This is an optimization exercise on Yosys and OpenROAD, whose aim is small area, not a production implementation.
Where RTL was checked, it was by simulation tests only, not by an equivalence proof against the original.
Some runs may be left out. An edit can pass the tests and still lose a function that they never use.
No functional check of the RTL was part of runs 5 and 6.

`design.v`:
```
module alu (
    input               i_clk,
    input               i_rst_n,
    input               i_valid,
    input signed [11:0] i_data_a,
    input signed [11:0] i_data_b,
    input        [2:0]  i_inst,
    output              o_valid,
    output       [11:0] o_data,
    output              o_overflow
);
reg  [11:0] o_data_w, o_data_r;
reg         o_valid_w, o_valid_r;
reg         o_overflow_w, o_overflow_r;
wire signed  [23:0]result[0:7];
wire signed  [11:0]result2;
reg [2:0]last_inst_w,last_inst_r;
reg mac_overflow_w,mac_overflow_r;
wire [11:0]abs_i_data_a,abs_i_data_b;
wire signed  [23:0] invert_result2;
assign o_valid = o_valid_r;
assign o_data = o_data_r;
assign o_overflow = o_overflow_r;
assign result[0] = i_data_a + i_data_b;
assign result[1] = i_data_a - i_data_b;
assign result[2] = i_data_a*i_data_b;
assign result2 = (result[2][4])?result[2][16:5]+1:result[2][16:5];   
assign invert_result2 = ~result[2]+1;  
assign result[3] =o_data_r + result2;
assign result[4] = (i_data_a~^i_data_b);
assign result[5] = (!i_data_a[11])?i_data_a:0;
assign result[6] = i_data_a + i_data_b;
assign abs_i_data_a = (~i_data_a[11])?i_data_a:-i_data_a;
assign abs_i_data_b = (~i_data_b[11])?i_data_b:-i_data_b;
always@(*) begin   
    o_overflow_w = 1'b0;
    o_valid_w = o_valid_r;
    last_inst_w = i_inst;
    mac_overflow_w = 1'b0;
    if(i_valid)begin
        o_data_w = 0;
        o_valid_w = 1'b1;
        case (i_inst)
            3'b000:begin 
                if((result[0][11]^i_data_a[11]) & (result[0][11]^i_data_b[11]))begin 
                    o_overflow_w = 1;
                end
                else begin
                    o_data_w = result[0][11:0];
                    o_overflow_w = 0;
                end
            end 
            3'b001:begin 
                if((result[1][11]^i_data_a[11]) & (result[1][11]^(!i_data_b[11])))begin 
                    o_overflow_w = 1;
                end
                else begin
                    o_data_w = result[1][11:0];
                    o_overflow_w = 0;
                end
            end
            3'b010:begin 
                if (result[2][23:5] > 2047 & !i_data_a[11] &!i_data_b[11]) begin     
                    o_overflow_w = 1; 
                end
                else if (result[2][23:5] > 2047 & i_data_a[11] &i_data_b[11])begin  
                    o_overflow_w = 1; 
                end
                else if (invert_result2[23:5] > 2048 & i_data_a[11] & !i_data_b[11])begin 
                    o_overflow_w = 1;
                end
                else if (invert_result2[23:5] > 2048 & !i_data_a[11] & i_data_b[11])begin 
                    o_overflow_w = 1;
                end
                else begin
                    o_data_w = result2;
                end
            end
            3'b011:begin  
                mac_overflow_w = mac_overflow_r;
                if(mac_overflow_r)begin              
                    o_overflow_w = 1'b1;
                    mac_overflow_w = 1'b1;
                end
                else if(last_inst_r == 3'b011)begin  
                    if (result[2][23:5] > 2047 & !i_data_a[11] &!i_data_b[11]) begin     
                        o_overflow_w = 1; 
                        mac_overflow_w = 1;
                    end
                    else if (result[2][23:5] > 2047 & i_data_a[11] &i_data_b[11])begin  
                        o_overflow_w = 1; 
                        mac_overflow_w = 1;
                    end
                    else if (invert_result2[23:5] > 2048 & i_data_a[11] &!i_data_b[11])begin 
                        o_overflow_w = 1;
                        mac_overflow_w = 1;
                    end
                    else if (invert_result2[23:5] > 2048 & !i_data_a[11] &i_data_b[11])begin 
                        o_overflow_w = 1;
                        mac_overflow_w = 1;
                    end
                    else if((result[3][11]^o_data_r[11]) & (result[3][11]^result[2][16]))begin
                        o_overflow_w = 1;
                        mac_overflow_w = 1;
                    end
                    else begin
                        o_data_w = result[3];
                    end
                end
                else begin                           
                    if (result[2][23:5] > 2047 & !i_data_a[11] &!i_data_b[11]) begin     
                        o_overflow_w = 1; 
                        mac_overflow_w = 1;
                    end
                    else if (result[2][23:5] > 2047 & i_data_a[11] &i_data_b[11])begin  
                        o_overflow_w = 1; 
                        mac_overflow_w = 1;
                    end
                    else if (invert_result2[23:5] > 2048 & i_data_a[11] &!i_data_b[11])begin 
                        o_overflow_w = 1;
                        mac_overflow_w = 1;
                    end
                    else if (invert_result2[23:5] > 2048 & !i_data_a[11] &i_data_b[11])begin 
                        o_overflow_w = 1;
                        mac_overflow_w = 1;
                    end
                    else begin
                        o_data_w = result2;
                    end
                end
            end
            3'b100:begin 
                o_data_w = result[4];
            end
            3'b101:begin 
                o_data_w = result[5];
            end
            3'b110:begin 
                o_data_w = result[6][12:1];
            end
            3'b111:begin 
                if(abs_i_data_a>=abs_i_data_b)begin
                    o_data_w = abs_i_data_a;      
                end
                else begin
                    o_data_w = abs_i_data_b;
                end
            end
            default: begin
            end
        endcase
    end
    else begin
        o_valid_w = 1'b0;
        o_data_w = o_data_r;
        o_overflow_w = o_overflow_r;
        mac_overflow_w = mac_overflow_r;
    end
end
always@(posedge i_clk or negedge i_rst_n) begin
    if(!i_rst_n) begin
        o_data_r <= 0;
        o_overflow_r <= 0;
        o_valid_r <= 0;
        last_inst_r <= 0;
        mac_overflow_r <= 0;
    end else begin
        o_data_r <= o_data_w;
        o_overflow_r <= o_overflow_w;
        o_valid_r <= o_valid_w;
        last_inst_r <= last_inst_w;
        mac_overflow_r <= mac_overflow_w ;
    end
end
endmodule
```
`run.sh`:
```
#!/bin/bash
# synth_recipe.tcl (not shown) runs the flow's synth.tcl, then flattens the netlist and writes it again
# the make line also repeats each setting of config.mk as NAME=value (left out here)
make -C /OpenROAD-flow-scripts/flow DESIGN_CONFIG=/design/flow/config.mk WORK_HOME=/design/flow/orfs CLKGATE_MAP_FILE= SYNTH_SCRIPT=/design/flow/synth_recipe.tcl finish
```
`config.mk`:
```
export PLATFORM = sky130hd
export DESIGN_NAME = alu
export DESIGN_NICKNAME = alu
export VERILOG_FILES = /design/flow/design.v
export SDC_FILE = /design/flow/constraint.sdc
export NUM_CORES = 4
export LEC_CHECK = 0
export CAP_MARGIN = 20
export CORE_MARGIN = 2
export CORE_UTILIZATION = 40
export SLEW_MARGIN = 20
```
`constraint.sdc`:
```
create_clock -name core_clock -period 9.0 [get_ports {i_clk}]
set_input_delay 1.8000 -clock core_clock [delete_from_list [all_inputs] [get_ports {i_clk}]]
set_output_delay 1.8000 -clock core_clock [all_outputs]
set_load 0.01 [all_outputs]
```
==> results.sh, run 1 <==
export IMPL_fp_dieW_um=163.8
export IMPL_dpl_instance_area_mm2=0.01182
export IMPL_place_gp_congestion=0.9315
export IMPL_clk_latency_ns=0.25
export IMPL_num_io_pins=44
export IMPL_final_nets=1694
export IMPL_ys_types=78
export IMPL_top_layer="met4"
export IMPL_clock_path_buffers=2
export IMPL_ys_warn_count=1
export IMPL_r2r_end="o_data_r[10]$_DFFE_PN0P_"
export IMPL_grt_pass1_vias=9726
export IMPL_hold_path_depth=2
export IMPL_coreArea_mm2=0.02511
export IMPL_diodes=0
export IMPL_synth_edf_count=0
export IMPL_slowest_stage="fa_1"
export IMPL_gr_usage_met1=0.3330
export IMPL_numClockSinks=18
export IMPL_crit_end="o_overflow_r$_DFFE_PN0P_"
export IMPL_ctsResizeCount=0
export IMPL_numCtsBuffers=3
export IMPL_clk_pin_slew_ns=0.05
export IMPL_via_per_inst=5.491
export IMPL_critical_path_depth=31
export IMPL_min_path_type="reg2reg"
export IMPL_dr_wl_met2_um=15450
export IMPL_required_ns=9.14
export IMPL_rows=58
export IMPL_cts_hold_buf=0
export IMPL_startpoint="i_data_a[5]"
export IMPL_tns_ns=0
export IMPL_remaining_drc_errors=0
export IMPL_synthArstFlopShare=1.000
export IMPL_port_buffers=43
export IMPL_wl_per_cell_um=18.10
export IMPL_final_setup_viol_count=0
export IMPL_fin_util=0.4824
export IMPL_setup_slack_ns=0.1777
export IMPL_drv_cap=0
export IMPL_crit_fanout=12
export IMPL_r2r_cells=14
export IMPL_worst_setup_path_start_kind="primary input"
export IMPL_min_from="o_data_r[2]$_DFFE_PN0P_"
export IMPL_area_growth_syn_to_layout_pct=18.58
export IMPL_final_common_cell="inv_1"
export IMPL_grt_util_met2=0.4345
export IMPL_finalCritPeriodShare=0.9803
export IMPL_drt_iter0_drc=679
export IMPL_placed_cells_incl_taps=1744
export IMPL_hold_path_end="o_data_r[2]$_DFFE_PN0P_"
export IMPL_place_hpwl_um=26800
export IMPL_maxSlewHeadroom=0.2999
export IMPL_syn_inst=1304
export IMPL_wl_met3_um=1200
export IMPL_hold_ws_ns=0.5560
export IMPL_end_kind="register"
export IMPL_max_freq_ghz=0.1133
export IMPL_final_cell_mix="inv_1 (219), fa_1 (141), nand2_1 (134)"
export IMPL_worst_pin_slew_ns=1.046
export IMPL_worstSetupPathType="in2reg"
export IMPL_clock_skew_final_ns=0.001820
export IMPL_use_met3=0.007576
export IMPL_synth_ff_type="dfrtp_1"
export IMPL_hold_viol=0
export IMPL_syn_area_per_cell_um2=7.833
export IMPL_drtPass1Iterations=5
export IMPL_start_util=0.4068
export IMPL_layout_min_cycle_time_ns=8.822
export IMPL_grt_max_degree=33
export IMPL_worst_r2r_startpoint="o_data_r[0]$_DFFE_PN0P_"
export IMPL_cpMostUsedCell="fa_1"
export IMPL_status="finished clean"
export IMPL_drive_gt1_frac=0.1338
export IMPL_grt_ovfl_total=0
export IMPL_antenna_found_initial=0
export IMPL_seq_area_frac_synth=0.04410
export IMPL_grt_pass1_wl_um=52100
export IMPL_die_area_mm2=0.02683
-- run 1: cell type report --
cell class,count,area (um^2)
flip-flops and latches,18,450.4
fillers,2531,13000
repair buffers,173,1476
multi-input cells,1002,8847
clock buffers,4,88.84
inverters,223,837.1
well taps,330,412.9
-- run 1: cells in the mapped netlist, drive strengths merged, types with 19 or more instances --
master  count  share of area
inv       220          0.081
fa        141           0.28
nand2     134          0.049
ha        102           0.12
nor2       95          0.035
a21oi      62          0.030
clkbuf     57          0.021
and2       51          0.031
xnor2      48          0.041
o21ai      38          0.019
nand3      26          0.013
nor3       26          0.013
a31oi      22          0.013
nand2b     19          0.012
-- run 1: cells by family after synthesis --
| family | synth area share |
|---|---|
| flops | 0.04410 |
| xor+xnor | 0.05316 |
| simple gates | 0.2043 |
| buf+inv | 0.1052 |
| mux | 0.01004 |
| compound gates | 0.1819 |
| fa+ha+maj | 0.4013 |
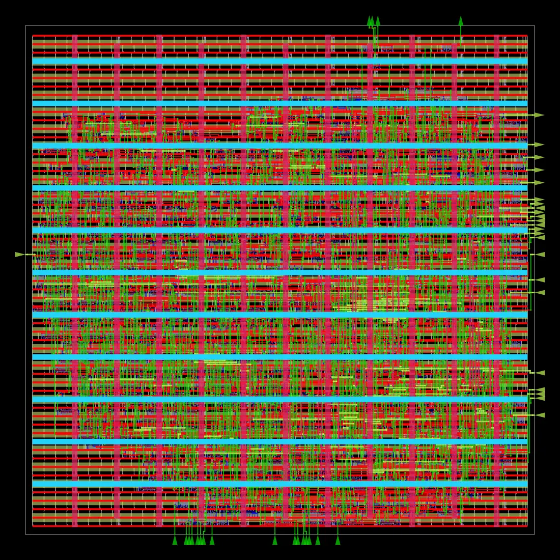
Fig. 1. Final layout (run 1).
non-filler cells, final: 1750
cell area after layout: 0.01211 mm^2
Die Y: 163.8 um

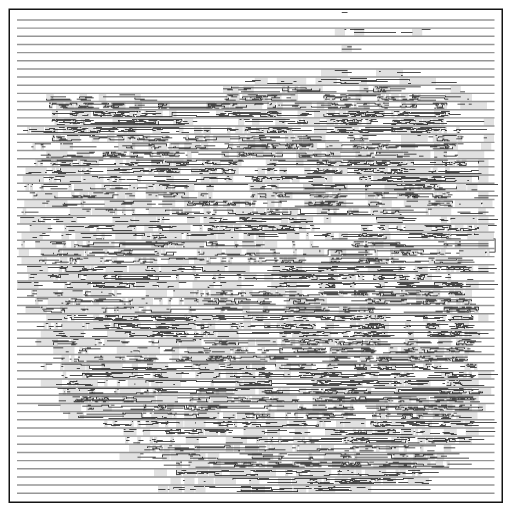
Fig. 2. Metal 1 (run 1).
Scale: 3 px per um. Supply wires on this layer in grey.
share of all routed wire	44%
main direction	horizontal
wire length on this layer	14100 um
longest straight run	54.3 um

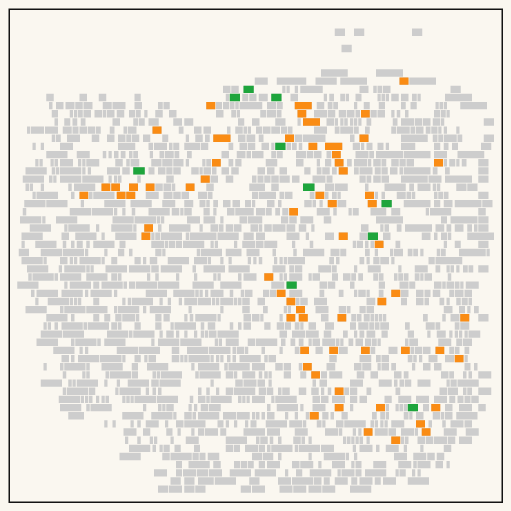
Fig. 3. Selected gate families (run 1).
Scale: 3 px per um.
family	colour	cells	most used
XOR/XNOR gates	orange	62	xnor2_1
multiplexers	green	10	mux2i_1

==> run 2: a larger rewrite; changed files in full <==
==> design.v <==
module alu (
    input               i_clk,
    input               i_rst_n,
    input               i_valid,
    input signed [11:0] i_data_a,
    input signed [11:0] i_data_b,
    input        [2:0]  i_inst,
    output              o_valid,
    output       [11:0] o_data,
    output              o_overflow
);
wire [11:0] a = i_data_a;
wire [11:0] b = i_data_b;
wire        v = i_valid;
wire        sa = a[11];
wire        sb = b[11];
reg  [11:0] data_r;      
reg         ovf_r;
reg         valid_r;
reg         last3_r;     
reg         sticky_r;    
reg         av_r;        
assign o_valid    = valid_r;
assign o_data     = data_r;
assign o_overflow = ovf_r;
wire is_add  = (i_inst == 3'd0);
wire is_sub  = (i_inst == 3'd1);
wire is_mul  = (i_inst == 3'd2);
wire is_mac  = (i_inst == 3'd3);
wire is_xn   = (i_inst == 3'd4);
wire is_relu = (i_inst == 3'd5);
wire is_mean = (i_inst == 3'd6);
wire is_abs  = (i_inst == 3'd7);
wire        k = ~(sa ^ sb);
wire [10:0] bk = b[10:0] ^ {11{k}};
wire        cc11;
wire sel_a = sa ^ cc11;
wire abs_b = v & is_abs & ~sel_a;
wire ua    = ~(is_add | is_sub | is_mean);
wire ub    = v & (is_add | is_sub | is_mul | is_mac | is_mean);
wire kb    = v & is_abs;
wire [11:0] pa, pb;
assign pa[3:0]  = a[3:0] & {4{ua}};
assign pa[4]    = ua ? a[4] : is_mean;
assign pa[5]    = ua ? a[5] : ~is_mean;
assign pa[11:6] = ua ? a[11:6] : {6{is_sub}};
assign pb[4:0]  = b[4:0] & {5{ub}};
assign pb[5]    = (b[5] & ub) | kb;
assign pb[11:6] = (b[11:6] & {6{ub}}) | {6{kb & sa}};
wire [22:0] P;
wire [11:0] T;
wire        tc12;
wire s_acc = ~v | (is_mac & last3_r & av_r);
wire s_a   = v & (is_add | is_sub | (is_relu & ~sa));
wire s_m   = v & is_mean;
wire s_x   = v & is_xn;
wire [11:0] bab = b ^ {12{sb}};
wire [11:0] am = {a[11], a[11:1]};
wire [11:0] xn = ~(a ^ b);
wire [11:0] accp = (data_r & {12{s_acc}}) | (a & {12{s_a}}) |
                   (am & {12{s_m}}) | (xn & {12{s_x}}) |
                   (bab & {12{abs_b}});
wire [11:0] R = P[16:5] & {12{~abs_b}};
wire cin = (P[4] & (~is_mean | a[0])) | (abs_b & sb);
wire pp_0_0;
assign pp_0_0 = pa[0] & pb[0];
wire pp_0_1;
assign pp_0_1 = pa[0] & pb[1];
wire pp_0_2;
assign pp_0_2 = pa[0] & pb[2];
wire pp_0_3;
assign pp_0_3 = pa[0] & pb[3];
wire pp_0_4;
assign pp_0_4 = pa[0] & pb[4];
wire pp_0_5;
assign pp_0_5 = pa[0] & pb[5];
wire pp_0_6;
assign pp_0_6 = pa[0] & pb[6];
wire pp_0_7;
assign pp_0_7 = pa[0] & pb[7];
wire pp_0_8;
assign pp_0_8 = pa[0] & pb[8];
wire pp_0_9;
assign pp_0_9 = pa[0] & pb[9];
wire pp_0_10;
assign pp_0_10 = pa[0] & pb[10];
wire pp_0_11;
assign pp_0_11 = ~(pa[0] & pb[11]);
wire pp_1_0;
assign pp_1_0 = pa[1] & pb[0];
wire pp_1_1;
assign pp_1_1 = pa[1] & pb[1];
wire pp_1_2;
assign pp_1_2 = pa[1] & pb[2];
wire pp_1_3;
assign pp_1_3 = pa[1] & pb[3];
wire pp_1_4;
assign pp_1_4 = pa[1] & pb[4];
wire pp_1_5;
assign pp_1_5 = pa[1] & pb[5];
wire pp_1_6;
assign pp_1_6 = pa[1] & pb[6];
wire pp_1_7;
assign pp_1_7 = pa[1] & pb[7];
wire pp_1_8;
assign pp_1_8 = pa[1] & pb[8];
wire pp_1_9;
assign pp_1_9 = pa[1] & pb[9];
wire pp_1_10;
assign pp_1_10 = pa[1] & pb[10];
wire pp_1_11;
assign pp_1_11 = ~(pa[1] & pb[11]);
wire pp_2_0;
assign pp_2_0 = pa[2] & pb[0];
wire pp_2_1;
assign pp_2_1 = pa[2] & pb[1];
wire pp_2_2;
assign pp_2_2 = pa[2] & pb[2];
wire pp_2_3;
assign pp_2_3 = pa[2] & pb[3];
wire pp_2_4;
assign pp_2_4 = pa[2] & pb[4];
wire pp_2_5;
assign pp_2_5 = pa[2] & pb[5];
wire pp_2_6;
assign pp_2_6 = pa[2] & pb[6];
wire pp_2_7;
assign pp_2_7 = pa[2] & pb[7];
wire pp_2_8;
assign pp_2_8 = pa[2] & pb[8];
wire pp_2_9;
assign pp_2_9 = pa[2] & pb[9];
wire pp_2_10;
assign pp_2_10 = pa[2] & pb[10];
wire pp_2_11;
assign pp_2_11 = ~(pa[2] & pb[11]);
wire pp_3_0;
assign pp_3_0 = pa[3] & pb[0];
wire pp_3_1;
assign pp_3_1 = pa[3] & pb[1];
wire pp_3_2;
assign pp_3_2 = pa[3] & pb[2];
wire pp_3_3;
assign pp_3_3 = pa[3] & pb[3];
wire pp_3_4;
assign pp_3_4 = pa[3] & pb[4];
wire pp_3_5;
assign pp_3_5 = pa[3] & pb[5];
wire pp_3_6;
assign pp_3_6 = pa[3] & pb[6];
wire pp_3_7;
assign pp_3_7 = pa[3] & pb[7];
wire pp_3_8;
assign pp_3_8 = pa[3] & pb[8];
wire pp_3_9;
assign pp_3_9 = pa[3] & pb[9];
wire pp_3_10;
assign pp_3_10 = pa[3] & pb[10];
wire pp_3_11;
assign pp_3_11 = ~(pa[3] & pb[11]);
wire pp_4_0;
assign pp_4_0 = pa[4] & pb[0];
wire pp_4_1;
assign pp_4_1 = pa[4] & pb[1];
wire pp_4_2;
assign pp_4_2 = pa[4] & pb[2];
wire pp_4_3;
assign pp_4_3 = pa[4] & pb[3];
wire pp_4_4;
assign pp_4_4 = pa[4] & pb[4];
wire pp_4_5;
assign pp_4_5 = pa[4] & pb[5];
wire pp_4_6;
assign pp_4_6 = pa[4] & pb[6];
wire pp_4_7;
assign pp_4_7 = pa[4] & pb[7];
wire pp_4_8;
assign pp_4_8 = pa[4] & pb[8];
wire pp_4_9;
assign pp_4_9 = pa[4] & pb[9];
wire pp_4_10;
assign pp_4_10 = pa[4] & pb[10];
wire pp_4_11;
assign pp_4_11 = ~(pa[4] & pb[11]);
wire pp_5_0;
assign pp_5_0 = pa[5] & pb[0];
wire pp_5_1;
assign pp_5_1 = pa[5] & pb[1];
wire pp_5_2;
assign pp_5_2 = pa[5] & pb[2];
wire pp_5_3;
assign pp_5_3 = pa[5] & pb[3];
wire pp_5_4;
assign pp_5_4 = pa[5] & pb[4];
wire pp_5_5;
assign pp_5_5 = pa[5] & pb[5];
wire pp_5_6;
assign pp_5_6 = pa[5] & pb[6];
wire pp_5_7;
assign pp_5_7 = pa[5] & pb[7];
wire pp_5_8;
assign pp_5_8 = pa[5] & pb[8];
wire pp_5_9;
assign pp_5_9 = pa[5] & pb[9];
wire pp_5_10;
assign pp_5_10 = pa[5] & pb[10];
wire pp_5_11;
assign pp_5_11 = ~(pa[5] & pb[11]);
wire pp_6_0;
assign pp_6_0 = pa[6] & pb[0];
wire pp_6_1;
assign pp_6_1 = pa[6] & pb[1];
wire pp_6_2;
assign pp_6_2 = pa[6] & pb[2];
wire pp_6_3;
assign pp_6_3 = pa[6] & pb[3];
wire pp_6_4;
assign pp_6_4 = pa[6] & pb[4];
wire pp_6_5;
assign pp_6_5 = pa[6] & pb[5];
wire pp_6_6;
assign pp_6_6 = pa[6] & pb[6];
wire pp_6_7;
assign pp_6_7 = pa[6] & pb[7];
wire pp_6_8;
assign pp_6_8 = pa[6] & pb[8];
wire pp_6_9;
assign pp_6_9 = pa[6] & pb[9];
wire pp_6_10;
assign pp_6_10 = pa[6] & pb[10];
wire pp_6_11;
assign pp_6_11 = ~(pa[6] & pb[11]);
wire pp_7_0;
assign pp_7_0 = pa[7] & pb[0];
wire pp_7_1;
assign pp_7_1 = pa[7] & pb[1];
wire pp_7_2;
assign pp_7_2 = pa[7] & pb[2];
wire pp_7_3;
assign pp_7_3 = pa[7] & pb[3];
wire pp_7_4;
assign pp_7_4 = pa[7] & pb[4];
wire pp_7_5;
assign pp_7_5 = pa[7] & pb[5];
wire pp_7_6;
assign pp_7_6 = pa[7] & pb[6];
wire pp_7_7;
assign pp_7_7 = pa[7] & pb[7];
wire pp_7_8;
assign pp_7_8 = pa[7] & pb[8];
wire pp_7_9;
assign pp_7_9 = pa[7] & pb[9];
wire pp_7_10;
assign pp_7_10 = pa[7] & pb[10];
wire pp_7_11;
assign pp_7_11 = ~(pa[7] & pb[11]);
wire pp_8_0;
assign pp_8_0 = pa[8] & pb[0];
wire pp_8_1;
assign pp_8_1 = pa[8] & pb[1];
wire pp_8_2;
assign pp_8_2 = pa[8] & pb[2];
wire pp_8_3;
assign pp_8_3 = pa[8] & pb[3];
wire pp_8_4;
assign pp_8_4 = pa[8] & pb[4];
wire pp_8_5;
assign pp_8_5 = pa[8] & pb[5];
wire pp_8_6;
assign pp_8_6 = pa[8] & pb[6];
wire pp_8_7;
assign pp_8_7 = pa[8] & pb[7];
wire pp_8_8;
assign pp_8_8 = pa[8] & pb[8];
wire pp_8_9;
assign pp_8_9 = pa[8] & pb[9];
wire pp_8_10;
assign pp_8_10 = pa[8] & pb[10];
wire pp_8_11;
assign pp_8_11 = ~(pa[8] & pb[11]);
wire pp_9_0;
assign pp_9_0 = pa[9] & pb[0];
wire pp_9_1;
assign pp_9_1 = pa[9] & pb[1];
wire pp_9_2;
assign pp_9_2 = pa[9] & pb[2];
wire pp_9_3;
assign pp_9_3 = pa[9] & pb[3];
wire pp_9_4;
assign pp_9_4 = pa[9] & pb[4];
wire pp_9_5;
assign pp_9_5 = pa[9] & pb[5];
wire pp_9_6;
assign pp_9_6 = pa[9] & pb[6];
wire pp_9_7;
assign pp_9_7 = pa[9] & pb[7];
wire pp_9_8;
assign pp_9_8 = pa[9] & pb[8];
wire pp_9_9;
assign pp_9_9 = pa[9] & pb[9];
wire pp_9_10;
assign pp_9_10 = pa[9] & pb[10];
wire pp_9_11;
assign pp_9_11 = ~(pa[9] & pb[11]);
wire pp_10_0;
assign pp_10_0 = pa[10] & pb[0];
wire pp_10_1;
assign pp_10_1 = pa[10] & pb[1];
wire pp_10_2;
assign pp_10_2 = pa[10] & pb[2];
wire pp_10_3;
assign pp_10_3 = pa[10] & pb[3];
wire pp_10_4;
assign pp_10_4 = pa[10] & pb[4];
wire pp_10_5;
assign pp_10_5 = pa[10] & pb[5];
wire pp_10_6;
assign pp_10_6 = pa[10] & pb[6];
wire pp_10_7;
assign pp_10_7 = pa[10] & pb[7];
wire pp_10_8;
assign pp_10_8 = pa[10] & pb[8];
wire pp_10_9;
assign pp_10_9 = pa[10] & pb[9];
wire pp_10_10;
assign pp_10_10 = pa[10] & pb[10];
wire pp_10_11;
assign pp_10_11 = ~(pa[10] & pb[11]);
wire pp_11_0;
assign pp_11_0 = ~(pa[11] & pb[0]);
wire pp_11_1;
assign pp_11_1 = ~(pa[11] & pb[1]);
wire pp_11_2;
assign pp_11_2 = ~(pa[11] & pb[2]);
wire pp_11_3;
assign pp_11_3 = ~(pa[11] & pb[3]);
wire pp_11_4;
assign pp_11_4 = ~(pa[11] & pb[4]);
wire pp_11_5;
assign pp_11_5 = ~(pa[11] & pb[5]);
wire pp_11_6;
assign pp_11_6 = ~(pa[11] & pb[6]);
wire pp_11_7;
assign pp_11_7 = ~(pa[11] & pb[7]);
wire pp_11_8;
assign pp_11_8 = ~(pa[11] & pb[8]);
wire pp_11_9;
assign pp_11_9 = ~(pa[11] & pb[9]);
wire pp_11_10;
assign pp_11_10 = ~(pa[11] & pb[10]);
wire pp_11_11;
assign pp_11_11 = pa[11] & pb[11];
wire s1;
wire c2;
alu_ha u_ha3 (.a(pp_0_9), .b(pp_1_8), .s(s1), .co(c2));
wire s4;
wire c5;
alu_fa u_fa6 (.a(pp_0_10), .b(pp_10_0), .c(pp_1_9), .s(s4), .co(c5));
wire s7;
wire c8;
alu_ha u_ha9 (.a(pp_2_8), .b(pp_3_7), .s(s7), .co(c8));
wire s10;
wire c11;
alu_fa u_fa12 (.a(pp_0_11), .b(pp_10_1), .c(pp_11_0), .s(s10), .co(c11));
wire s13;
wire c14;
alu_fa u_fa15 (.a(pp_1_10), .b(pp_2_9), .c(pp_3_8), .s(s13), .co(c14));
wire s16;
wire c17;
alu_ha u_ha18 (.a(pp_4_7), .b(pp_5_6), .s(s16), .co(c17));
wire s19;
wire c20;
alu_fa u_fa21 (.a(1'b1), .b(pp_10_2), .c(pp_11_1), .s(s19), .co(c20));
wire s22;
wire c23;
alu_fa u_fa24 (.a(pp_1_11), .b(pp_2_10), .c(pp_3_9), .s(s22), .co(c23));
wire s25;
wire c26;
alu_fa u_fa27 (.a(pp_4_8), .b(pp_5_7), .c(pp_6_6), .s(s25), .co(c26));
wire s28;
wire c29;
alu_fa u_fa30 (.a(pp_10_3), .b(pp_11_2), .c(pp_2_11), .s(s28), .co(c29));
wire s31;
wire c32;
alu_fa u_fa33 (.a(pp_3_10), .b(pp_4_9), .c(pp_5_8), .s(s31), .co(c32));
wire s34;
wire c35;
alu_fa u_fa36 (.a(pp_10_4), .b(pp_11_3), .c(pp_3_11), .s(s34), .co(c35));
wire s37;
wire c38;
alu_ha u_ha39 (.a(pp_0_6), .b(pp_1_5), .s(s37), .co(c38));
wire s40;
wire c41;
alu_fa u_fa42 (.a(pp_0_7), .b(pp_1_6), .c(pp_2_5), .s(s40), .co(c41));
wire s43;
wire c44;
alu_ha u_ha45 (.a(pp_3_4), .b(pp_4_3), .s(s43), .co(c44));
wire s46;
wire c47;
alu_fa u_fa48 (.a(pp_0_8), .b(pp_1_7), .c(pp_2_6), .s(s46), .co(c47));
wire s49;
wire c50;
alu_fa u_fa51 (.a(pp_3_5), .b(pp_4_4), .c(pp_5_3), .s(s49), .co(c50));
wire s52;
wire c53;
alu_ha u_ha54 (.a(pp_6_2), .b(pp_7_1), .s(s52), .co(c53));
wire s55;
wire c56;
alu_fa u_fa57 (.a(pp_2_7), .b(pp_3_6), .c(pp_4_5), .s(s55), .co(c56));
wire s58;
wire c59;
alu_fa u_fa60 (.a(pp_5_4), .b(pp_6_3), .c(pp_7_2), .s(s58), .co(c59));
wire s61;
wire c62;
alu_fa u_fa63 (.a(pp_8_1), .b(pp_9_0), .c(s1), .s(s61), .co(c62));
wire s64;
wire c65;
alu_fa u_fa66 (.a(pp_4_6), .b(pp_5_5), .c(pp_6_4), .s(s64), .co(c65));
wire s67;
wire c68;
alu_fa u_fa69 (.a(pp_7_3), .b(pp_8_2), .c(pp_9_1), .s(s67), .co(c68));
wire s70;
wire c71;
alu_fa u_fa72 (.a(c2), .b(s7), .c(s4), .s(s70), .co(c71));
wire s73;
wire c74;
alu_fa u_fa75 (.a(pp_6_5), .b(pp_7_4), .c(pp_8_3), .s(s73), .co(c74));
wire s76;
wire c77;
alu_fa u_fa78 (.a(pp_9_2), .b(c8), .c(s16), .s(s76), .co(c77));
wire s79;
wire c80;
alu_fa u_fa81 (.a(c5), .b(s10), .c(s13), .s(s79), .co(c80));
wire s82;
wire c83;
alu_fa u_fa84 (.a(pp_7_5), .b(pp_8_4), .c(pp_9_3), .s(s82), .co(c83));
wire s85;
wire c86;
alu_fa u_fa87 (.a(c17), .b(c11), .c(c14), .s(s85), .co(c86));
wire s88;
wire c89;
alu_fa u_fa90 (.a(s19), .b(s22), .c(s25), .s(s88), .co(c89));
wire s91;
wire c92;
alu_fa u_fa93 (.a(pp_6_7), .b(pp_7_6), .c(pp_8_5), .s(s91), .co(c92));
wire s94;
wire c95;
alu_fa u_fa96 (.a(pp_9_4), .b(c20), .c(c23), .s(s94), .co(c95));
wire s97;
wire c98;
alu_fa u_fa99 (.a(c26), .b(s28), .c(s31), .s(s97), .co(c98));
wire s100;
wire c101;
alu_fa u_fa102 (.a(pp_4_10), .b(pp_5_9), .c(pp_6_8), .s(s100), .co(c101));
wire s103;
wire c104;
alu_fa u_fa105 (.a(pp_7_7), .b(pp_8_6), .c(pp_9_5), .s(s103), .co(c104));
wire s106;
wire c107;
alu_fa u_fa108 (.a(c29), .b(c32), .c(s34), .s(s106), .co(c107));
wire s109;
wire c110;
alu_fa u_fa111 (.a(pp_10_5), .b(pp_11_4), .c(pp_4_11), .s(s109), .co(c110));
wire s112;
wire c113;
alu_fa u_fa114 (.a(pp_5_10), .b(pp_6_9), .c(pp_7_8), .s(s112), .co(c113));
wire s115;
wire c116;
alu_fa u_fa117 (.a(pp_8_7), .b(pp_9_6), .c(c35), .s(s115), .co(c116));
wire s118;
wire c119;
alu_fa u_fa120 (.a(pp_10_6), .b(pp_11_5), .c(pp_5_11), .s(s118), .co(c119));
wire s121;
wire c122;
alu_fa u_fa123 (.a(pp_6_10), .b(pp_7_9), .c(pp_8_8), .s(s121), .co(c122));
wire s124;
wire c125;
alu_fa u_fa126 (.a(pp_10_7), .b(pp_11_6), .c(pp_6_11), .s(s124), .co(c125));
wire s127;
wire c128;
alu_ha u_ha129 (.a(pp_0_4), .b(pp_1_3), .s(s127), .co(c128));
wire s130;
wire c131;
alu_fa u_fa132 (.a(pp_0_5), .b(pp_1_4), .c(pp_2_3), .s(s130), .co(c131));
wire s133;
wire c134;
alu_ha u_ha135 (.a(pp_3_2), .b(pp_4_1), .s(s133), .co(c134));
wire s136;
wire c137;
alu_fa u_fa138 (.a(pp_2_4), .b(pp_3_3), .c(pp_4_2), .s(s136), .co(c137));
wire s139;
wire c140;
alu_fa u_fa141 (.a(pp_5_1), .b(pp_6_0), .c(s37), .s(s139), .co(c140));
wire s142;
wire c143;
alu_fa u_fa144 (.a(pp_5_2), .b(pp_6_1), .c(pp_7_0), .s(s142), .co(c143));
wire s145;
wire c146;
alu_fa u_fa147 (.a(c38), .b(s43), .c(s40), .s(s145), .co(c146));
wire s148;
wire c149;
alu_fa u_fa150 (.a(pp_8_0), .b(c44), .c(s52), .s(s148), .co(c149));
wire s151;
wire c152;
alu_fa u_fa153 (.a(c41), .b(s46), .c(s49), .s(s151), .co(c152));
wire s154;
wire c155;
alu_fa u_fa156 (.a(c53), .b(c47), .c(c50), .s(s154), .co(c155));
wire s157;
wire c158;
alu_fa u_fa159 (.a(s55), .b(s58), .c(s61), .s(s157), .co(c158));
wire s160;
wire c161;
alu_fa u_fa162 (.a(c56), .b(c59), .c(s64), .s(s160), .co(c161));
wire s163;
wire c164;
alu_fa u_fa165 (.a(s67), .b(c62), .c(s70), .s(s163), .co(c164));
wire s166;
wire c167;
alu_fa u_fa168 (.a(c65), .b(c68), .c(s73), .s(s166), .co(c167));
wire s169;
wire c170;
alu_fa u_fa171 (.a(s76), .b(c71), .c(s79), .s(s169), .co(c170));
wire s172;
wire c173;
alu_fa u_fa174 (.a(c74), .b(s82), .c(c77), .s(s172), .co(c173));
wire s175;
wire c176;
alu_fa u_fa177 (.a(c80), .b(s85), .c(s88), .s(s175), .co(c176));
wire s178;
wire c179;
alu_fa u_fa180 (.a(c83), .b(s91), .c(c86), .s(s178), .co(c179));
wire s181;
wire c182;
alu_fa u_fa183 (.a(c89), .b(s94), .c(s97), .s(s181), .co(c182));
wire s184;
wire c185;
alu_fa u_fa186 (.a(c92), .b(s100), .c(s103), .s(s184), .co(c185));
wire s187;
wire c188;
alu_fa u_fa189 (.a(c95), .b(c98), .c(s106), .s(s187), .co(c188));
wire s190;
wire c191;
alu_fa u_fa192 (.a(c101), .b(c104), .c(s109), .s(s190), .co(c191));
wire s193;
wire c194;
alu_fa u_fa195 (.a(s112), .b(c107), .c(s115), .s(s193), .co(c194));
wire s196;
wire c197;
alu_fa u_fa198 (.a(pp_9_7), .b(c110), .c(c113), .s(s196), .co(c197));
wire s199;
wire c200;
alu_fa u_fa201 (.a(s118), .b(s121), .c(c116), .s(s199), .co(c200));
wire s202;
wire c203;
alu_fa u_fa204 (.a(pp_7_10), .b(pp_8_9), .c(pp_9_8), .s(s202), .co(c203));
wire s205;
wire c206;
alu_fa u_fa207 (.a(c119), .b(c122), .c(s124), .s(s205), .co(c206));
wire s208;
wire c209;
alu_fa u_fa210 (.a(pp_10_8), .b(pp_11_7), .c(pp_7_11), .s(s208), .co(c209));
wire s211;
wire c212;
alu_fa u_fa213 (.a(pp_8_10), .b(pp_9_9), .c(c125), .s(s211), .co(c212));
wire s214;
wire c215;
alu_fa u_fa216 (.a(pp_10_9), .b(pp_11_8), .c(pp_8_11), .s(s214), .co(c215));
wire s217;
wire c218;
alu_ha u_ha219 (.a(pp_0_3), .b(pp_1_2), .s(s217), .co(c218));
wire s220;
wire c221;
alu_fa u_fa222 (.a(pp_2_2), .b(pp_3_1), .c(pp_4_0), .s(s220), .co(c221));
wire s223;
wire c224;
alu_fa u_fa225 (.a(pp_5_0), .b(c128), .c(s133), .s(s223), .co(c224));
wire s226;
wire c227;
alu_fa u_fa228 (.a(c134), .b(c131), .c(s136), .s(s226), .co(c227));
wire s229;
wire c230;
alu_fa u_fa231 (.a(c137), .b(s142), .c(c140), .s(s229), .co(c230));
wire s232;
wire c233;
alu_fa u_fa234 (.a(c143), .b(s148), .c(c146), .s(s232), .co(c233));
wire s235;
wire c236;
alu_fa u_fa237 (.a(c149), .b(c152), .c(s154), .s(s235), .co(c236));
wire s238;
wire c239;
alu_fa u_fa240 (.a(c155), .b(s160), .c(c158), .s(s238), .co(c239));
wire s241;
wire c242;
alu_fa u_fa243 (.a(c161), .b(s166), .c(c164), .s(s241), .co(c242));
wire s244;
wire c245;
alu_fa u_fa246 (.a(c167), .b(s172), .c(c170), .s(s244), .co(c245));
wire s247;
wire c248;
alu_fa u_fa249 (.a(c173), .b(s178), .c(c176), .s(s247), .co(c248));
wire s250;
wire c251;
alu_fa u_fa252 (.a(s184), .b(c179), .c(c182), .s(s250), .co(c251));
wire s253;
wire c254;
alu_fa u_fa255 (.a(c185), .b(s190), .c(c188), .s(s253), .co(c254));
wire s256;
wire c257;
alu_fa u_fa258 (.a(c191), .b(s196), .c(s199), .s(s256), .co(c257));
wire s259;
wire c260;
alu_fa u_fa261 (.a(s202), .b(c197), .c(s205), .s(s259), .co(c260));
wire s262;
wire c263;
alu_fa u_fa264 (.a(c203), .b(s208), .c(c206), .s(s262), .co(c263));
wire s265;
wire c266;
alu_fa u_fa267 (.a(pp_9_10), .b(c209), .c(s214), .s(s265), .co(c266));
wire s268;
wire c269;
alu_fa u_fa270 (.a(pp_10_10), .b(pp_11_9), .c(pp_9_11), .s(s268), .co(c269));
wire s271;
wire c272;
alu_ha u_ha273 (.a(pp_0_2), .b(pp_1_1), .s(s271), .co(c272));
wire s274;
wire c275;
alu_fa u_fa276 (.a(pp_2_1), .b(pp_3_0), .c(s217), .s(s274), .co(c275));
wire s277;
wire c278;
alu_fa u_fa279 (.a(c218), .b(s127), .c(s220), .s(s277), .co(c278));
wire s280;
wire c281;
alu_fa u_fa282 (.a(c221), .b(s130), .c(s223), .s(s280), .co(c281));
wire s283;
wire c284;
alu_fa u_fa285 (.a(c224), .b(s139), .c(s226), .s(s283), .co(c284));
wire s286;
wire c287;
alu_fa u_fa288 (.a(c227), .b(s145), .c(s229), .s(s286), .co(c287));
wire s289;
wire c290;
alu_fa u_fa291 (.a(s151), .b(c230), .c(s232), .s(s289), .co(c290));
wire s292;
wire c293;
alu_fa u_fa294 (.a(s157), .b(c233), .c(s235), .s(s292), .co(c293));
wire s295;
wire c296;
alu_fa u_fa297 (.a(c236), .b(s163), .c(s238), .s(s295), .co(c296));
wire s298;
wire c299;
alu_fa u_fa300 (.a(s169), .b(c239), .c(s241), .s(s298), .co(c299));
wire s301;
wire c302;
alu_fa u_fa303 (.a(s175), .b(c242), .c(s244), .s(s301), .co(c302));
wire s304;
wire c305;
alu_fa u_fa306 (.a(s181), .b(c245), .c(s247), .s(s304), .co(c305));
wire s307;
wire c308;
alu_fa u_fa309 (.a(s187), .b(c248), .c(s250), .s(s307), .co(c308));
wire s310;
wire c311;
alu_fa u_fa312 (.a(s193), .b(c251), .c(s253), .s(s310), .co(c311));
wire s313;
wire c314;
alu_fa u_fa315 (.a(c194), .b(c254), .c(s256), .s(s313), .co(c314));
wire s316;
wire c317;
alu_fa u_fa318 (.a(c200), .b(s259), .c(c257), .s(s316), .co(c317));
wire s319;
wire c320;
alu_fa u_fa321 (.a(s211), .b(c260), .c(s262), .s(s319), .co(c320));
wire s322;
wire c323;
alu_fa u_fa324 (.a(c212), .b(s265), .c(c263), .s(s322), .co(c323));
wire s325;
wire c326;
alu_fa u_fa327 (.a(c215), .b(s268), .c(c266), .s(s325), .co(c326));
wire s328;
wire c329;
alu_fa u_fa330 (.a(pp_10_11), .b(pp_11_10), .c(c269), .s(s328), .co(c329));
wire SA0;
wire SB0;
assign SA0 = pp_0_0;
assign SB0 = 1'b0;
wire SA1;
wire SB1;
assign SA1 = pp_0_1;
assign SB1 = pp_1_0;
wire SA2;
wire SB2;
assign SA2 = pp_2_0;
assign SB2 = s271;
wire SA3;
wire SB3;
assign SA3 = c272;
assign SB3 = s274;
wire SA4;
wire SB4;
assign SA4 = c275;
assign SB4 = s277;
wire SA5;
wire SB5;
assign SA5 = c278;
assign SB5 = s280;
wire SA6;
wire SB6;
assign SA6 = c281;
assign SB6 = s283;
wire SA7;
wire SB7;
assign SA7 = c284;
assign SB7 = s286;
wire SA8;
wire SB8;
assign SA8 = c287;
assign SB8 = s289;
wire SA9;
wire SB9;
assign SA9 = c290;
assign SB9 = s292;
wire SA10;
wire SB10;
assign SA10 = c293;
assign SB10 = s295;
wire SA11;
wire SB11;
assign SA11 = c296;
assign SB11 = s298;
wire SA12;
wire SB12;
assign SA12 = c299;
assign SB12 = s301;
wire SA13;
wire SB13;
assign SA13 = c302;
assign SB13 = s304;
wire SA14;
wire SB14;
assign SA14 = c305;
assign SB14 = s307;
wire SA15;
wire SB15;
assign SA15 = c308;
assign SB15 = s310;
wire SA16;
wire SB16;
assign SA16 = c311;
assign SB16 = s313;
wire SA17;
wire SB17;
assign SA17 = c314;
assign SB17 = s316;
wire SA18;
wire SB18;
assign SA18 = s319;
assign SB18 = c317;
wire SA19;
wire SB19;
assign SA19 = c320;
assign SB19 = s322;
wire SA20;
wire SB20;
assign SA20 = s325;
assign SB20 = c323;
wire SA21;
wire SB21;
assign SA21 = s328;
assign SB21 = c326;
wire SA22;
wire SB22;
assign SA22 = pp_11_11;
assign SB22 = c329;
wire g0;
wire p0;
assign g0 = SA0 & SB0;
assign p0 = SA0 ^ SB0;
wire g1;
wire p1;
assign g1 = SA1 & SB1;
assign p1 = SA1 ^ SB1;
wire g2;
wire p2;
assign g2 = SA2 & SB2;
assign p2 = SA2 ^ SB2;
wire g3;
wire p3;
assign g3 = SA3 & SB3;
assign p3 = SA3 ^ SB3;
wire g4;
wire p4;
assign g4 = SA4 & SB4;
assign p4 = SA4 ^ SB4;
wire g5;
wire p5;
assign g5 = SA5 & SB5;
assign p5 = SA5 ^ SB5;
wire g6;
wire p6;
assign g6 = SA6 & SB6;
assign p6 = SA6 ^ SB6;
wire g7;
wire p7;
assign g7 = SA7 & SB7;
assign p7 = SA7 ^ SB7;
wire g8;
wire p8;
assign g8 = SA8 & SB8;
assign p8 = SA8 ^ SB8;
wire g9;
wire p9;
assign g9 = SA9 & SB9;
assign p9 = SA9 ^ SB9;
wire g10;
wire p10;
assign g10 = SA10 & SB10;
assign p10 = SA10 ^ SB10;
wire g11;
wire p11;
assign g11 = SA11 & SB11;
assign p11 = SA11 ^ SB11;
wire g12;
wire p12;
assign g12 = SA12 & SB12;
assign p12 = SA12 ^ SB12;
wire g13;
wire p13;
assign g13 = SA13 & SB13;
assign p13 = SA13 ^ SB13;
wire g14;
wire p14;
assign g14 = SA14 & SB14;
assign p14 = SA14 ^ SB14;
wire g15;
wire p15;
assign g15 = SA15 & SB15;
assign p15 = SA15 ^ SB15;
wire g16;
wire p16;
assign g16 = SA16 & SB16;
assign p16 = SA16 ^ SB16;
wire g17;
wire p17;
assign g17 = SA17 & SB17;
assign p17 = SA17 ^ SB17;
wire g18;
wire p18;
assign g18 = SA18 & SB18;
assign p18 = SA18 ^ SB18;
wire g19;
wire p19;
assign g19 = SA19 & SB19;
assign p19 = SA19 ^ SB19;
wire g20;
wire p20;
assign g20 = SA20 & SB20;
assign p20 = SA20 ^ SB20;
wire g21;
wire p21;
assign g21 = SA21 & SB21;
assign p21 = SA21 ^ SB21;
wire g22;
wire p22;
assign g22 = SA22 & SB22;
assign p22 = SA22 ^ SB22;
wire G1_ci;
assign G1_ci = g1 | (p1 & g0);
wire P1_ci;
assign P1_ci = 1'b0;
wire pg331;
wire pp332;
assign pg331 = g2 | (p2 & G1_ci);
assign pp332 = p2 & P1_ci;
wire pg333;
wire pp334;
assign pg333 = g4 | (p4 & g3);
assign pp334 = p4 & p3;
wire pg335;
wire pp336;
assign pg335 = g6 | (p6 & g5);
assign pp336 = p6 & p5;
wire pg337;
wire pp338;
assign pg337 = g8 | (p8 & g7);
assign pp338 = p8 & p7;
wire pg339;
wire pp340;
assign pg339 = g10 | (p10 & g9);
assign pp340 = p10 & p9;
wire pg341;
wire pp342;
assign pg341 = g12 | (p12 & g11);
assign pp342 = p12 & p11;
wire pg343;
wire pp344;
assign pg343 = g14 | (p14 & g13);
assign pp344 = p14 & p13;
wire pg345;
wire pp346;
assign pg345 = g16 | (p16 & g15);
assign pp346 = p16 & p15;
wire pg347;
wire pp348;
assign pg347 = g18 | (p18 & g17);
assign pp348 = p18 & p17;
wire pg349;
wire pp350;
assign pg349 = g20 | (p20 & g19);
assign pp350 = p20 & p19;
wire pg351;
wire pp352;
assign pg351 = g22 | (p22 & g21);
assign pp352 = p22 & p21;
wire pg353;
wire pp354;
assign pg353 = pg333 | (pp334 & pg331);
assign pp354 = pp334 & pp332;
wire pg355;
wire pp356;
assign pg355 = pg337 | (pp338 & pg335);
assign pp356 = pp338 & pp336;
wire pg357;
wire pp358;
assign pg357 = pg341 | (pp342 & pg339);
assign pp358 = pp342 & pp340;
wire pg359;
wire pp360;
assign pg359 = pg345 | (pp346 & pg343);
assign pp360 = pp346 & pp344;
wire pg361;
wire pp362;
assign pg361 = pg349 | (pp350 & pg347);
assign pp362 = pp350 & pp348;
wire pg363;
wire pp364;
assign pg363 = pg355 | (pp356 & pg353);
assign pp364 = pp356 & pp354;
wire pg365;
wire pp366;
assign pg365 = pg359 | (pp360 & pg357);
assign pp366 = pp360 & pp358;
wire pg367;
wire pp368;
assign pg367 = pg365 | (pp366 & pg363);
assign pp368 = pp366 & pp364;
wire pg369;
wire pp370;
assign pg369 = pg357 | (pp358 & pg363);
assign pp370 = pp358 & pp364;
wire pg371;
wire pp372;
assign pg371 = pg361 | (pp362 & pg367);
assign pp372 = pp362 & pp368;
wire pg373;
wire pp374;
assign pg373 = pg335 | (pp336 & pg353);
assign pp374 = pp336 & pp354;
wire pg375;
wire pp376;
assign pg375 = pg339 | (pp340 & pg363);
assign pp376 = pp340 & pp364;
wire pg377;
wire pp378;
assign pg377 = pg343 | (pp344 & pg369);
assign pp378 = pp344 & pp370;
wire pg379;
wire pp380;
assign pg379 = pg347 | (pp348 & pg367);
assign pp380 = pp348 & pp368;
wire pg381;
wire pp382;
assign pg381 = pg351 | (pp352 & pg371);
assign pp382 = pp352 & pp372;
wire pg383;
wire pp384;
assign pg383 = g3 | (p3 & pg331);
assign pp384 = p3 & pp332;
wire pg385;
wire pp386;
assign pg385 = g5 | (p5 & pg353);
assign pp386 = p5 & pp354;
wire pg387;
wire pp388;
assign pg387 = g7 | (p7 & pg373);
assign pp388 = p7 & pp374;
wire pg389;
wire pp390;
assign pg389 = g9 | (p9 & pg363);
assign pp390 = p9 & pp364;
wire pg391;
wire pp392;
assign pg391 = g11 | (p11 & pg375);
assign pp392 = p11 & pp376;
wire pg393;
wire pp394;
assign pg393 = g13 | (p13 & pg369);
assign pp394 = p13 & pp370;
wire pg395;
wire pp396;
assign pg395 = g15 | (p15 & pg377);
assign pp396 = p15 & pp378;
wire pg397;
wire pp398;
assign pg397 = g17 | (p17 & pg367);
assign pp398 = p17 & pp368;
wire pg399;
wire pp400;
assign pg399 = g19 | (p19 & pg379);
assign pp400 = p19 & pp380;
wire pg401;
wire pp402;
assign pg401 = g21 | (p21 & pg371);
assign pp402 = p21 & pp372;
assign P[0] = p0;
assign P[1] = p1 ^ g0;
assign P[2] = p2 ^ G1_ci;
assign P[3] = p3 ^ pg331;
assign P[4] = p4 ^ pg383;
assign P[5] = p5 ^ pg353;
assign P[6] = p6 ^ pg385;
assign P[7] = p7 ^ pg373;
assign P[8] = p8 ^ pg387;
assign P[9] = p9 ^ pg363;
assign P[10] = p10 ^ pg389;
assign P[11] = p11 ^ pg375;
assign P[12] = p12 ^ pg391;
assign P[13] = p13 ^ pg369;
assign P[14] = p14 ^ pg393;
assign P[15] = p15 ^ pg377;
assign P[16] = p16 ^ pg395;
assign P[17] = p17 ^ pg367;
assign P[18] = p18 ^ pg397;
assign P[19] = p19 ^ pg379;
assign P[20] = p20 ^ pg399;
assign P[21] = p21 ^ pg371;
assign P[22] = p22 ^ pg401;
wire ag403;
wire ap404;
wire ax405;
assign ag403 = a[0] & bk[0];
assign ax405 = a[0] ^ bk[0];
assign ap404 = a[0] | bk[0];
wire ag406;
wire ap407;
wire ax408;
assign ag406 = a[1] & bk[1];
assign ax408 = a[1] ^ bk[1];
assign ap407 = a[1] | bk[1];
wire ag409;
wire ap410;
wire ax411;
assign ag409 = a[2] & bk[2];
assign ax411 = a[2] ^ bk[2];
assign ap410 = a[2] | bk[2];
wire ag412;
wire ap413;
wire ax414;
assign ag412 = a[3] & bk[3];
assign ax414 = a[3] ^ bk[3];
assign ap413 = a[3] | bk[3];
wire ag415;
wire ap416;
wire ax417;
assign ag415 = a[4] & bk[4];
assign ax417 = a[4] ^ bk[4];
assign ap416 = a[4] | bk[4];
wire ag418;
wire ap419;
wire ax420;
assign ag418 = a[5] & bk[5];
assign ax420 = a[5] ^ bk[5];
assign ap419 = a[5] | bk[5];
wire ag421;
wire ap422;
wire ax423;
assign ag421 = a[6] & bk[6];
assign ax423 = a[6] ^ bk[6];
assign ap422 = a[6] | bk[6];
wire ag424;
wire ap425;
wire ax426;
assign ag424 = a[7] & bk[7];
assign ax426 = a[7] ^ bk[7];
assign ap425 = a[7] | bk[7];
wire ag427;
wire ap428;
wire ax429;
assign ag427 = a[8] & bk[8];
assign ax429 = a[8] ^ bk[8];
assign ap428 = a[8] | bk[8];
wire ag430;
wire ap431;
wire ax432;
assign ag430 = a[9] & bk[9];
assign ax432 = a[9] ^ bk[9];
assign ap431 = a[9] | bk[9];
wire ag433;
wire ap434;
wire ax435;
assign ag433 = a[10] & bk[10];
assign ax435 = a[10] ^ bk[10];
assign ap434 = a[10] | bk[10];
wire cg436;
assign cg436 = ag403 | (ap404 & k);
wire rg437;
assign rg437 = ag406 | (ap407 & cg436);
wire rg438;
assign rg438 = ag409 | (ap410 & rg437);
wire rg439;
assign rg439 = ag412 | (ap413 & rg438);
wire rg440;
assign rg440 = ag415 | (ap416 & rg439);
wire rg441;
assign rg441 = ag418 | (ap419 & rg440);
wire rg442;
assign rg442 = ag421 | (ap422 & rg441);
wire rg443;
assign rg443 = ag424 | (ap425 & rg442);
wire rg444;
assign rg444 = ag427 | (ap428 & rg443);
wire rg445;
assign rg445 = ag430 | (ap431 & rg444);
wire rg446;
assign rg446 = ag433 | (ap434 & rg445);
assign cc11 = rg446;
wire ag447;
wire ap448;
wire ax449;
assign ag447 = accp[0] & R[0];
assign ax449 = accp[0] ^ R[0];
assign ap448 = ax449;
wire ag450;
wire ap451;
wire ax452;
assign ag450 = accp[1] & R[1];
assign ax452 = accp[1] ^ R[1];
assign ap451 = ax452;
wire ag453;
wire ap454;
wire ax455;
assign ag453 = accp[2] & R[2];
assign ax455 = accp[2] ^ R[2];
assign ap454 = ax455;
wire ag456;
wire ap457;
wire ax458;
assign ag456 = accp[3] & R[3];
assign ax458 = accp[3] ^ R[3];
assign ap457 = ax458;
wire ag459;
wire ap460;
wire ax461;
assign ag459 = accp[4] & R[4];
assign ax461 = accp[4] ^ R[4];
assign ap460 = ax461;
wire ag462;
wire ap463;
wire ax464;
assign ag462 = accp[5] & R[5];
assign ax464 = accp[5] ^ R[5];
assign ap463 = ax464;
wire ag465;
wire ap466;
wire ax467;
assign ag465 = accp[6] & R[6];
assign ax467 = accp[6] ^ R[6];
assign ap466 = ax467;
wire ag468;
wire ap469;
wire ax470;
assign ag468 = accp[7] & R[7];
assign ax470 = accp[7] ^ R[7];
assign ap469 = ax470;
wire ag471;
wire ap472;
wire ax473;
assign ag471 = accp[8] & R[8];
assign ax473 = accp[8] ^ R[8];
assign ap472 = ax473;
wire ag474;
wire ap475;
wire ax476;
assign ag474 = accp[9] & R[9];
assign ax476 = accp[9] ^ R[9];
assign ap475 = ax476;
wire ag477;
wire ap478;
wire ax479;
assign ag477 = accp[10] & R[10];
assign ax479 = accp[10] ^ R[10];
assign ap478 = ax479;
wire ag480;
wire ap481;
wire ax482;
assign ag480 = accp[11] & R[11];
assign ax482 = accp[11] ^ R[11];
assign ap481 = ax482;
wire cg483;
assign cg483 = ag447 | (ap448 & cin);
wire pg484;
wire pq485;
assign pg484 = ag450 | (ap451 & cg483);
assign pq485 = ap451 & ap448;
wire pg486;
wire pq487;
assign pg486 = ag456 | (ap457 & ag453);
assign pq487 = ap457 & ap454;
wire pg488;
wire pq489;
assign pg488 = ag462 | (ap463 & ag459);
assign pq489 = ap463 & ap460;
wire pg490;
wire pq491;
assign pg490 = ag468 | (ap469 & ag465);
assign pq491 = ap469 & ap466;
wire pg492;
wire pq493;
assign pg492 = ag474 | (ap475 & ag471);
assign pq493 = ap475 & ap472;
wire pg494;
wire pq495;
assign pg494 = ag480 | (ap481 & ag477);
assign pq495 = ap481 & ap478;
wire pg496;
wire pq497;
assign pg496 = pg486 | (pq487 & pg484);
assign pq497 = pq487 & pq485;
wire pg498;
wire pq499;
assign pg498 = pg490 | (pq491 & pg488);
assign pq499 = pq491 & pq489;
wire pg500;
wire pq501;
assign pg500 = pg494 | (pq495 & pg492);
assign pq501 = pq495 & pq493;
wire pg502;
wire pq503;
assign pg502 = pg498 | (pq499 & pg496);
assign pq503 = pq499 & pq497;
wire pg504;
wire pq505;
assign pg504 = pg500 | (pq501 & pg502);
assign pq505 = pq501 & pq503;
wire pg506;
wire pq507;
assign pg506 = pg488 | (pq489 & pg496);
assign pq507 = pq489 & pq497;
wire pg508;
wire pq509;
assign pg508 = pg492 | (pq493 & pg502);
assign pq509 = pq493 & pq503;
wire pg510;
wire pq511;
assign pg510 = ag453 | (ap454 & pg484);
assign pq511 = ap454 & pq485;
wire pg512;
wire pq513;
assign pg512 = ag459 | (ap460 & pg496);
assign pq513 = ap460 & pq497;
wire pg514;
wire pq515;
assign pg514 = ag465 | (ap466 & pg506);
assign pq515 = ap466 & pq507;
wire pg516;
wire pq517;
assign pg516 = ag471 | (ap472 & pg502);
assign pq517 = ap472 & pq503;
wire pg518;
wire pq519;
assign pg518 = ag477 | (ap478 & pg508);
assign pq519 = ap478 & pq509;
wire as520;
assign as520 = ax449 ^ cin;
wire as521;
assign as521 = ax452 ^ cg483;
wire as522;
assign as522 = ax455 ^ pg484;
wire as523;
assign as523 = ax458 ^ pg510;
wire as524;
assign as524 = ax461 ^ pg496;
wire as525;
assign as525 = ax464 ^ pg512;
wire as526;
assign as526 = ax467 ^ pg506;
wire as527;
assign as527 = ax470 ^ pg514;
wire as528;
assign as528 = ax473 ^ pg502;
wire as529;
assign as529 = ax476 ^ pg516;
wire as530;
assign as530 = ax479 ^ pg508;
wire as531;
assign as531 = ax482 ^ pg518;
assign T[0] = as520;
assign T[1] = as521;
assign T[2] = as522;
assign T[3] = as523;
assign T[4] = as524;
assign T[5] = as525;
assign T[6] = as526;
assign T[7] = as527;
assign T[8] = as528;
assign T[9] = as529;
assign T[10] = as530;
assign T[11] = as531;
assign tc12 = pg504;
wire s12     = accp[11] ^ P[17] ^ tc12;
wire ok_mul  = (P[22:16] == 7'h00) | (P[22:16] == 7'h7f) |
               ((P[22:17] == 6'h3f) & ~P[16] & (P[15:5] == 11'h7ff) & (P[4:0] != 5'd0));
wire e_ovf = (is_mul & ~ok_mul) | (is_mac & (sticky_r | ~ok_mul));
wire f_as  = is_add | is_sub;
wire g_acc = is_mac & last3_r;
wire ovf1  = e_ovf | (f_as & ~s12) | (g_acc & ~accp[11] & ~P[16]);
wire ovf0  = e_ovf | (f_as & s12)  | (g_acc & accp[11] & P[16]);
wire ovf   = v & (T[11] ? ovf1 : ovf0);
always @(posedge i_clk) begin
    data_r <= T & {12{~ovf}};
    ovf_r  <= ovf;
end
always @(posedge i_clk or negedge i_rst_n) begin
    if (!i_rst_n) begin
        valid_r  <= 1'b0;
        last3_r  <= 1'b0;
        sticky_r <= 1'b0;
        av_r     <= 1'b0;
    end else begin
        valid_r  <= v;
        last3_r  <= is_mac;
        sticky_r <= v ? (is_mac & ovf) : sticky_r;
        av_r     <= av_r | v;
    end
end
endmodule
module alu_fa (input a, input b, input c, output s, output co);
    assign s  = a ^ b ^ c;
    assign co = (a & b) | (a & c) | (b & c);
endmodule
module alu_ha (input a, input b, output s, output co);
    assign s  = a ^ b;
    assign co = a & b;
endmodule
==> config.mk <==
export PLATFORM = sky130hd
export DESIGN_NAME = alu
export DESIGN_NICKNAME = alu
export VERILOG_FILES = /design/flow/design.v
export SDC_FILE = /design/flow/constraint.sdc
export NUM_CORES = 4
export LEC_CHECK = 0
export ABC_AREA = 1
export CAP_MARGIN = 20
export CORE_MARGIN = 2
export CORE_UTILIZATION = 50
export GPL_ROUTABILITY_DRIVEN = 0
export GPL_TIMING_DRIVEN = 0
export SLEW_MARGIN = 20
export SYNTH_HIERARCHICAL = 1
export SYNTH_MINIMUM_KEEP_SIZE = 0
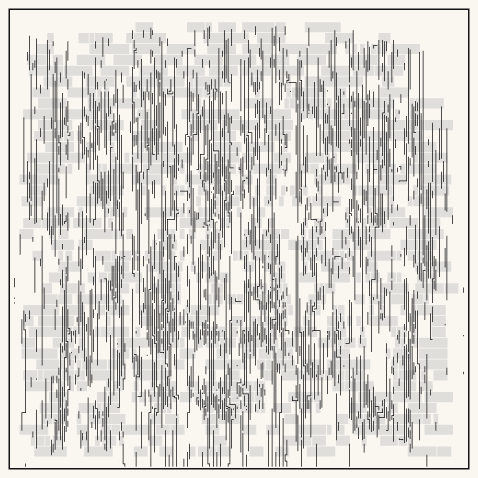
Fig. 4. Met2 routing (run 2).
Scale: 4 px per um.
nets with wire on the layer	852
main direction	vertical
longest straight run	70.0 um

==> results.sh, run 2 <==
export IMPL_status="finished clean"
export IMPL_min_from="av_r$_DFF_PN0_"
export IMPL_worst_r2r_startpoint="last3_r$_DFF_PN0_"
export IMPL_synth_ff_type="dfxtp_1"
export IMPL_ctsResizeCount=49
export IMPL_wl_per_cell_um=17.48
export IMPL_fp_dieW_um=114.5
export IMPL_die_h_um=114.5
export IMPL_ys_warn_count=7
export IMPL_clock_path_buffers=2
export IMPL_final_setup_viol_count=0
export IMPL_worst_setup_path_start_kind="primary input"
export IMPL_clk_pin_slew_ns=0.05
export IMPL_dpl_instance_area_mm2=0.006686
export IMPL_crit_fanout=10
export IMPL_num_io_pins=44
export IMPL_final_common_cell="nor2_1"
export IMPL_hold_ws_ns=0.4728
export IMPL_n_fill_cell=1090
export IMPL_nMultiInputCombCells=612
export IMPL_max_freq_ghz=0.1146
export IMPL_syn_area_per_cell_um2=8.104
export IMPL_synth_common_cells="nor2_1 (146), fa_1 (118), nand2_1 (109)"
export IMPL_dr_wl_met2_um=8095
export IMPL_synthAdderAreaFrac=0.4671
export IMPL_synthArstFlopShare=0.2353
export IMPL_inverters=95
export IMPL_seq_area_frac=0.05054
export IMPL_cts_hold_buf=0
export IMPL_setup_slack_ns=0.2706
export IMPL_grt_max_degree=12
export IMPL_final_nonclk_buf_share=0.09495
export IMPL_antenna_found_initial=0
export IMPL_yosysMostFrequentCell="nor2_1"
export IMPL_grt_ovfl_total=0
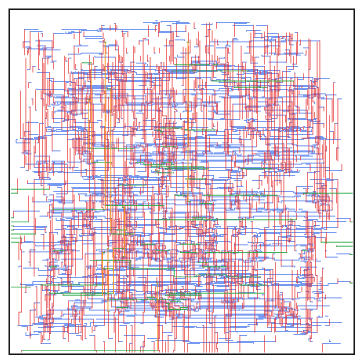
Fig. 5. Metal layers overlaid (run 2).
Scale: 3 px per um.
layer	colour	wire length
met2	red	8100 um
met1	blue	7480 um
met4	orange	294 um
met3	green	753 um

## run 2: cell count changes after synthesis, moves of 35 or more
cell	delta
inv_1	-145
ha_1	-63
nor2_1	+52
and2_1	-50
a21oi_1	-43
xnor2_1	-35
## run 2: modules after synthesis, one instance, submodules excluded
module | copies in the design | cell area, um^2 | cells inside
alu_fa | 100 | 20.02 | 1
alu_ha | 10 | 12.51 | 1
alu | 1 | 3975 | 643
## run 2: how the worst max path moves through the flow
stage	end	cells past startpoint	slack, ns	from
finish	data_r[6]$_DFF_P_	31	0.27	i_data_a[3]
global route	data_r[10]$_DFF_P_	37	-0.01	i_inst[0]
CTS	data_r[6]$_DFF_P_	36	0.0002	i_inst[1]
detailed placement	data_r[6]$_DFF_P_	36	-1.68	i_inst[1]
global placement	data_r[7]$_DFF_P_	36	-1.47	i_inst[1]
floorplan	data_r[2]$_DFF_P_	33	0.48	i_inst[2]
## run 2: stage by stage
stage            util  TNS [ns]
4_1_cts        0.5792         0
5_1_grt        0.5960  -0.05764
6_report       0.5960         0
3_5_place_dp   0.5590    -22.42
2_1_floorplan       -         0
3_3_place_gp   0.5590    -19.62
==> run 3, diff against run 2 <==
--- a/config.mk
+++ b/config.mk
@@ -10,5 +10,4 @@
 export CORE_MARGIN = 2
 export CORE_UTILIZATION = 50
-export GPL_ROUTABILITY_DRIVEN = 0
 export GPL_TIMING_DRIVEN = 0
 export SLEW_MARGIN = 20
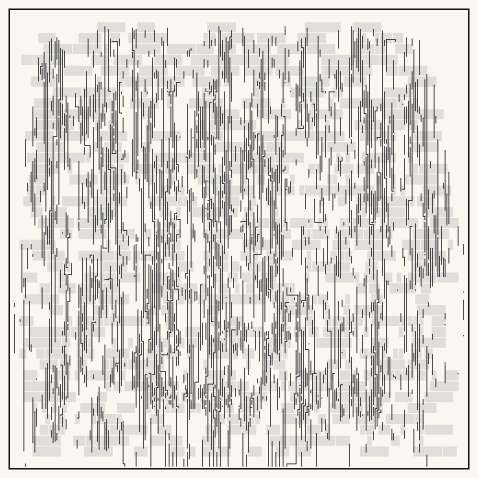
Fig. 6. Met2 routing (run 3).
Scale: 4 px per um.
nets with wire on the layer	842
longest straight run	61.2 um
main direction	vertical
share of all routed wire	48%

==> results.sh, run 3 <==
export IMPL_syn_inst=753
export IMPL_numCtsBuffers=3
export IMPL_layout_min_cycle_time_ns=8.713
export IMPL_synth_ff_type="dfxtp_1"
export IMPL_diodes=0
export IMPL_hold_path_depth=1
export IMPL_final_setup_viol_count=0
export IMPL_grt_pass1_vias=5405
export IMPL_top_layer="met4"
export IMPL_use_met3=0.03123
export IMPL_clock_skew_final_ns=0.006471
export IMPL_syn_area_per_cell_um2=8.104
export IMPL_placed_cells_incl_taps=940
export IMPL_clock_path_buffers=2
export IMPL_wl_per_cell_um=17.57
export IMPL_max_freq_ghz=0.1148
export IMPL_dr_wl_met2_um=8035
export IMPL_hold_ws_ns=0.4770
export IMPL_min_from="av_r$_DFF_PN0_"
export IMPL_r2r_cells=22
export IMPL_final_nets=985
export IMPL_synth_area_leaders="fa_1 (39%), nor2_1 (9.0%), ha_1 (8.0%)"
export IMPL_die_h_um=114.5
export IMPL_die_area_mm2=0.01310
export IMPL_coreArea_mm2=0.01196
export IMPL_status="finished clean"
export IMPL_grt_max_degree=12
export IMPL_rows=40
export IMPL_required_ns=9.20
export IMPL_design_area_mm2=0.007033
export IMPL_fp_dieW_um=114.5
export IMPL_drv_cap=0
export IMPL_yosys_area_top_type="fa_1"
export IMPL_min_path_type="reg2reg"
export IMPL_numClockSinks=17
export IMPL_slowest_stage="clkdlybuf4s50_1"
export IMPL_wl_met3_um=731
export IMPL_worst_r2r_startpoint="last3_r$_DFF_PN0_"
export IMPL_place_gp_congestion=0.8743
export IMPL_start_util=0.5101
export IMPL_crit_end="data_r[3]$_DFF_P_"
export IMPL_place_hpwl_um=14270
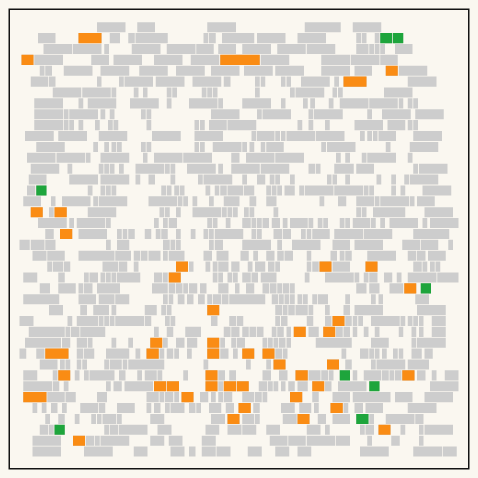
Fig. 7. Selected gate families (run 3).
Scale: 4 px per um.
family	colour	cells	most used
AND-OR and OR-AND gates	green	8	a21o_1
XOR/XNOR gates	orange	45	xor2_1

-- run 3: cell counts after synthesis --
No cell type changed its count.
-- run 3: per-module statistics from Yosys (local to each module, per instance) --
module | cells inside | area, um^2
alu | 643 | 3975
alu_ha | 1 | 12.51
alu_fa | 1 | 20.02
-- run 3: repair_timing --
action | 4_1_cts | 5_1_grt
endpoints found under the setup margin | 14 | 14
endpoints found under the hold margin | 0 | 0
gates resized for setup | 51 | 56
setup buffers | 3 | 5
pin swaps | 7 | 10
-- run 3: kinds of logic after synthesis --
logic type	after synthesis	synth area share
AOI/OAI and AO/OA	65	0.07464
xor gates and xnor gates	45	0.06582
adders and majority gates	157	0.4671
buffers and inverters	124	0.08038
DFF	17	0.05905
other	1	0.0006145
and+or+nand+nor	344	0.2524
-- run 3: cell type report --
type	instances	area, um^2	area share
multi-input cells	612	5434	0.7726
repair buffers	48	452.9	0.06440
inverters	95	371.6	0.05284
flip-flops and latches	17	360.3	0.05124
well taps	147	183.9	0.02615
plain buffers	21	151.4	0.02153
clock buffers	4	78.83	0.01121
==> run 4, diff against run 3 <==
--- a/config.mk
+++ b/config.mk
@@ -10,5 +10,4 @@
 export CORE_MARGIN = 2
 export CORE_UTILIZATION = 50
-export GPL_TIMING_DRIVEN = 0
 export SLEW_MARGIN = 20
 export SYNTH_HIERARCHICAL = 1
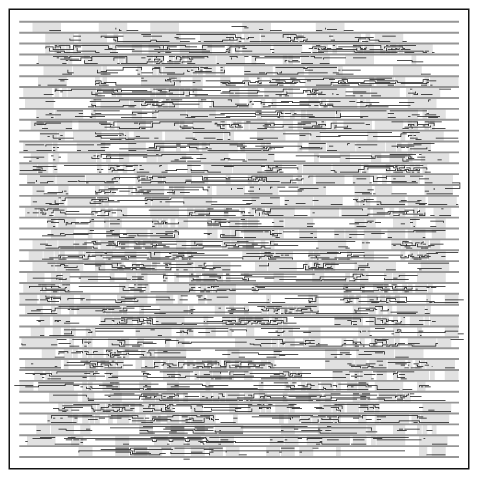
Fig. 8. Metal 1 (run 4).
Scale: 4 px per um. Supply wires on this layer in grey.
longest straight run	49.7 um
main direction	horizontal
share of all routed wire	43%
nets with wire on the layer	947

==> results.sh, run 4 <==
export IMPL_synth_common_cells="nor2_1 (146), fa_1 (118), nand2_1 (109)"
export IMPL_synth_xor_area_frac=0.06582
export IMPL_synth_compound_area_share=0.07464
export IMPL_grt_ovfl_total=0
export IMPL_coreArea_mm2=0.01196
export IMPL_dpl_instance_area_mm2=0.007146
export IMPL_synthAdderAreaFrac=0.4671
export IMPL_drive_gt1_frac=0.1860
export IMPL_slowest_stage="clkdlybuf4s50_1"
export IMPL_grt_pass1_wl_um=29210
export IMPL_grt_pass1_vias=5633
export IMPL_synthSimpleGateAreaFrac=0.2524
export IMPL_finalCritPeriodShare=0.9601
export IMPL_die_area_mm2=0.01310
export IMPL_synthArstFlopShare=0.2353
export IMPL_seq_cells=17
export IMPL_max_freq_ghz=0.1157
export IMPL_inverters=95
export IMPL_start_util=0.5101
export IMPL_r2r_end="data_r[0]$_DFF_P_"
export IMPL_tns_ns=0
export IMPL_yosysMostFrequentCell="nor2_1"
export IMPL_port_buffers=43
export IMPL_num_io_pins=44
export IMPL_multi_input_area_mm2=0.005310
export IMPL_antenna_found_initial=0
export IMPL_startpoint="i_data_a[6]"
export IMPL_via_per_inst=5.421
export IMPL_synth_edf_count=0
export IMPL_min_path_type="reg2reg"
export IMPL_status="finished clean"
export IMPL_synth_top_area_frac=0.3871
export IMPL_instances_no_fill=991
export IMPL_worst_r2r_startpoint="last3_r$_DFF_PN0_"
export IMPL_hold_viol=0
export IMPL_crit_fanout=12
export IMPL_clkbuf_count=3
export IMPL_worst_setup_path_start_kind="primary input"
export IMPL_placed_cells_incl_taps=987
export IMPL_hold_ws_ns=0.4976
export IMPL_worst_pin_slew_ns=0.5918
export IMPL_nMultiInputCombCells=612
export IMPL_seq_area_um2=360.3
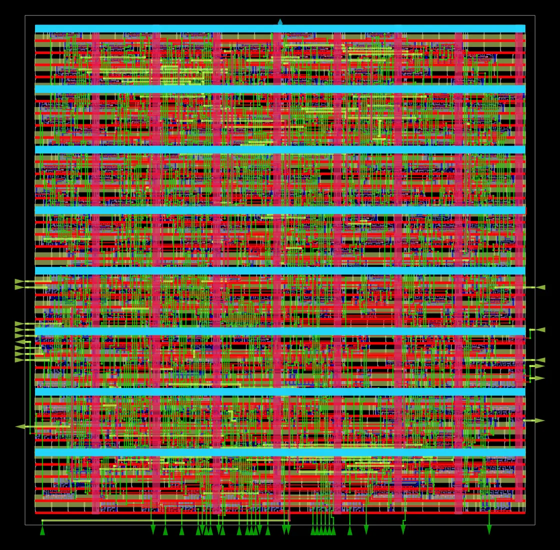
Fig. 9. Final layout (run 4).
chip width: 114.5 um
utilization after layout: 0.6098
Routed WL: 18020 um
Placement Rows: 40
cell area after layout: 0.007295 mm^2

-- run 4: cell count changes in the layout (fill, tap and decap cells not counted), sizes merged --
cell	before	now
buf	25	73
clkbuf	11	3
clkdlybuf4s50	34	39
clkinv	2	4
dlymetal6s2s	2	4
clkdlybuf4s15	1	0
inv	93	92
-- run 4: per-module statistics from Yosys, one instance, submodules excluded --
| module | times used | flip-flops and latches | area [um^2] | cells inside |
|---|---|---|---|---|
| alu | 1 | 17 | 3975 | 643 |
| alu_ha | 10 | 0 | 12.51 | 1 |
| alu_fa | 100 | 0 | 20.02 | 1 |
-- run 4: per-layer routing --
layer	vias to the layer above	wire, um	track usage
met4	0	549	0.08455
met5	-	0	0
met1	2607	7819	0.4057
met3	43	937	0.04288
met2	175	8709	0.4773
li1	2547	-	-
-- run 4: repair_timing --
item | CTS | global route
hold buffers | 0 | 0
gates resized for setup | 1 | 25
endpoints found under the setup margin | 11 | 14
-- run 4: worst max-delay path: cells and delay by family --
family                     cells  cell delay (ns)
and+or+nand+nor                9             1.00
AOI/OAI and AO/OA              5             1.11
xor gates and xnor gates       2             0.45
buffers and inverters          7             1.24
adders and majority gates      8             3.21
## Run 5: large edit since run 4, in outline
design.v: 1344 -> 1142 lines; modules unchanged: 2
  alu: edited, 1336 -> 1134 lines
--- a/config.mk
+++ b/config.mk
@@ -10,4 +10,5 @@
 export CORE_MARGIN = 2
 export CORE_UTILIZATION = 50
+export GPL_TIMING_DRIVEN = 0
 export SLEW_MARGIN = 20
 export SYNTH_HIERARCHICAL = 1
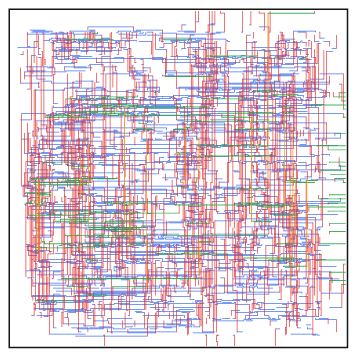
Fig. 10. Metal layers overlaid (run 5).
Scale: 3 px per um.
gr usage total: 0.2895
Routed WL: 17680 um
Avg WL per Cell: 17.12 um
vias: 5853

==> results.sh, run 5 <==
export IMPL_worst_r2r_startpoint="last3_r$_DFF_PN0_"
export IMPL_antenna_found_initial=0
export IMPL_max_freq_ghz=0.1182
export IMPL_drtPass1Iterations=5
export IMPL_place_gp_congestion=0.8780
export IMPL_tns_ns=0
export IMPL_drt_iter0_drc=417
export IMPL_crit_end="sticky_r$_DFFE_PN0P_"
export IMPL_diodes=0
export IMPL_synth_common_cells="nand2_1 (135), inv_1 (107), xor2_1 (85)"
export IMPL_grt_pass1_vias=5924
export IMPL_worst_setup_path_start_kind="primary input"
export IMPL_r2r_end="sticky_r$_DFFE_PN0P_"
export IMPL_fin_util=0.5879
export IMPL_grt_max_degree=11
export IMPL_synth_ff_type="dfxtp_1"
export IMPL_drv_cap=0
export IMPL_design_area_mm2=0.006713
export IMPL_crit_fanout=10
export IMPL_finalCritPeriodShare=0.9398
export IMPL_final_nets=1022
export IMPL_dpl_instance_area_mm2=0.006467
export IMPL_instances_no_fill=1033
export IMPL_ctsResizeCount=0
export IMPL_postRouteAntennaNets=0
export IMPL_area_growth_syn_to_layout_pct=14.56
export IMPL_die_area_mm2=0.01260
export IMPL_numClockSinks=17
export IMPL_grt_pass1_wl_um=29670
export IMPL_final_cell_mix="nand2_1 (133), inv_1 (107), xor2_1 (85)"
export IMPL_syn_area_per_cell_um2=7.043
export IMPL_cpMostUsedCell="nand3_1"
export IMPL_clk_latency_ns=0.26
export IMPL_slowest_stage="fa_2"
export IMPL_synthArstFlopShare=0.2353
export IMPL_cp_top_family="adder cells"
export IMPL_port_buffers=41
export IMPL_layout_min_cycle_time_ns=8.459
export IMPL_synth_top_area_frac=0.1879
export IMPL_coreArea_mm2=0.01142
export IMPL_clk_pin_slew_ns=0.06
export IMPL_place_hpwl_um=14450
export IMPL_worst_pin_slew_ns=0.8079
export IMPL_ys_types=46
export IMPL_cts_root_buf="clkbuf_16"
export IMPL_drive_gt1_frac=0.08539
export IMPL_synth_area_leaders="fa_1 (19%), xor2_1 (13%), ha_1 (9.8%)"
export IMPL_numCtsBuffers=3
export IMPL_setup_slack_ns=0.5415
export IMPL_seq_area_frac_synth=0.06150
export IMPL_clock_path_buffers=2
export IMPL_final_common_cell="nand2_1"
export IMPL_hold_path_end="av_r$_DFF_PN0_"
export IMPL_min_from="av_r$_DFF_PN0_"
export IMPL_status="finished clean"
export IMPL_post_cts_buffers=0
export IMPL_start_util=0.5131
export IMPL_clock_skew_final_ns=0.004951
export IMPL_grt_ovfl_total=0
export IMPL_final_setup_viol_count=0
export IMPL_hold_viol=0
export IMPL_fp_dieW_um=112.3
export IMPL_num_io_pins=44
export IMPL_required_ns=9.15
export IMPL_ys_warn_count=7
export IMPL_yosysMostFrequentCell="nand2_1"
export IMPL_rows=39
export IMPL_min_path_type="reg2reg"
export IMPL_critPathBufInv=7
export IMPL_via_per_inst=5.666
export IMPL_hold_path_depth=1
export IMPL_r2r_cells=27
export IMPL_startpoint="i_valid"
export IMPL_yosys_area_top_type="fa_1"
export IMPL_placed_cells_incl_taps=1021
export IMPL_hold_ws_ns=0.4765
export IMPL_syn_inst=832
export IMPL_synth_edf_count=0
export IMPL_worstSetupPathType="in2reg"
export IMPL_remaining_drc_errors=0
export IMPL_die_h_um=112.3
export IMPL_end_kind="register"
export IMPL_maxSlewHeadroom=0.4614
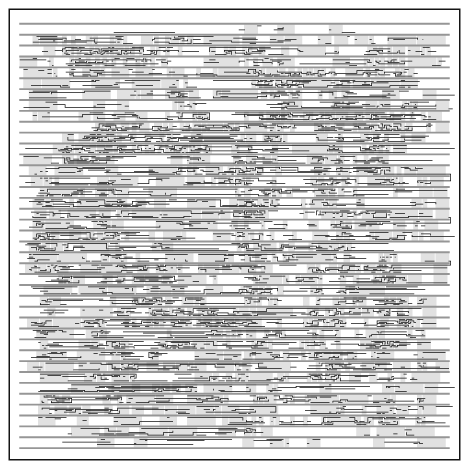
Fig. 11. Metal 1 (run 5).
Scale: 4 px per um. Supply wires on this layer in grey.
longest straight run	49.2 um
main direction	horizontal
nets with wire on the layer	957

[run 5: logic make-up after synthesis]
group | share of synthesized area
and+or+nand+nor | 0.2238
AOI/OAI and AO/OA | 0.1625
buffers and inverters | 0.09951
xor gates and xnor gates | 0.1659
adders and majority gates | 0.2861
DFF | 0.06150
other | 0.0006400
[run 5: routing by layer]
layer / wire length [um] / part of all wire / GRT usage
met1: 7927 / 0.45 / 0.4027
met3: 1254 / 0.071 / 0.03294
met4: 499 / 0.028 / 0.08374
met2: 8002 / 0.45 / 0.4783
met5: 0 / 0 / 0
[run 5: final cells by class]
cell class | count | area, um^2
flip-flops and latches | 17 | 360.3
inverters | 114 | 430.4
repair buffers | 49 | 478.0
clock buffers | 3 | 75.07
clock inverters | 1 | 5.005
plain buffers | 35 | 162.7
multi-input cells | 671 | 5022
fillers | 1148 | 4706
well taps | 143 | 178.9
==> run 6, diff against run 5 <==
--- a/config.mk
+++ b/config.mk
@@ -10,4 +10,5 @@
 export CORE_MARGIN = 2
 export CORE_UTILIZATION = 50
+export CTS_BUF_LIST = sky130_fd_sc_hd__clkbuf_4
 export GPL_TIMING_DRIVEN = 0
 export SLEW_MARGIN = 20
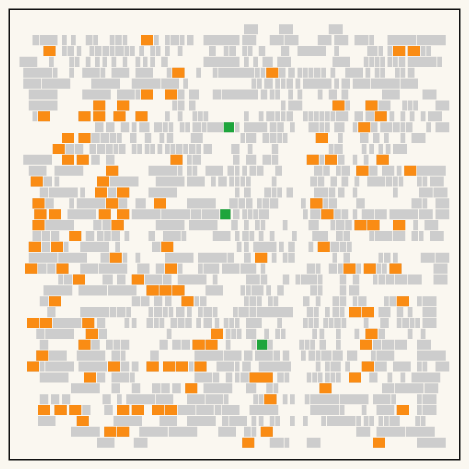
Fig. 12. Selected gate families (run 6).
Scale: 4 px per um.
family	colour	cells	most used
AND-OR and OR-AND gates	green	3	a21o_1
XOR/XNOR gates	orange	111	xor2_1

==> results.sh, run 6 <==
export IMPL_synth_top_family_by_area="adder cells"
export IMPL_critical_path_depth=27
export IMPL_numCtsBuffers=3
export IMPL_crit_end="sticky_r$_DFFE_PN0P_"
export IMPL_port_buffers=41
export IMPL_hold_path_end="av_r$_DFF_PN0_"
export IMPL_final_cell_mix="nand2_1 (133), inv_1 (107), xor2_1 (85)"
export IMPL_crit_fanout=10
export IMPL_drtPass1Iterations=5
export IMPL_track_usage=0.2898
export IMPL_r2r_end="sticky_r$_DFFE_PN0P_"
export IMPL_status="finished clean"
export IMPL_fin_util=0.5813
export IMPL_grt_ovfl_total=0
export IMPL_max_freq_ghz=0.1164
export IMPL_final_nets=1022
export IMPL_wl_per_cell_um=17.08
export IMPL_worstSetupPathType="in2reg"
export IMPL_synth_top_area_frac=0.1879
export IMPL_largest_cell_class="multi-input gates"
export IMPL_drive_gt1_frac=0.08315
export IMPL_final_nonclk_buf_share=0.09538
export IMPL_critPathBufInv=4
export IMPL_place_gp_congestion=0.8780
export IMPL_ys_warn_count=7
export IMPL_fp_dieW_um=112.3
export IMPL_worst_setup_path_start_kind="primary input"
export IMPL_synth_area_leaders="fa_1 (19%), xor2_1 (13%), ha_1 (9.8%)"
export IMPL_maxSlewHeadroom=0.4340
export IMPL_numClockSinks=17
export IMPL_synth_xor_area_frac=0.1659
export IMPL_ctsResizeCount=0
export IMPL_tritoncts="built"
export IMPL_diodes=0
export IMPL_clock_skew_final_ns=0.007841
export IMPL_worst_pin_slew_ns=0.8490
export IMPL_synth_common_cells="nand2_1 (135), inv_1 (107), xor2_1 (85)"
export IMPL_grt_pass1_wl_um=29680
export IMPL_clk_latency_ns=0.33
export IMPL_worst_r2r_startpoint="last3_r$_DFF_PN0_"
export IMPL_ys_types=46
export IMPL_clk_pin_slew_ns=0.12
export IMPL_seq_area_um2=360.3
export IMPL_start_util=0.5131
export IMPL_postRouteAntennaNets=0
export IMPL_cts_root_buf="clkbuf_4"
export IMPL_cpMostUsedCell="nand2_1"
export IMPL_area_growth_syn_to_layout_pct=13.28
export IMPL_synth_compound_area_share=0.1625
export IMPL_drv_cap=0
export IMPL_rows=39
export IMPL_synth_seq_cells=17
export IMPL_yosysMostFrequentCell="nand2_1"
export IMPL_placed_cells_incl_taps=1021
export IMPL_hold_path_depth=1
export IMPL_vias=5893
export IMPL_grt_pass1_vias=5929
export IMPL_post_cts_buffers=0
export IMPL_antenna_found_initial=0
export IMPL_remaining_drc_errors=0
export IMPL_multi_input_area_share=0.7544
export IMPL_totalWireLength_um=17640
export IMPL_synthAdderAreaFrac=0.2861
export IMPL_grt_max_degree=11
export IMPL_cts_hold_buf=0
export IMPL_seq_area_frac=0.05429
export IMPL_r2r_cells=27
export IMPL_num_io_pins=44
export IMPL_min_from="av_r$_DFF_PN0_"
export IMPL_n_all_buffers=84
export IMPL_via_per_inst=5.705
export IMPL_clock_path_buffers=2
export IMPL_layout_min_cycle_time_ns=8.594
export IMPL_cp_top_family="adder cells"
export IMPL_synth_edf_count=0
export IMPL_syn_inst=832
export IMPL_coreArea_mm2=0.01142
export IMPL_yosys_mux_area_fraction=0
export IMPL_synthSimpleGateAreaFrac=0.2238
export IMPL_yosys_area_top_type="fa_1"
export IMPL_syn_area_mm2=0.005859
export IMPL_die_h_um=112.3
export IMPL_nMultiInputCombCells=671
export IMPL_die_area_mm2=0.01260
export IMPL_drt_iter0_drc=353
export IMPL_startpoint="i_inst[2]"
export IMPL_final_clk_cell_share=0.004147
export IMPL_synthArstFlopShare=0.2353
export IMPL_seq_cells=17
export IMPL_clkbuf_count=3
export IMPL_synth_ff_type="dfxtp_1"
export IMPL_finalCritPeriodShare=0.9549
export IMPL_n_tap_cell=143
export IMPL_hold_ws_ns=0.4930
export IMPL_min_path_type="reg2reg"
export IMPL_required_ns=9.24
export IMPL_n_fill_cell=1154
export IMPL_end_kind="register"
export IMPL_final_setup_viol_count=0
export IMPL_syn_area_per_cell_um2=7.043
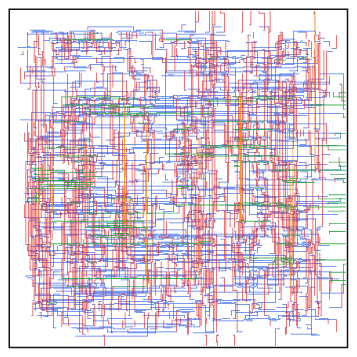
Fig. 13. Metal layers overlaid (run 6).
Scale: 3 px per um.
layer	colour	wire length
met2	red	8110 um
met1	blue	8010 um
met3	green	1100 um
met4	orange	434 um

run 6: cell count changes in the layout (fill, tap and decap cells not counted), moves of 3 or more:
cell             change
clkbuf_4             +3
dlymetal6s2s_1       -3
clkdlybuf4s50_1      +3
clkbuf_16            -3
run 6: metrics by stage:
| step | TNS (ns) | setup WS, ns | cell area, um^2 |
|---|---|---|---|
| floorplan | 0 | 1.492 | 5878 |
| global placement | -0.1085 | -0.09523 | 6467 |
| detailed placement | -0.5748 | -0.2257 | 6467 |
| CTS | 0 | 0.1248 | 6495 |
| global route | -0.009020 | -0.009020 | 6638 |
| finish | 0 | 0.4059 | 6638 |
run 6: per-layer routing:
metal | GRT usage | vias to the layer above | routed length (um)
met5 | 0 | - | 0
met2 | 0.4791 | 213 | 8105
met1 | 0.4020 | 2791 | 8008
li1 | - | 2856 | -
met3 | 0.03402 | 33 | 1096
met4 | 0.08374 | 0 | 433
==> run 7: too many edits to list; what changed since run 6 <==
design.v: 1142 -> 1148 lines; modules unchanged: 2
  alu: edited, 1134 -> 1140 lines
--- a/config.mk
+++ b/config.mk
@@ -10,5 +10,5 @@
 export CORE_MARGIN = 2
 export CORE_UTILIZATION = 50
-export CTS_BUF_LIST = sky130_fd_sc_hd__clkbuf_4
+export CTS_BUF_LIST = sky130_fd_sc_hd__clkbuf_8
 export GPL_TIMING_DRIVEN = 0
 export SLEW_MARGIN = 20
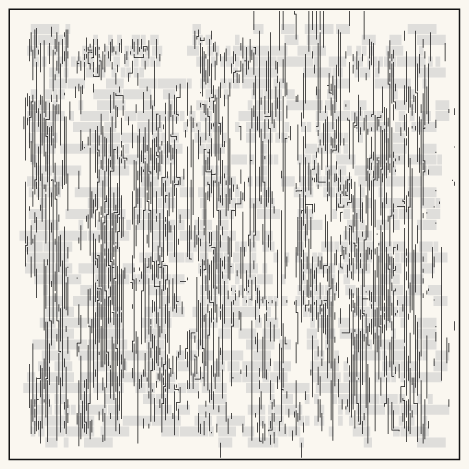
Fig. 14. Met2 routing (run 7).
Scale: 4 px per um.
wire length on this layer	7980 um
main direction	vertical
nets with wire on the layer	855

==> results.sh, run 7 <==
export IMPL_dpl_instance_area_mm2=0.006422
export IMPL_r2r_end="sticky_r$_DFFE_PN0P_"
export IMPL_n_fill_cell=1151
export IMPL_num_io_pins=44
export IMPL_n_all_buffers=86
export IMPL_tritoncts="built"
export IMPL_nMultiInputCombCells=664
export IMPL_drive_gt1_frac=0.09808
export IMPL_final_clk_cell_share=0.006918
export IMPL_totalWireLength_um=17270
export IMPL_track_usage=0.2779
export IMPL_place_hpwl_um=14340
export IMPL_grt_pass1_wl_um=28660
export IMPL_vias=5773
export IMPL_seq_cells=17
export IMPL_cts_root_buf="clkbuf_8"
export IMPL_final_setup_viol_count=0
export IMPL_n_tap_cell=143
export IMPL_multi_input_area_mm2=0.005012
export IMPL_rows=39
export IMPL_ys_warn_count=7
export IMPL_startpoint="i_inst[0]"
export IMPL_tns_ns=0
export IMPL_final_common_cell="nand2_1"
export IMPL_seq_area_frac=0.05385
export IMPL_final_nonclk_buf_share=0.09835
export IMPL_synthArstFlopShare=0.2353
export IMPL_yosysMostFrequentCell="nand2_1"
export IMPL_pre_cts_ws_ns=-0.4881
export IMPL_max_freq_ghz=0.1184
export IMPL_status="finished clean"
export IMPL_synth_compound_area_share=0.1616
export IMPL_clock_path_buffers=2
export IMPL_clk_latency_ns=0.26
export IMPL_cts_hold_buf=0
export IMPL_syn_area_per_cell_um2=7.010
export IMPL_grt_ovfl_total=0
export IMPL_worstSetupPathType="in2reg"
export IMPL_yosys_mux_area_fraction=0
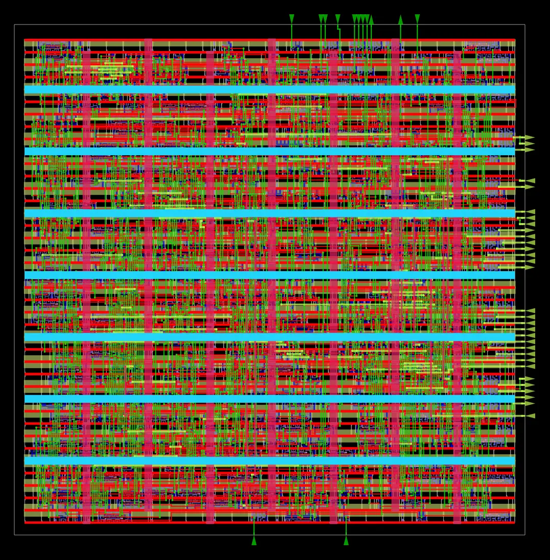
Fig. 15. Final layout (run 7).
cell area after layout: 0.006691 mm^2
Die Y: 112.2 um
utilization after layout: 0.5860
die area: 0.01259 mm^2

run 7: kinds of logic (layout without fill, tap and decap cells):
logic type	Yosys count	after routing
simple gates	303	303
buf+inv	154	206
compound gates	150	150
xor+xnor	114	114
fa+ha+maj	97	97
flops	17	17
run 7: critical path: cells and delay by family:
kind | cells | cell delay (ns)
compound gates | 8 | 1.42
xor+xnor | 2 | 0.32
fa+ha+maj | 6 | 2.32
buf+inv | 8 | 1.31
simple gates | 16 | 1.42
run 7: routing by layer:
| layer | part of all wire | vias to the layer above | wire (um) | track usage |
|---|---|---|---|---|
| met5 | 0 | - | 0 | 0 |
| met4 | 0.021 | 0 | 361 | 0.06179 |
| met3 | 0.049 | 20 | 850 | 0.01458 |
| met2 | 0.46 | 172 | 7975 | 0.4703 |
| met1 | 0.47 | 2733 | 8081 | 0.3948 |
| li1 | - | 2848 | - | - |
run 7: timing repair:
item                       4_1_cts  5_1_grt
pin swaps                        0        9
setup endpoints to repair        2        6
cloned                           0        1
gates resized for setup          4       54
setup buffers                    0       11

==> screenshots <==
Metal 1.
Scale: 4 px per um. Supply wires on this layer in grey.
panel A
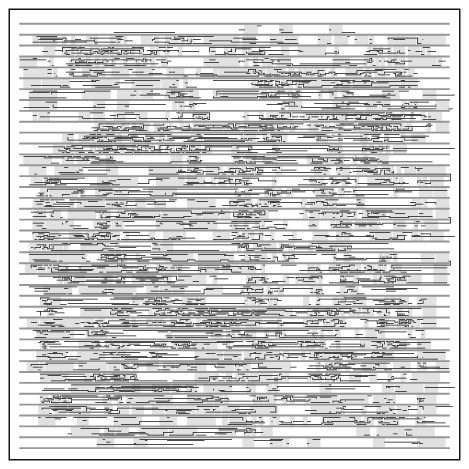
panel B
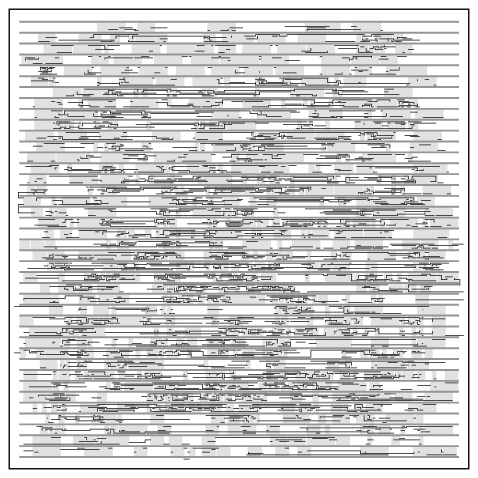
For run 6, see panel A.
For run 3, see panel B.

Key to panel A:
share of all routed wire	45%
main direction	horizontal
wire length on this layer	8010 um


==> layout pictures side by side <==
Met2 routing.
Plate I
Scale: 4 px per um.
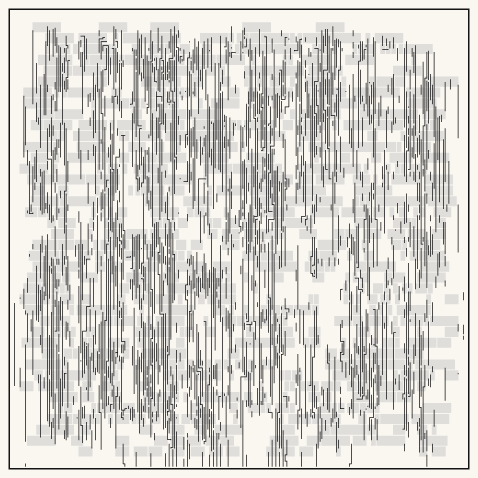
Plate II
Scale: 3 px per um.
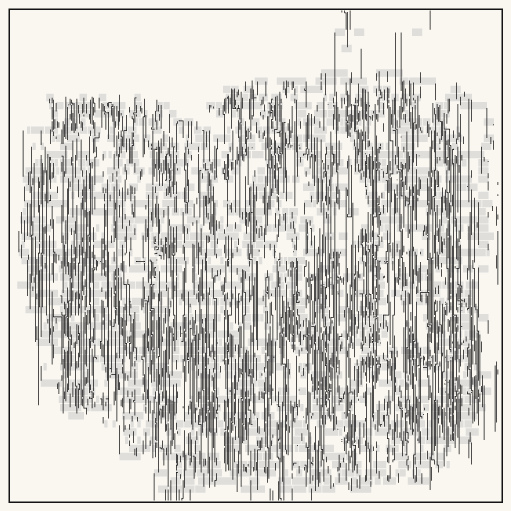
Plate III
Scale: 4 px per um.
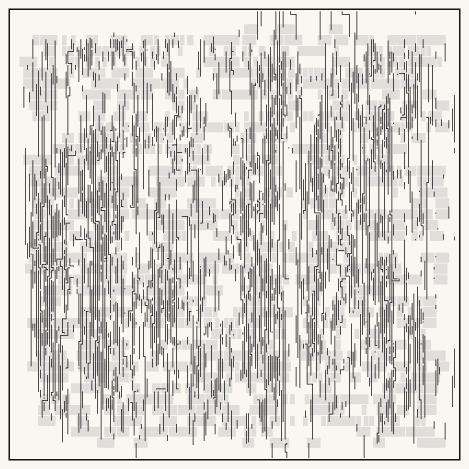
| from | picture |
|---|---|
| run 4 | Plate I |
| run 1 | Plate II |
| run 5 | Plate III |
- largest die: Plate II

Key to Plate III:
share of all routed wire	45%
wire length on this layer	8000 um

separate check: timing with driven ports:
Ports are ideal in the flow. The routed layouts listed here were re-timed in OpenROAD. Step 1 assumes that a clkbuf_16 drives the clock port and a buf_2 every other input. Step 2, shift: input delay + t, output delay - t, t = (earliest + latest rising clock arrival at the registers) / 2. This alone moves slack from input paths to output paths. a / b / c = ideal ports / drivers / drivers and shift; a / b = the first two.
| run | t, ns | setup slack, ns | worst setup path at the end |
|---|---|---|---|
| run 1 | 0.277 | 0.178 / 0.185 / -0.091 | input to register |
| run 2 | 0.287 | 0.271 / 0.277 / -0.011 | input to register |
| run 3 | 0.293 | 0.287 / 0.300 / 0.007 | input to register |
| run 4 | 0.290 | 0.359 / 0.368 / 0.077 | input to register |
| run 5 | 0.295 | 0.541 / 0.555 / 0.260 | input to register |
| run 6 | 0.357 | 0.406 / 0.407 / 0.050 | input to register |
| run 7 | 0.289 | 0.554 / 0.562 / 0.272 | input to register |
With both steps, setup timing fails in run 1 and run 2, where it was met with ideal ports. The setup slack of run 6, which loses most, moves by +0.001 ns with the drivers and by -0.356 ns with both steps.
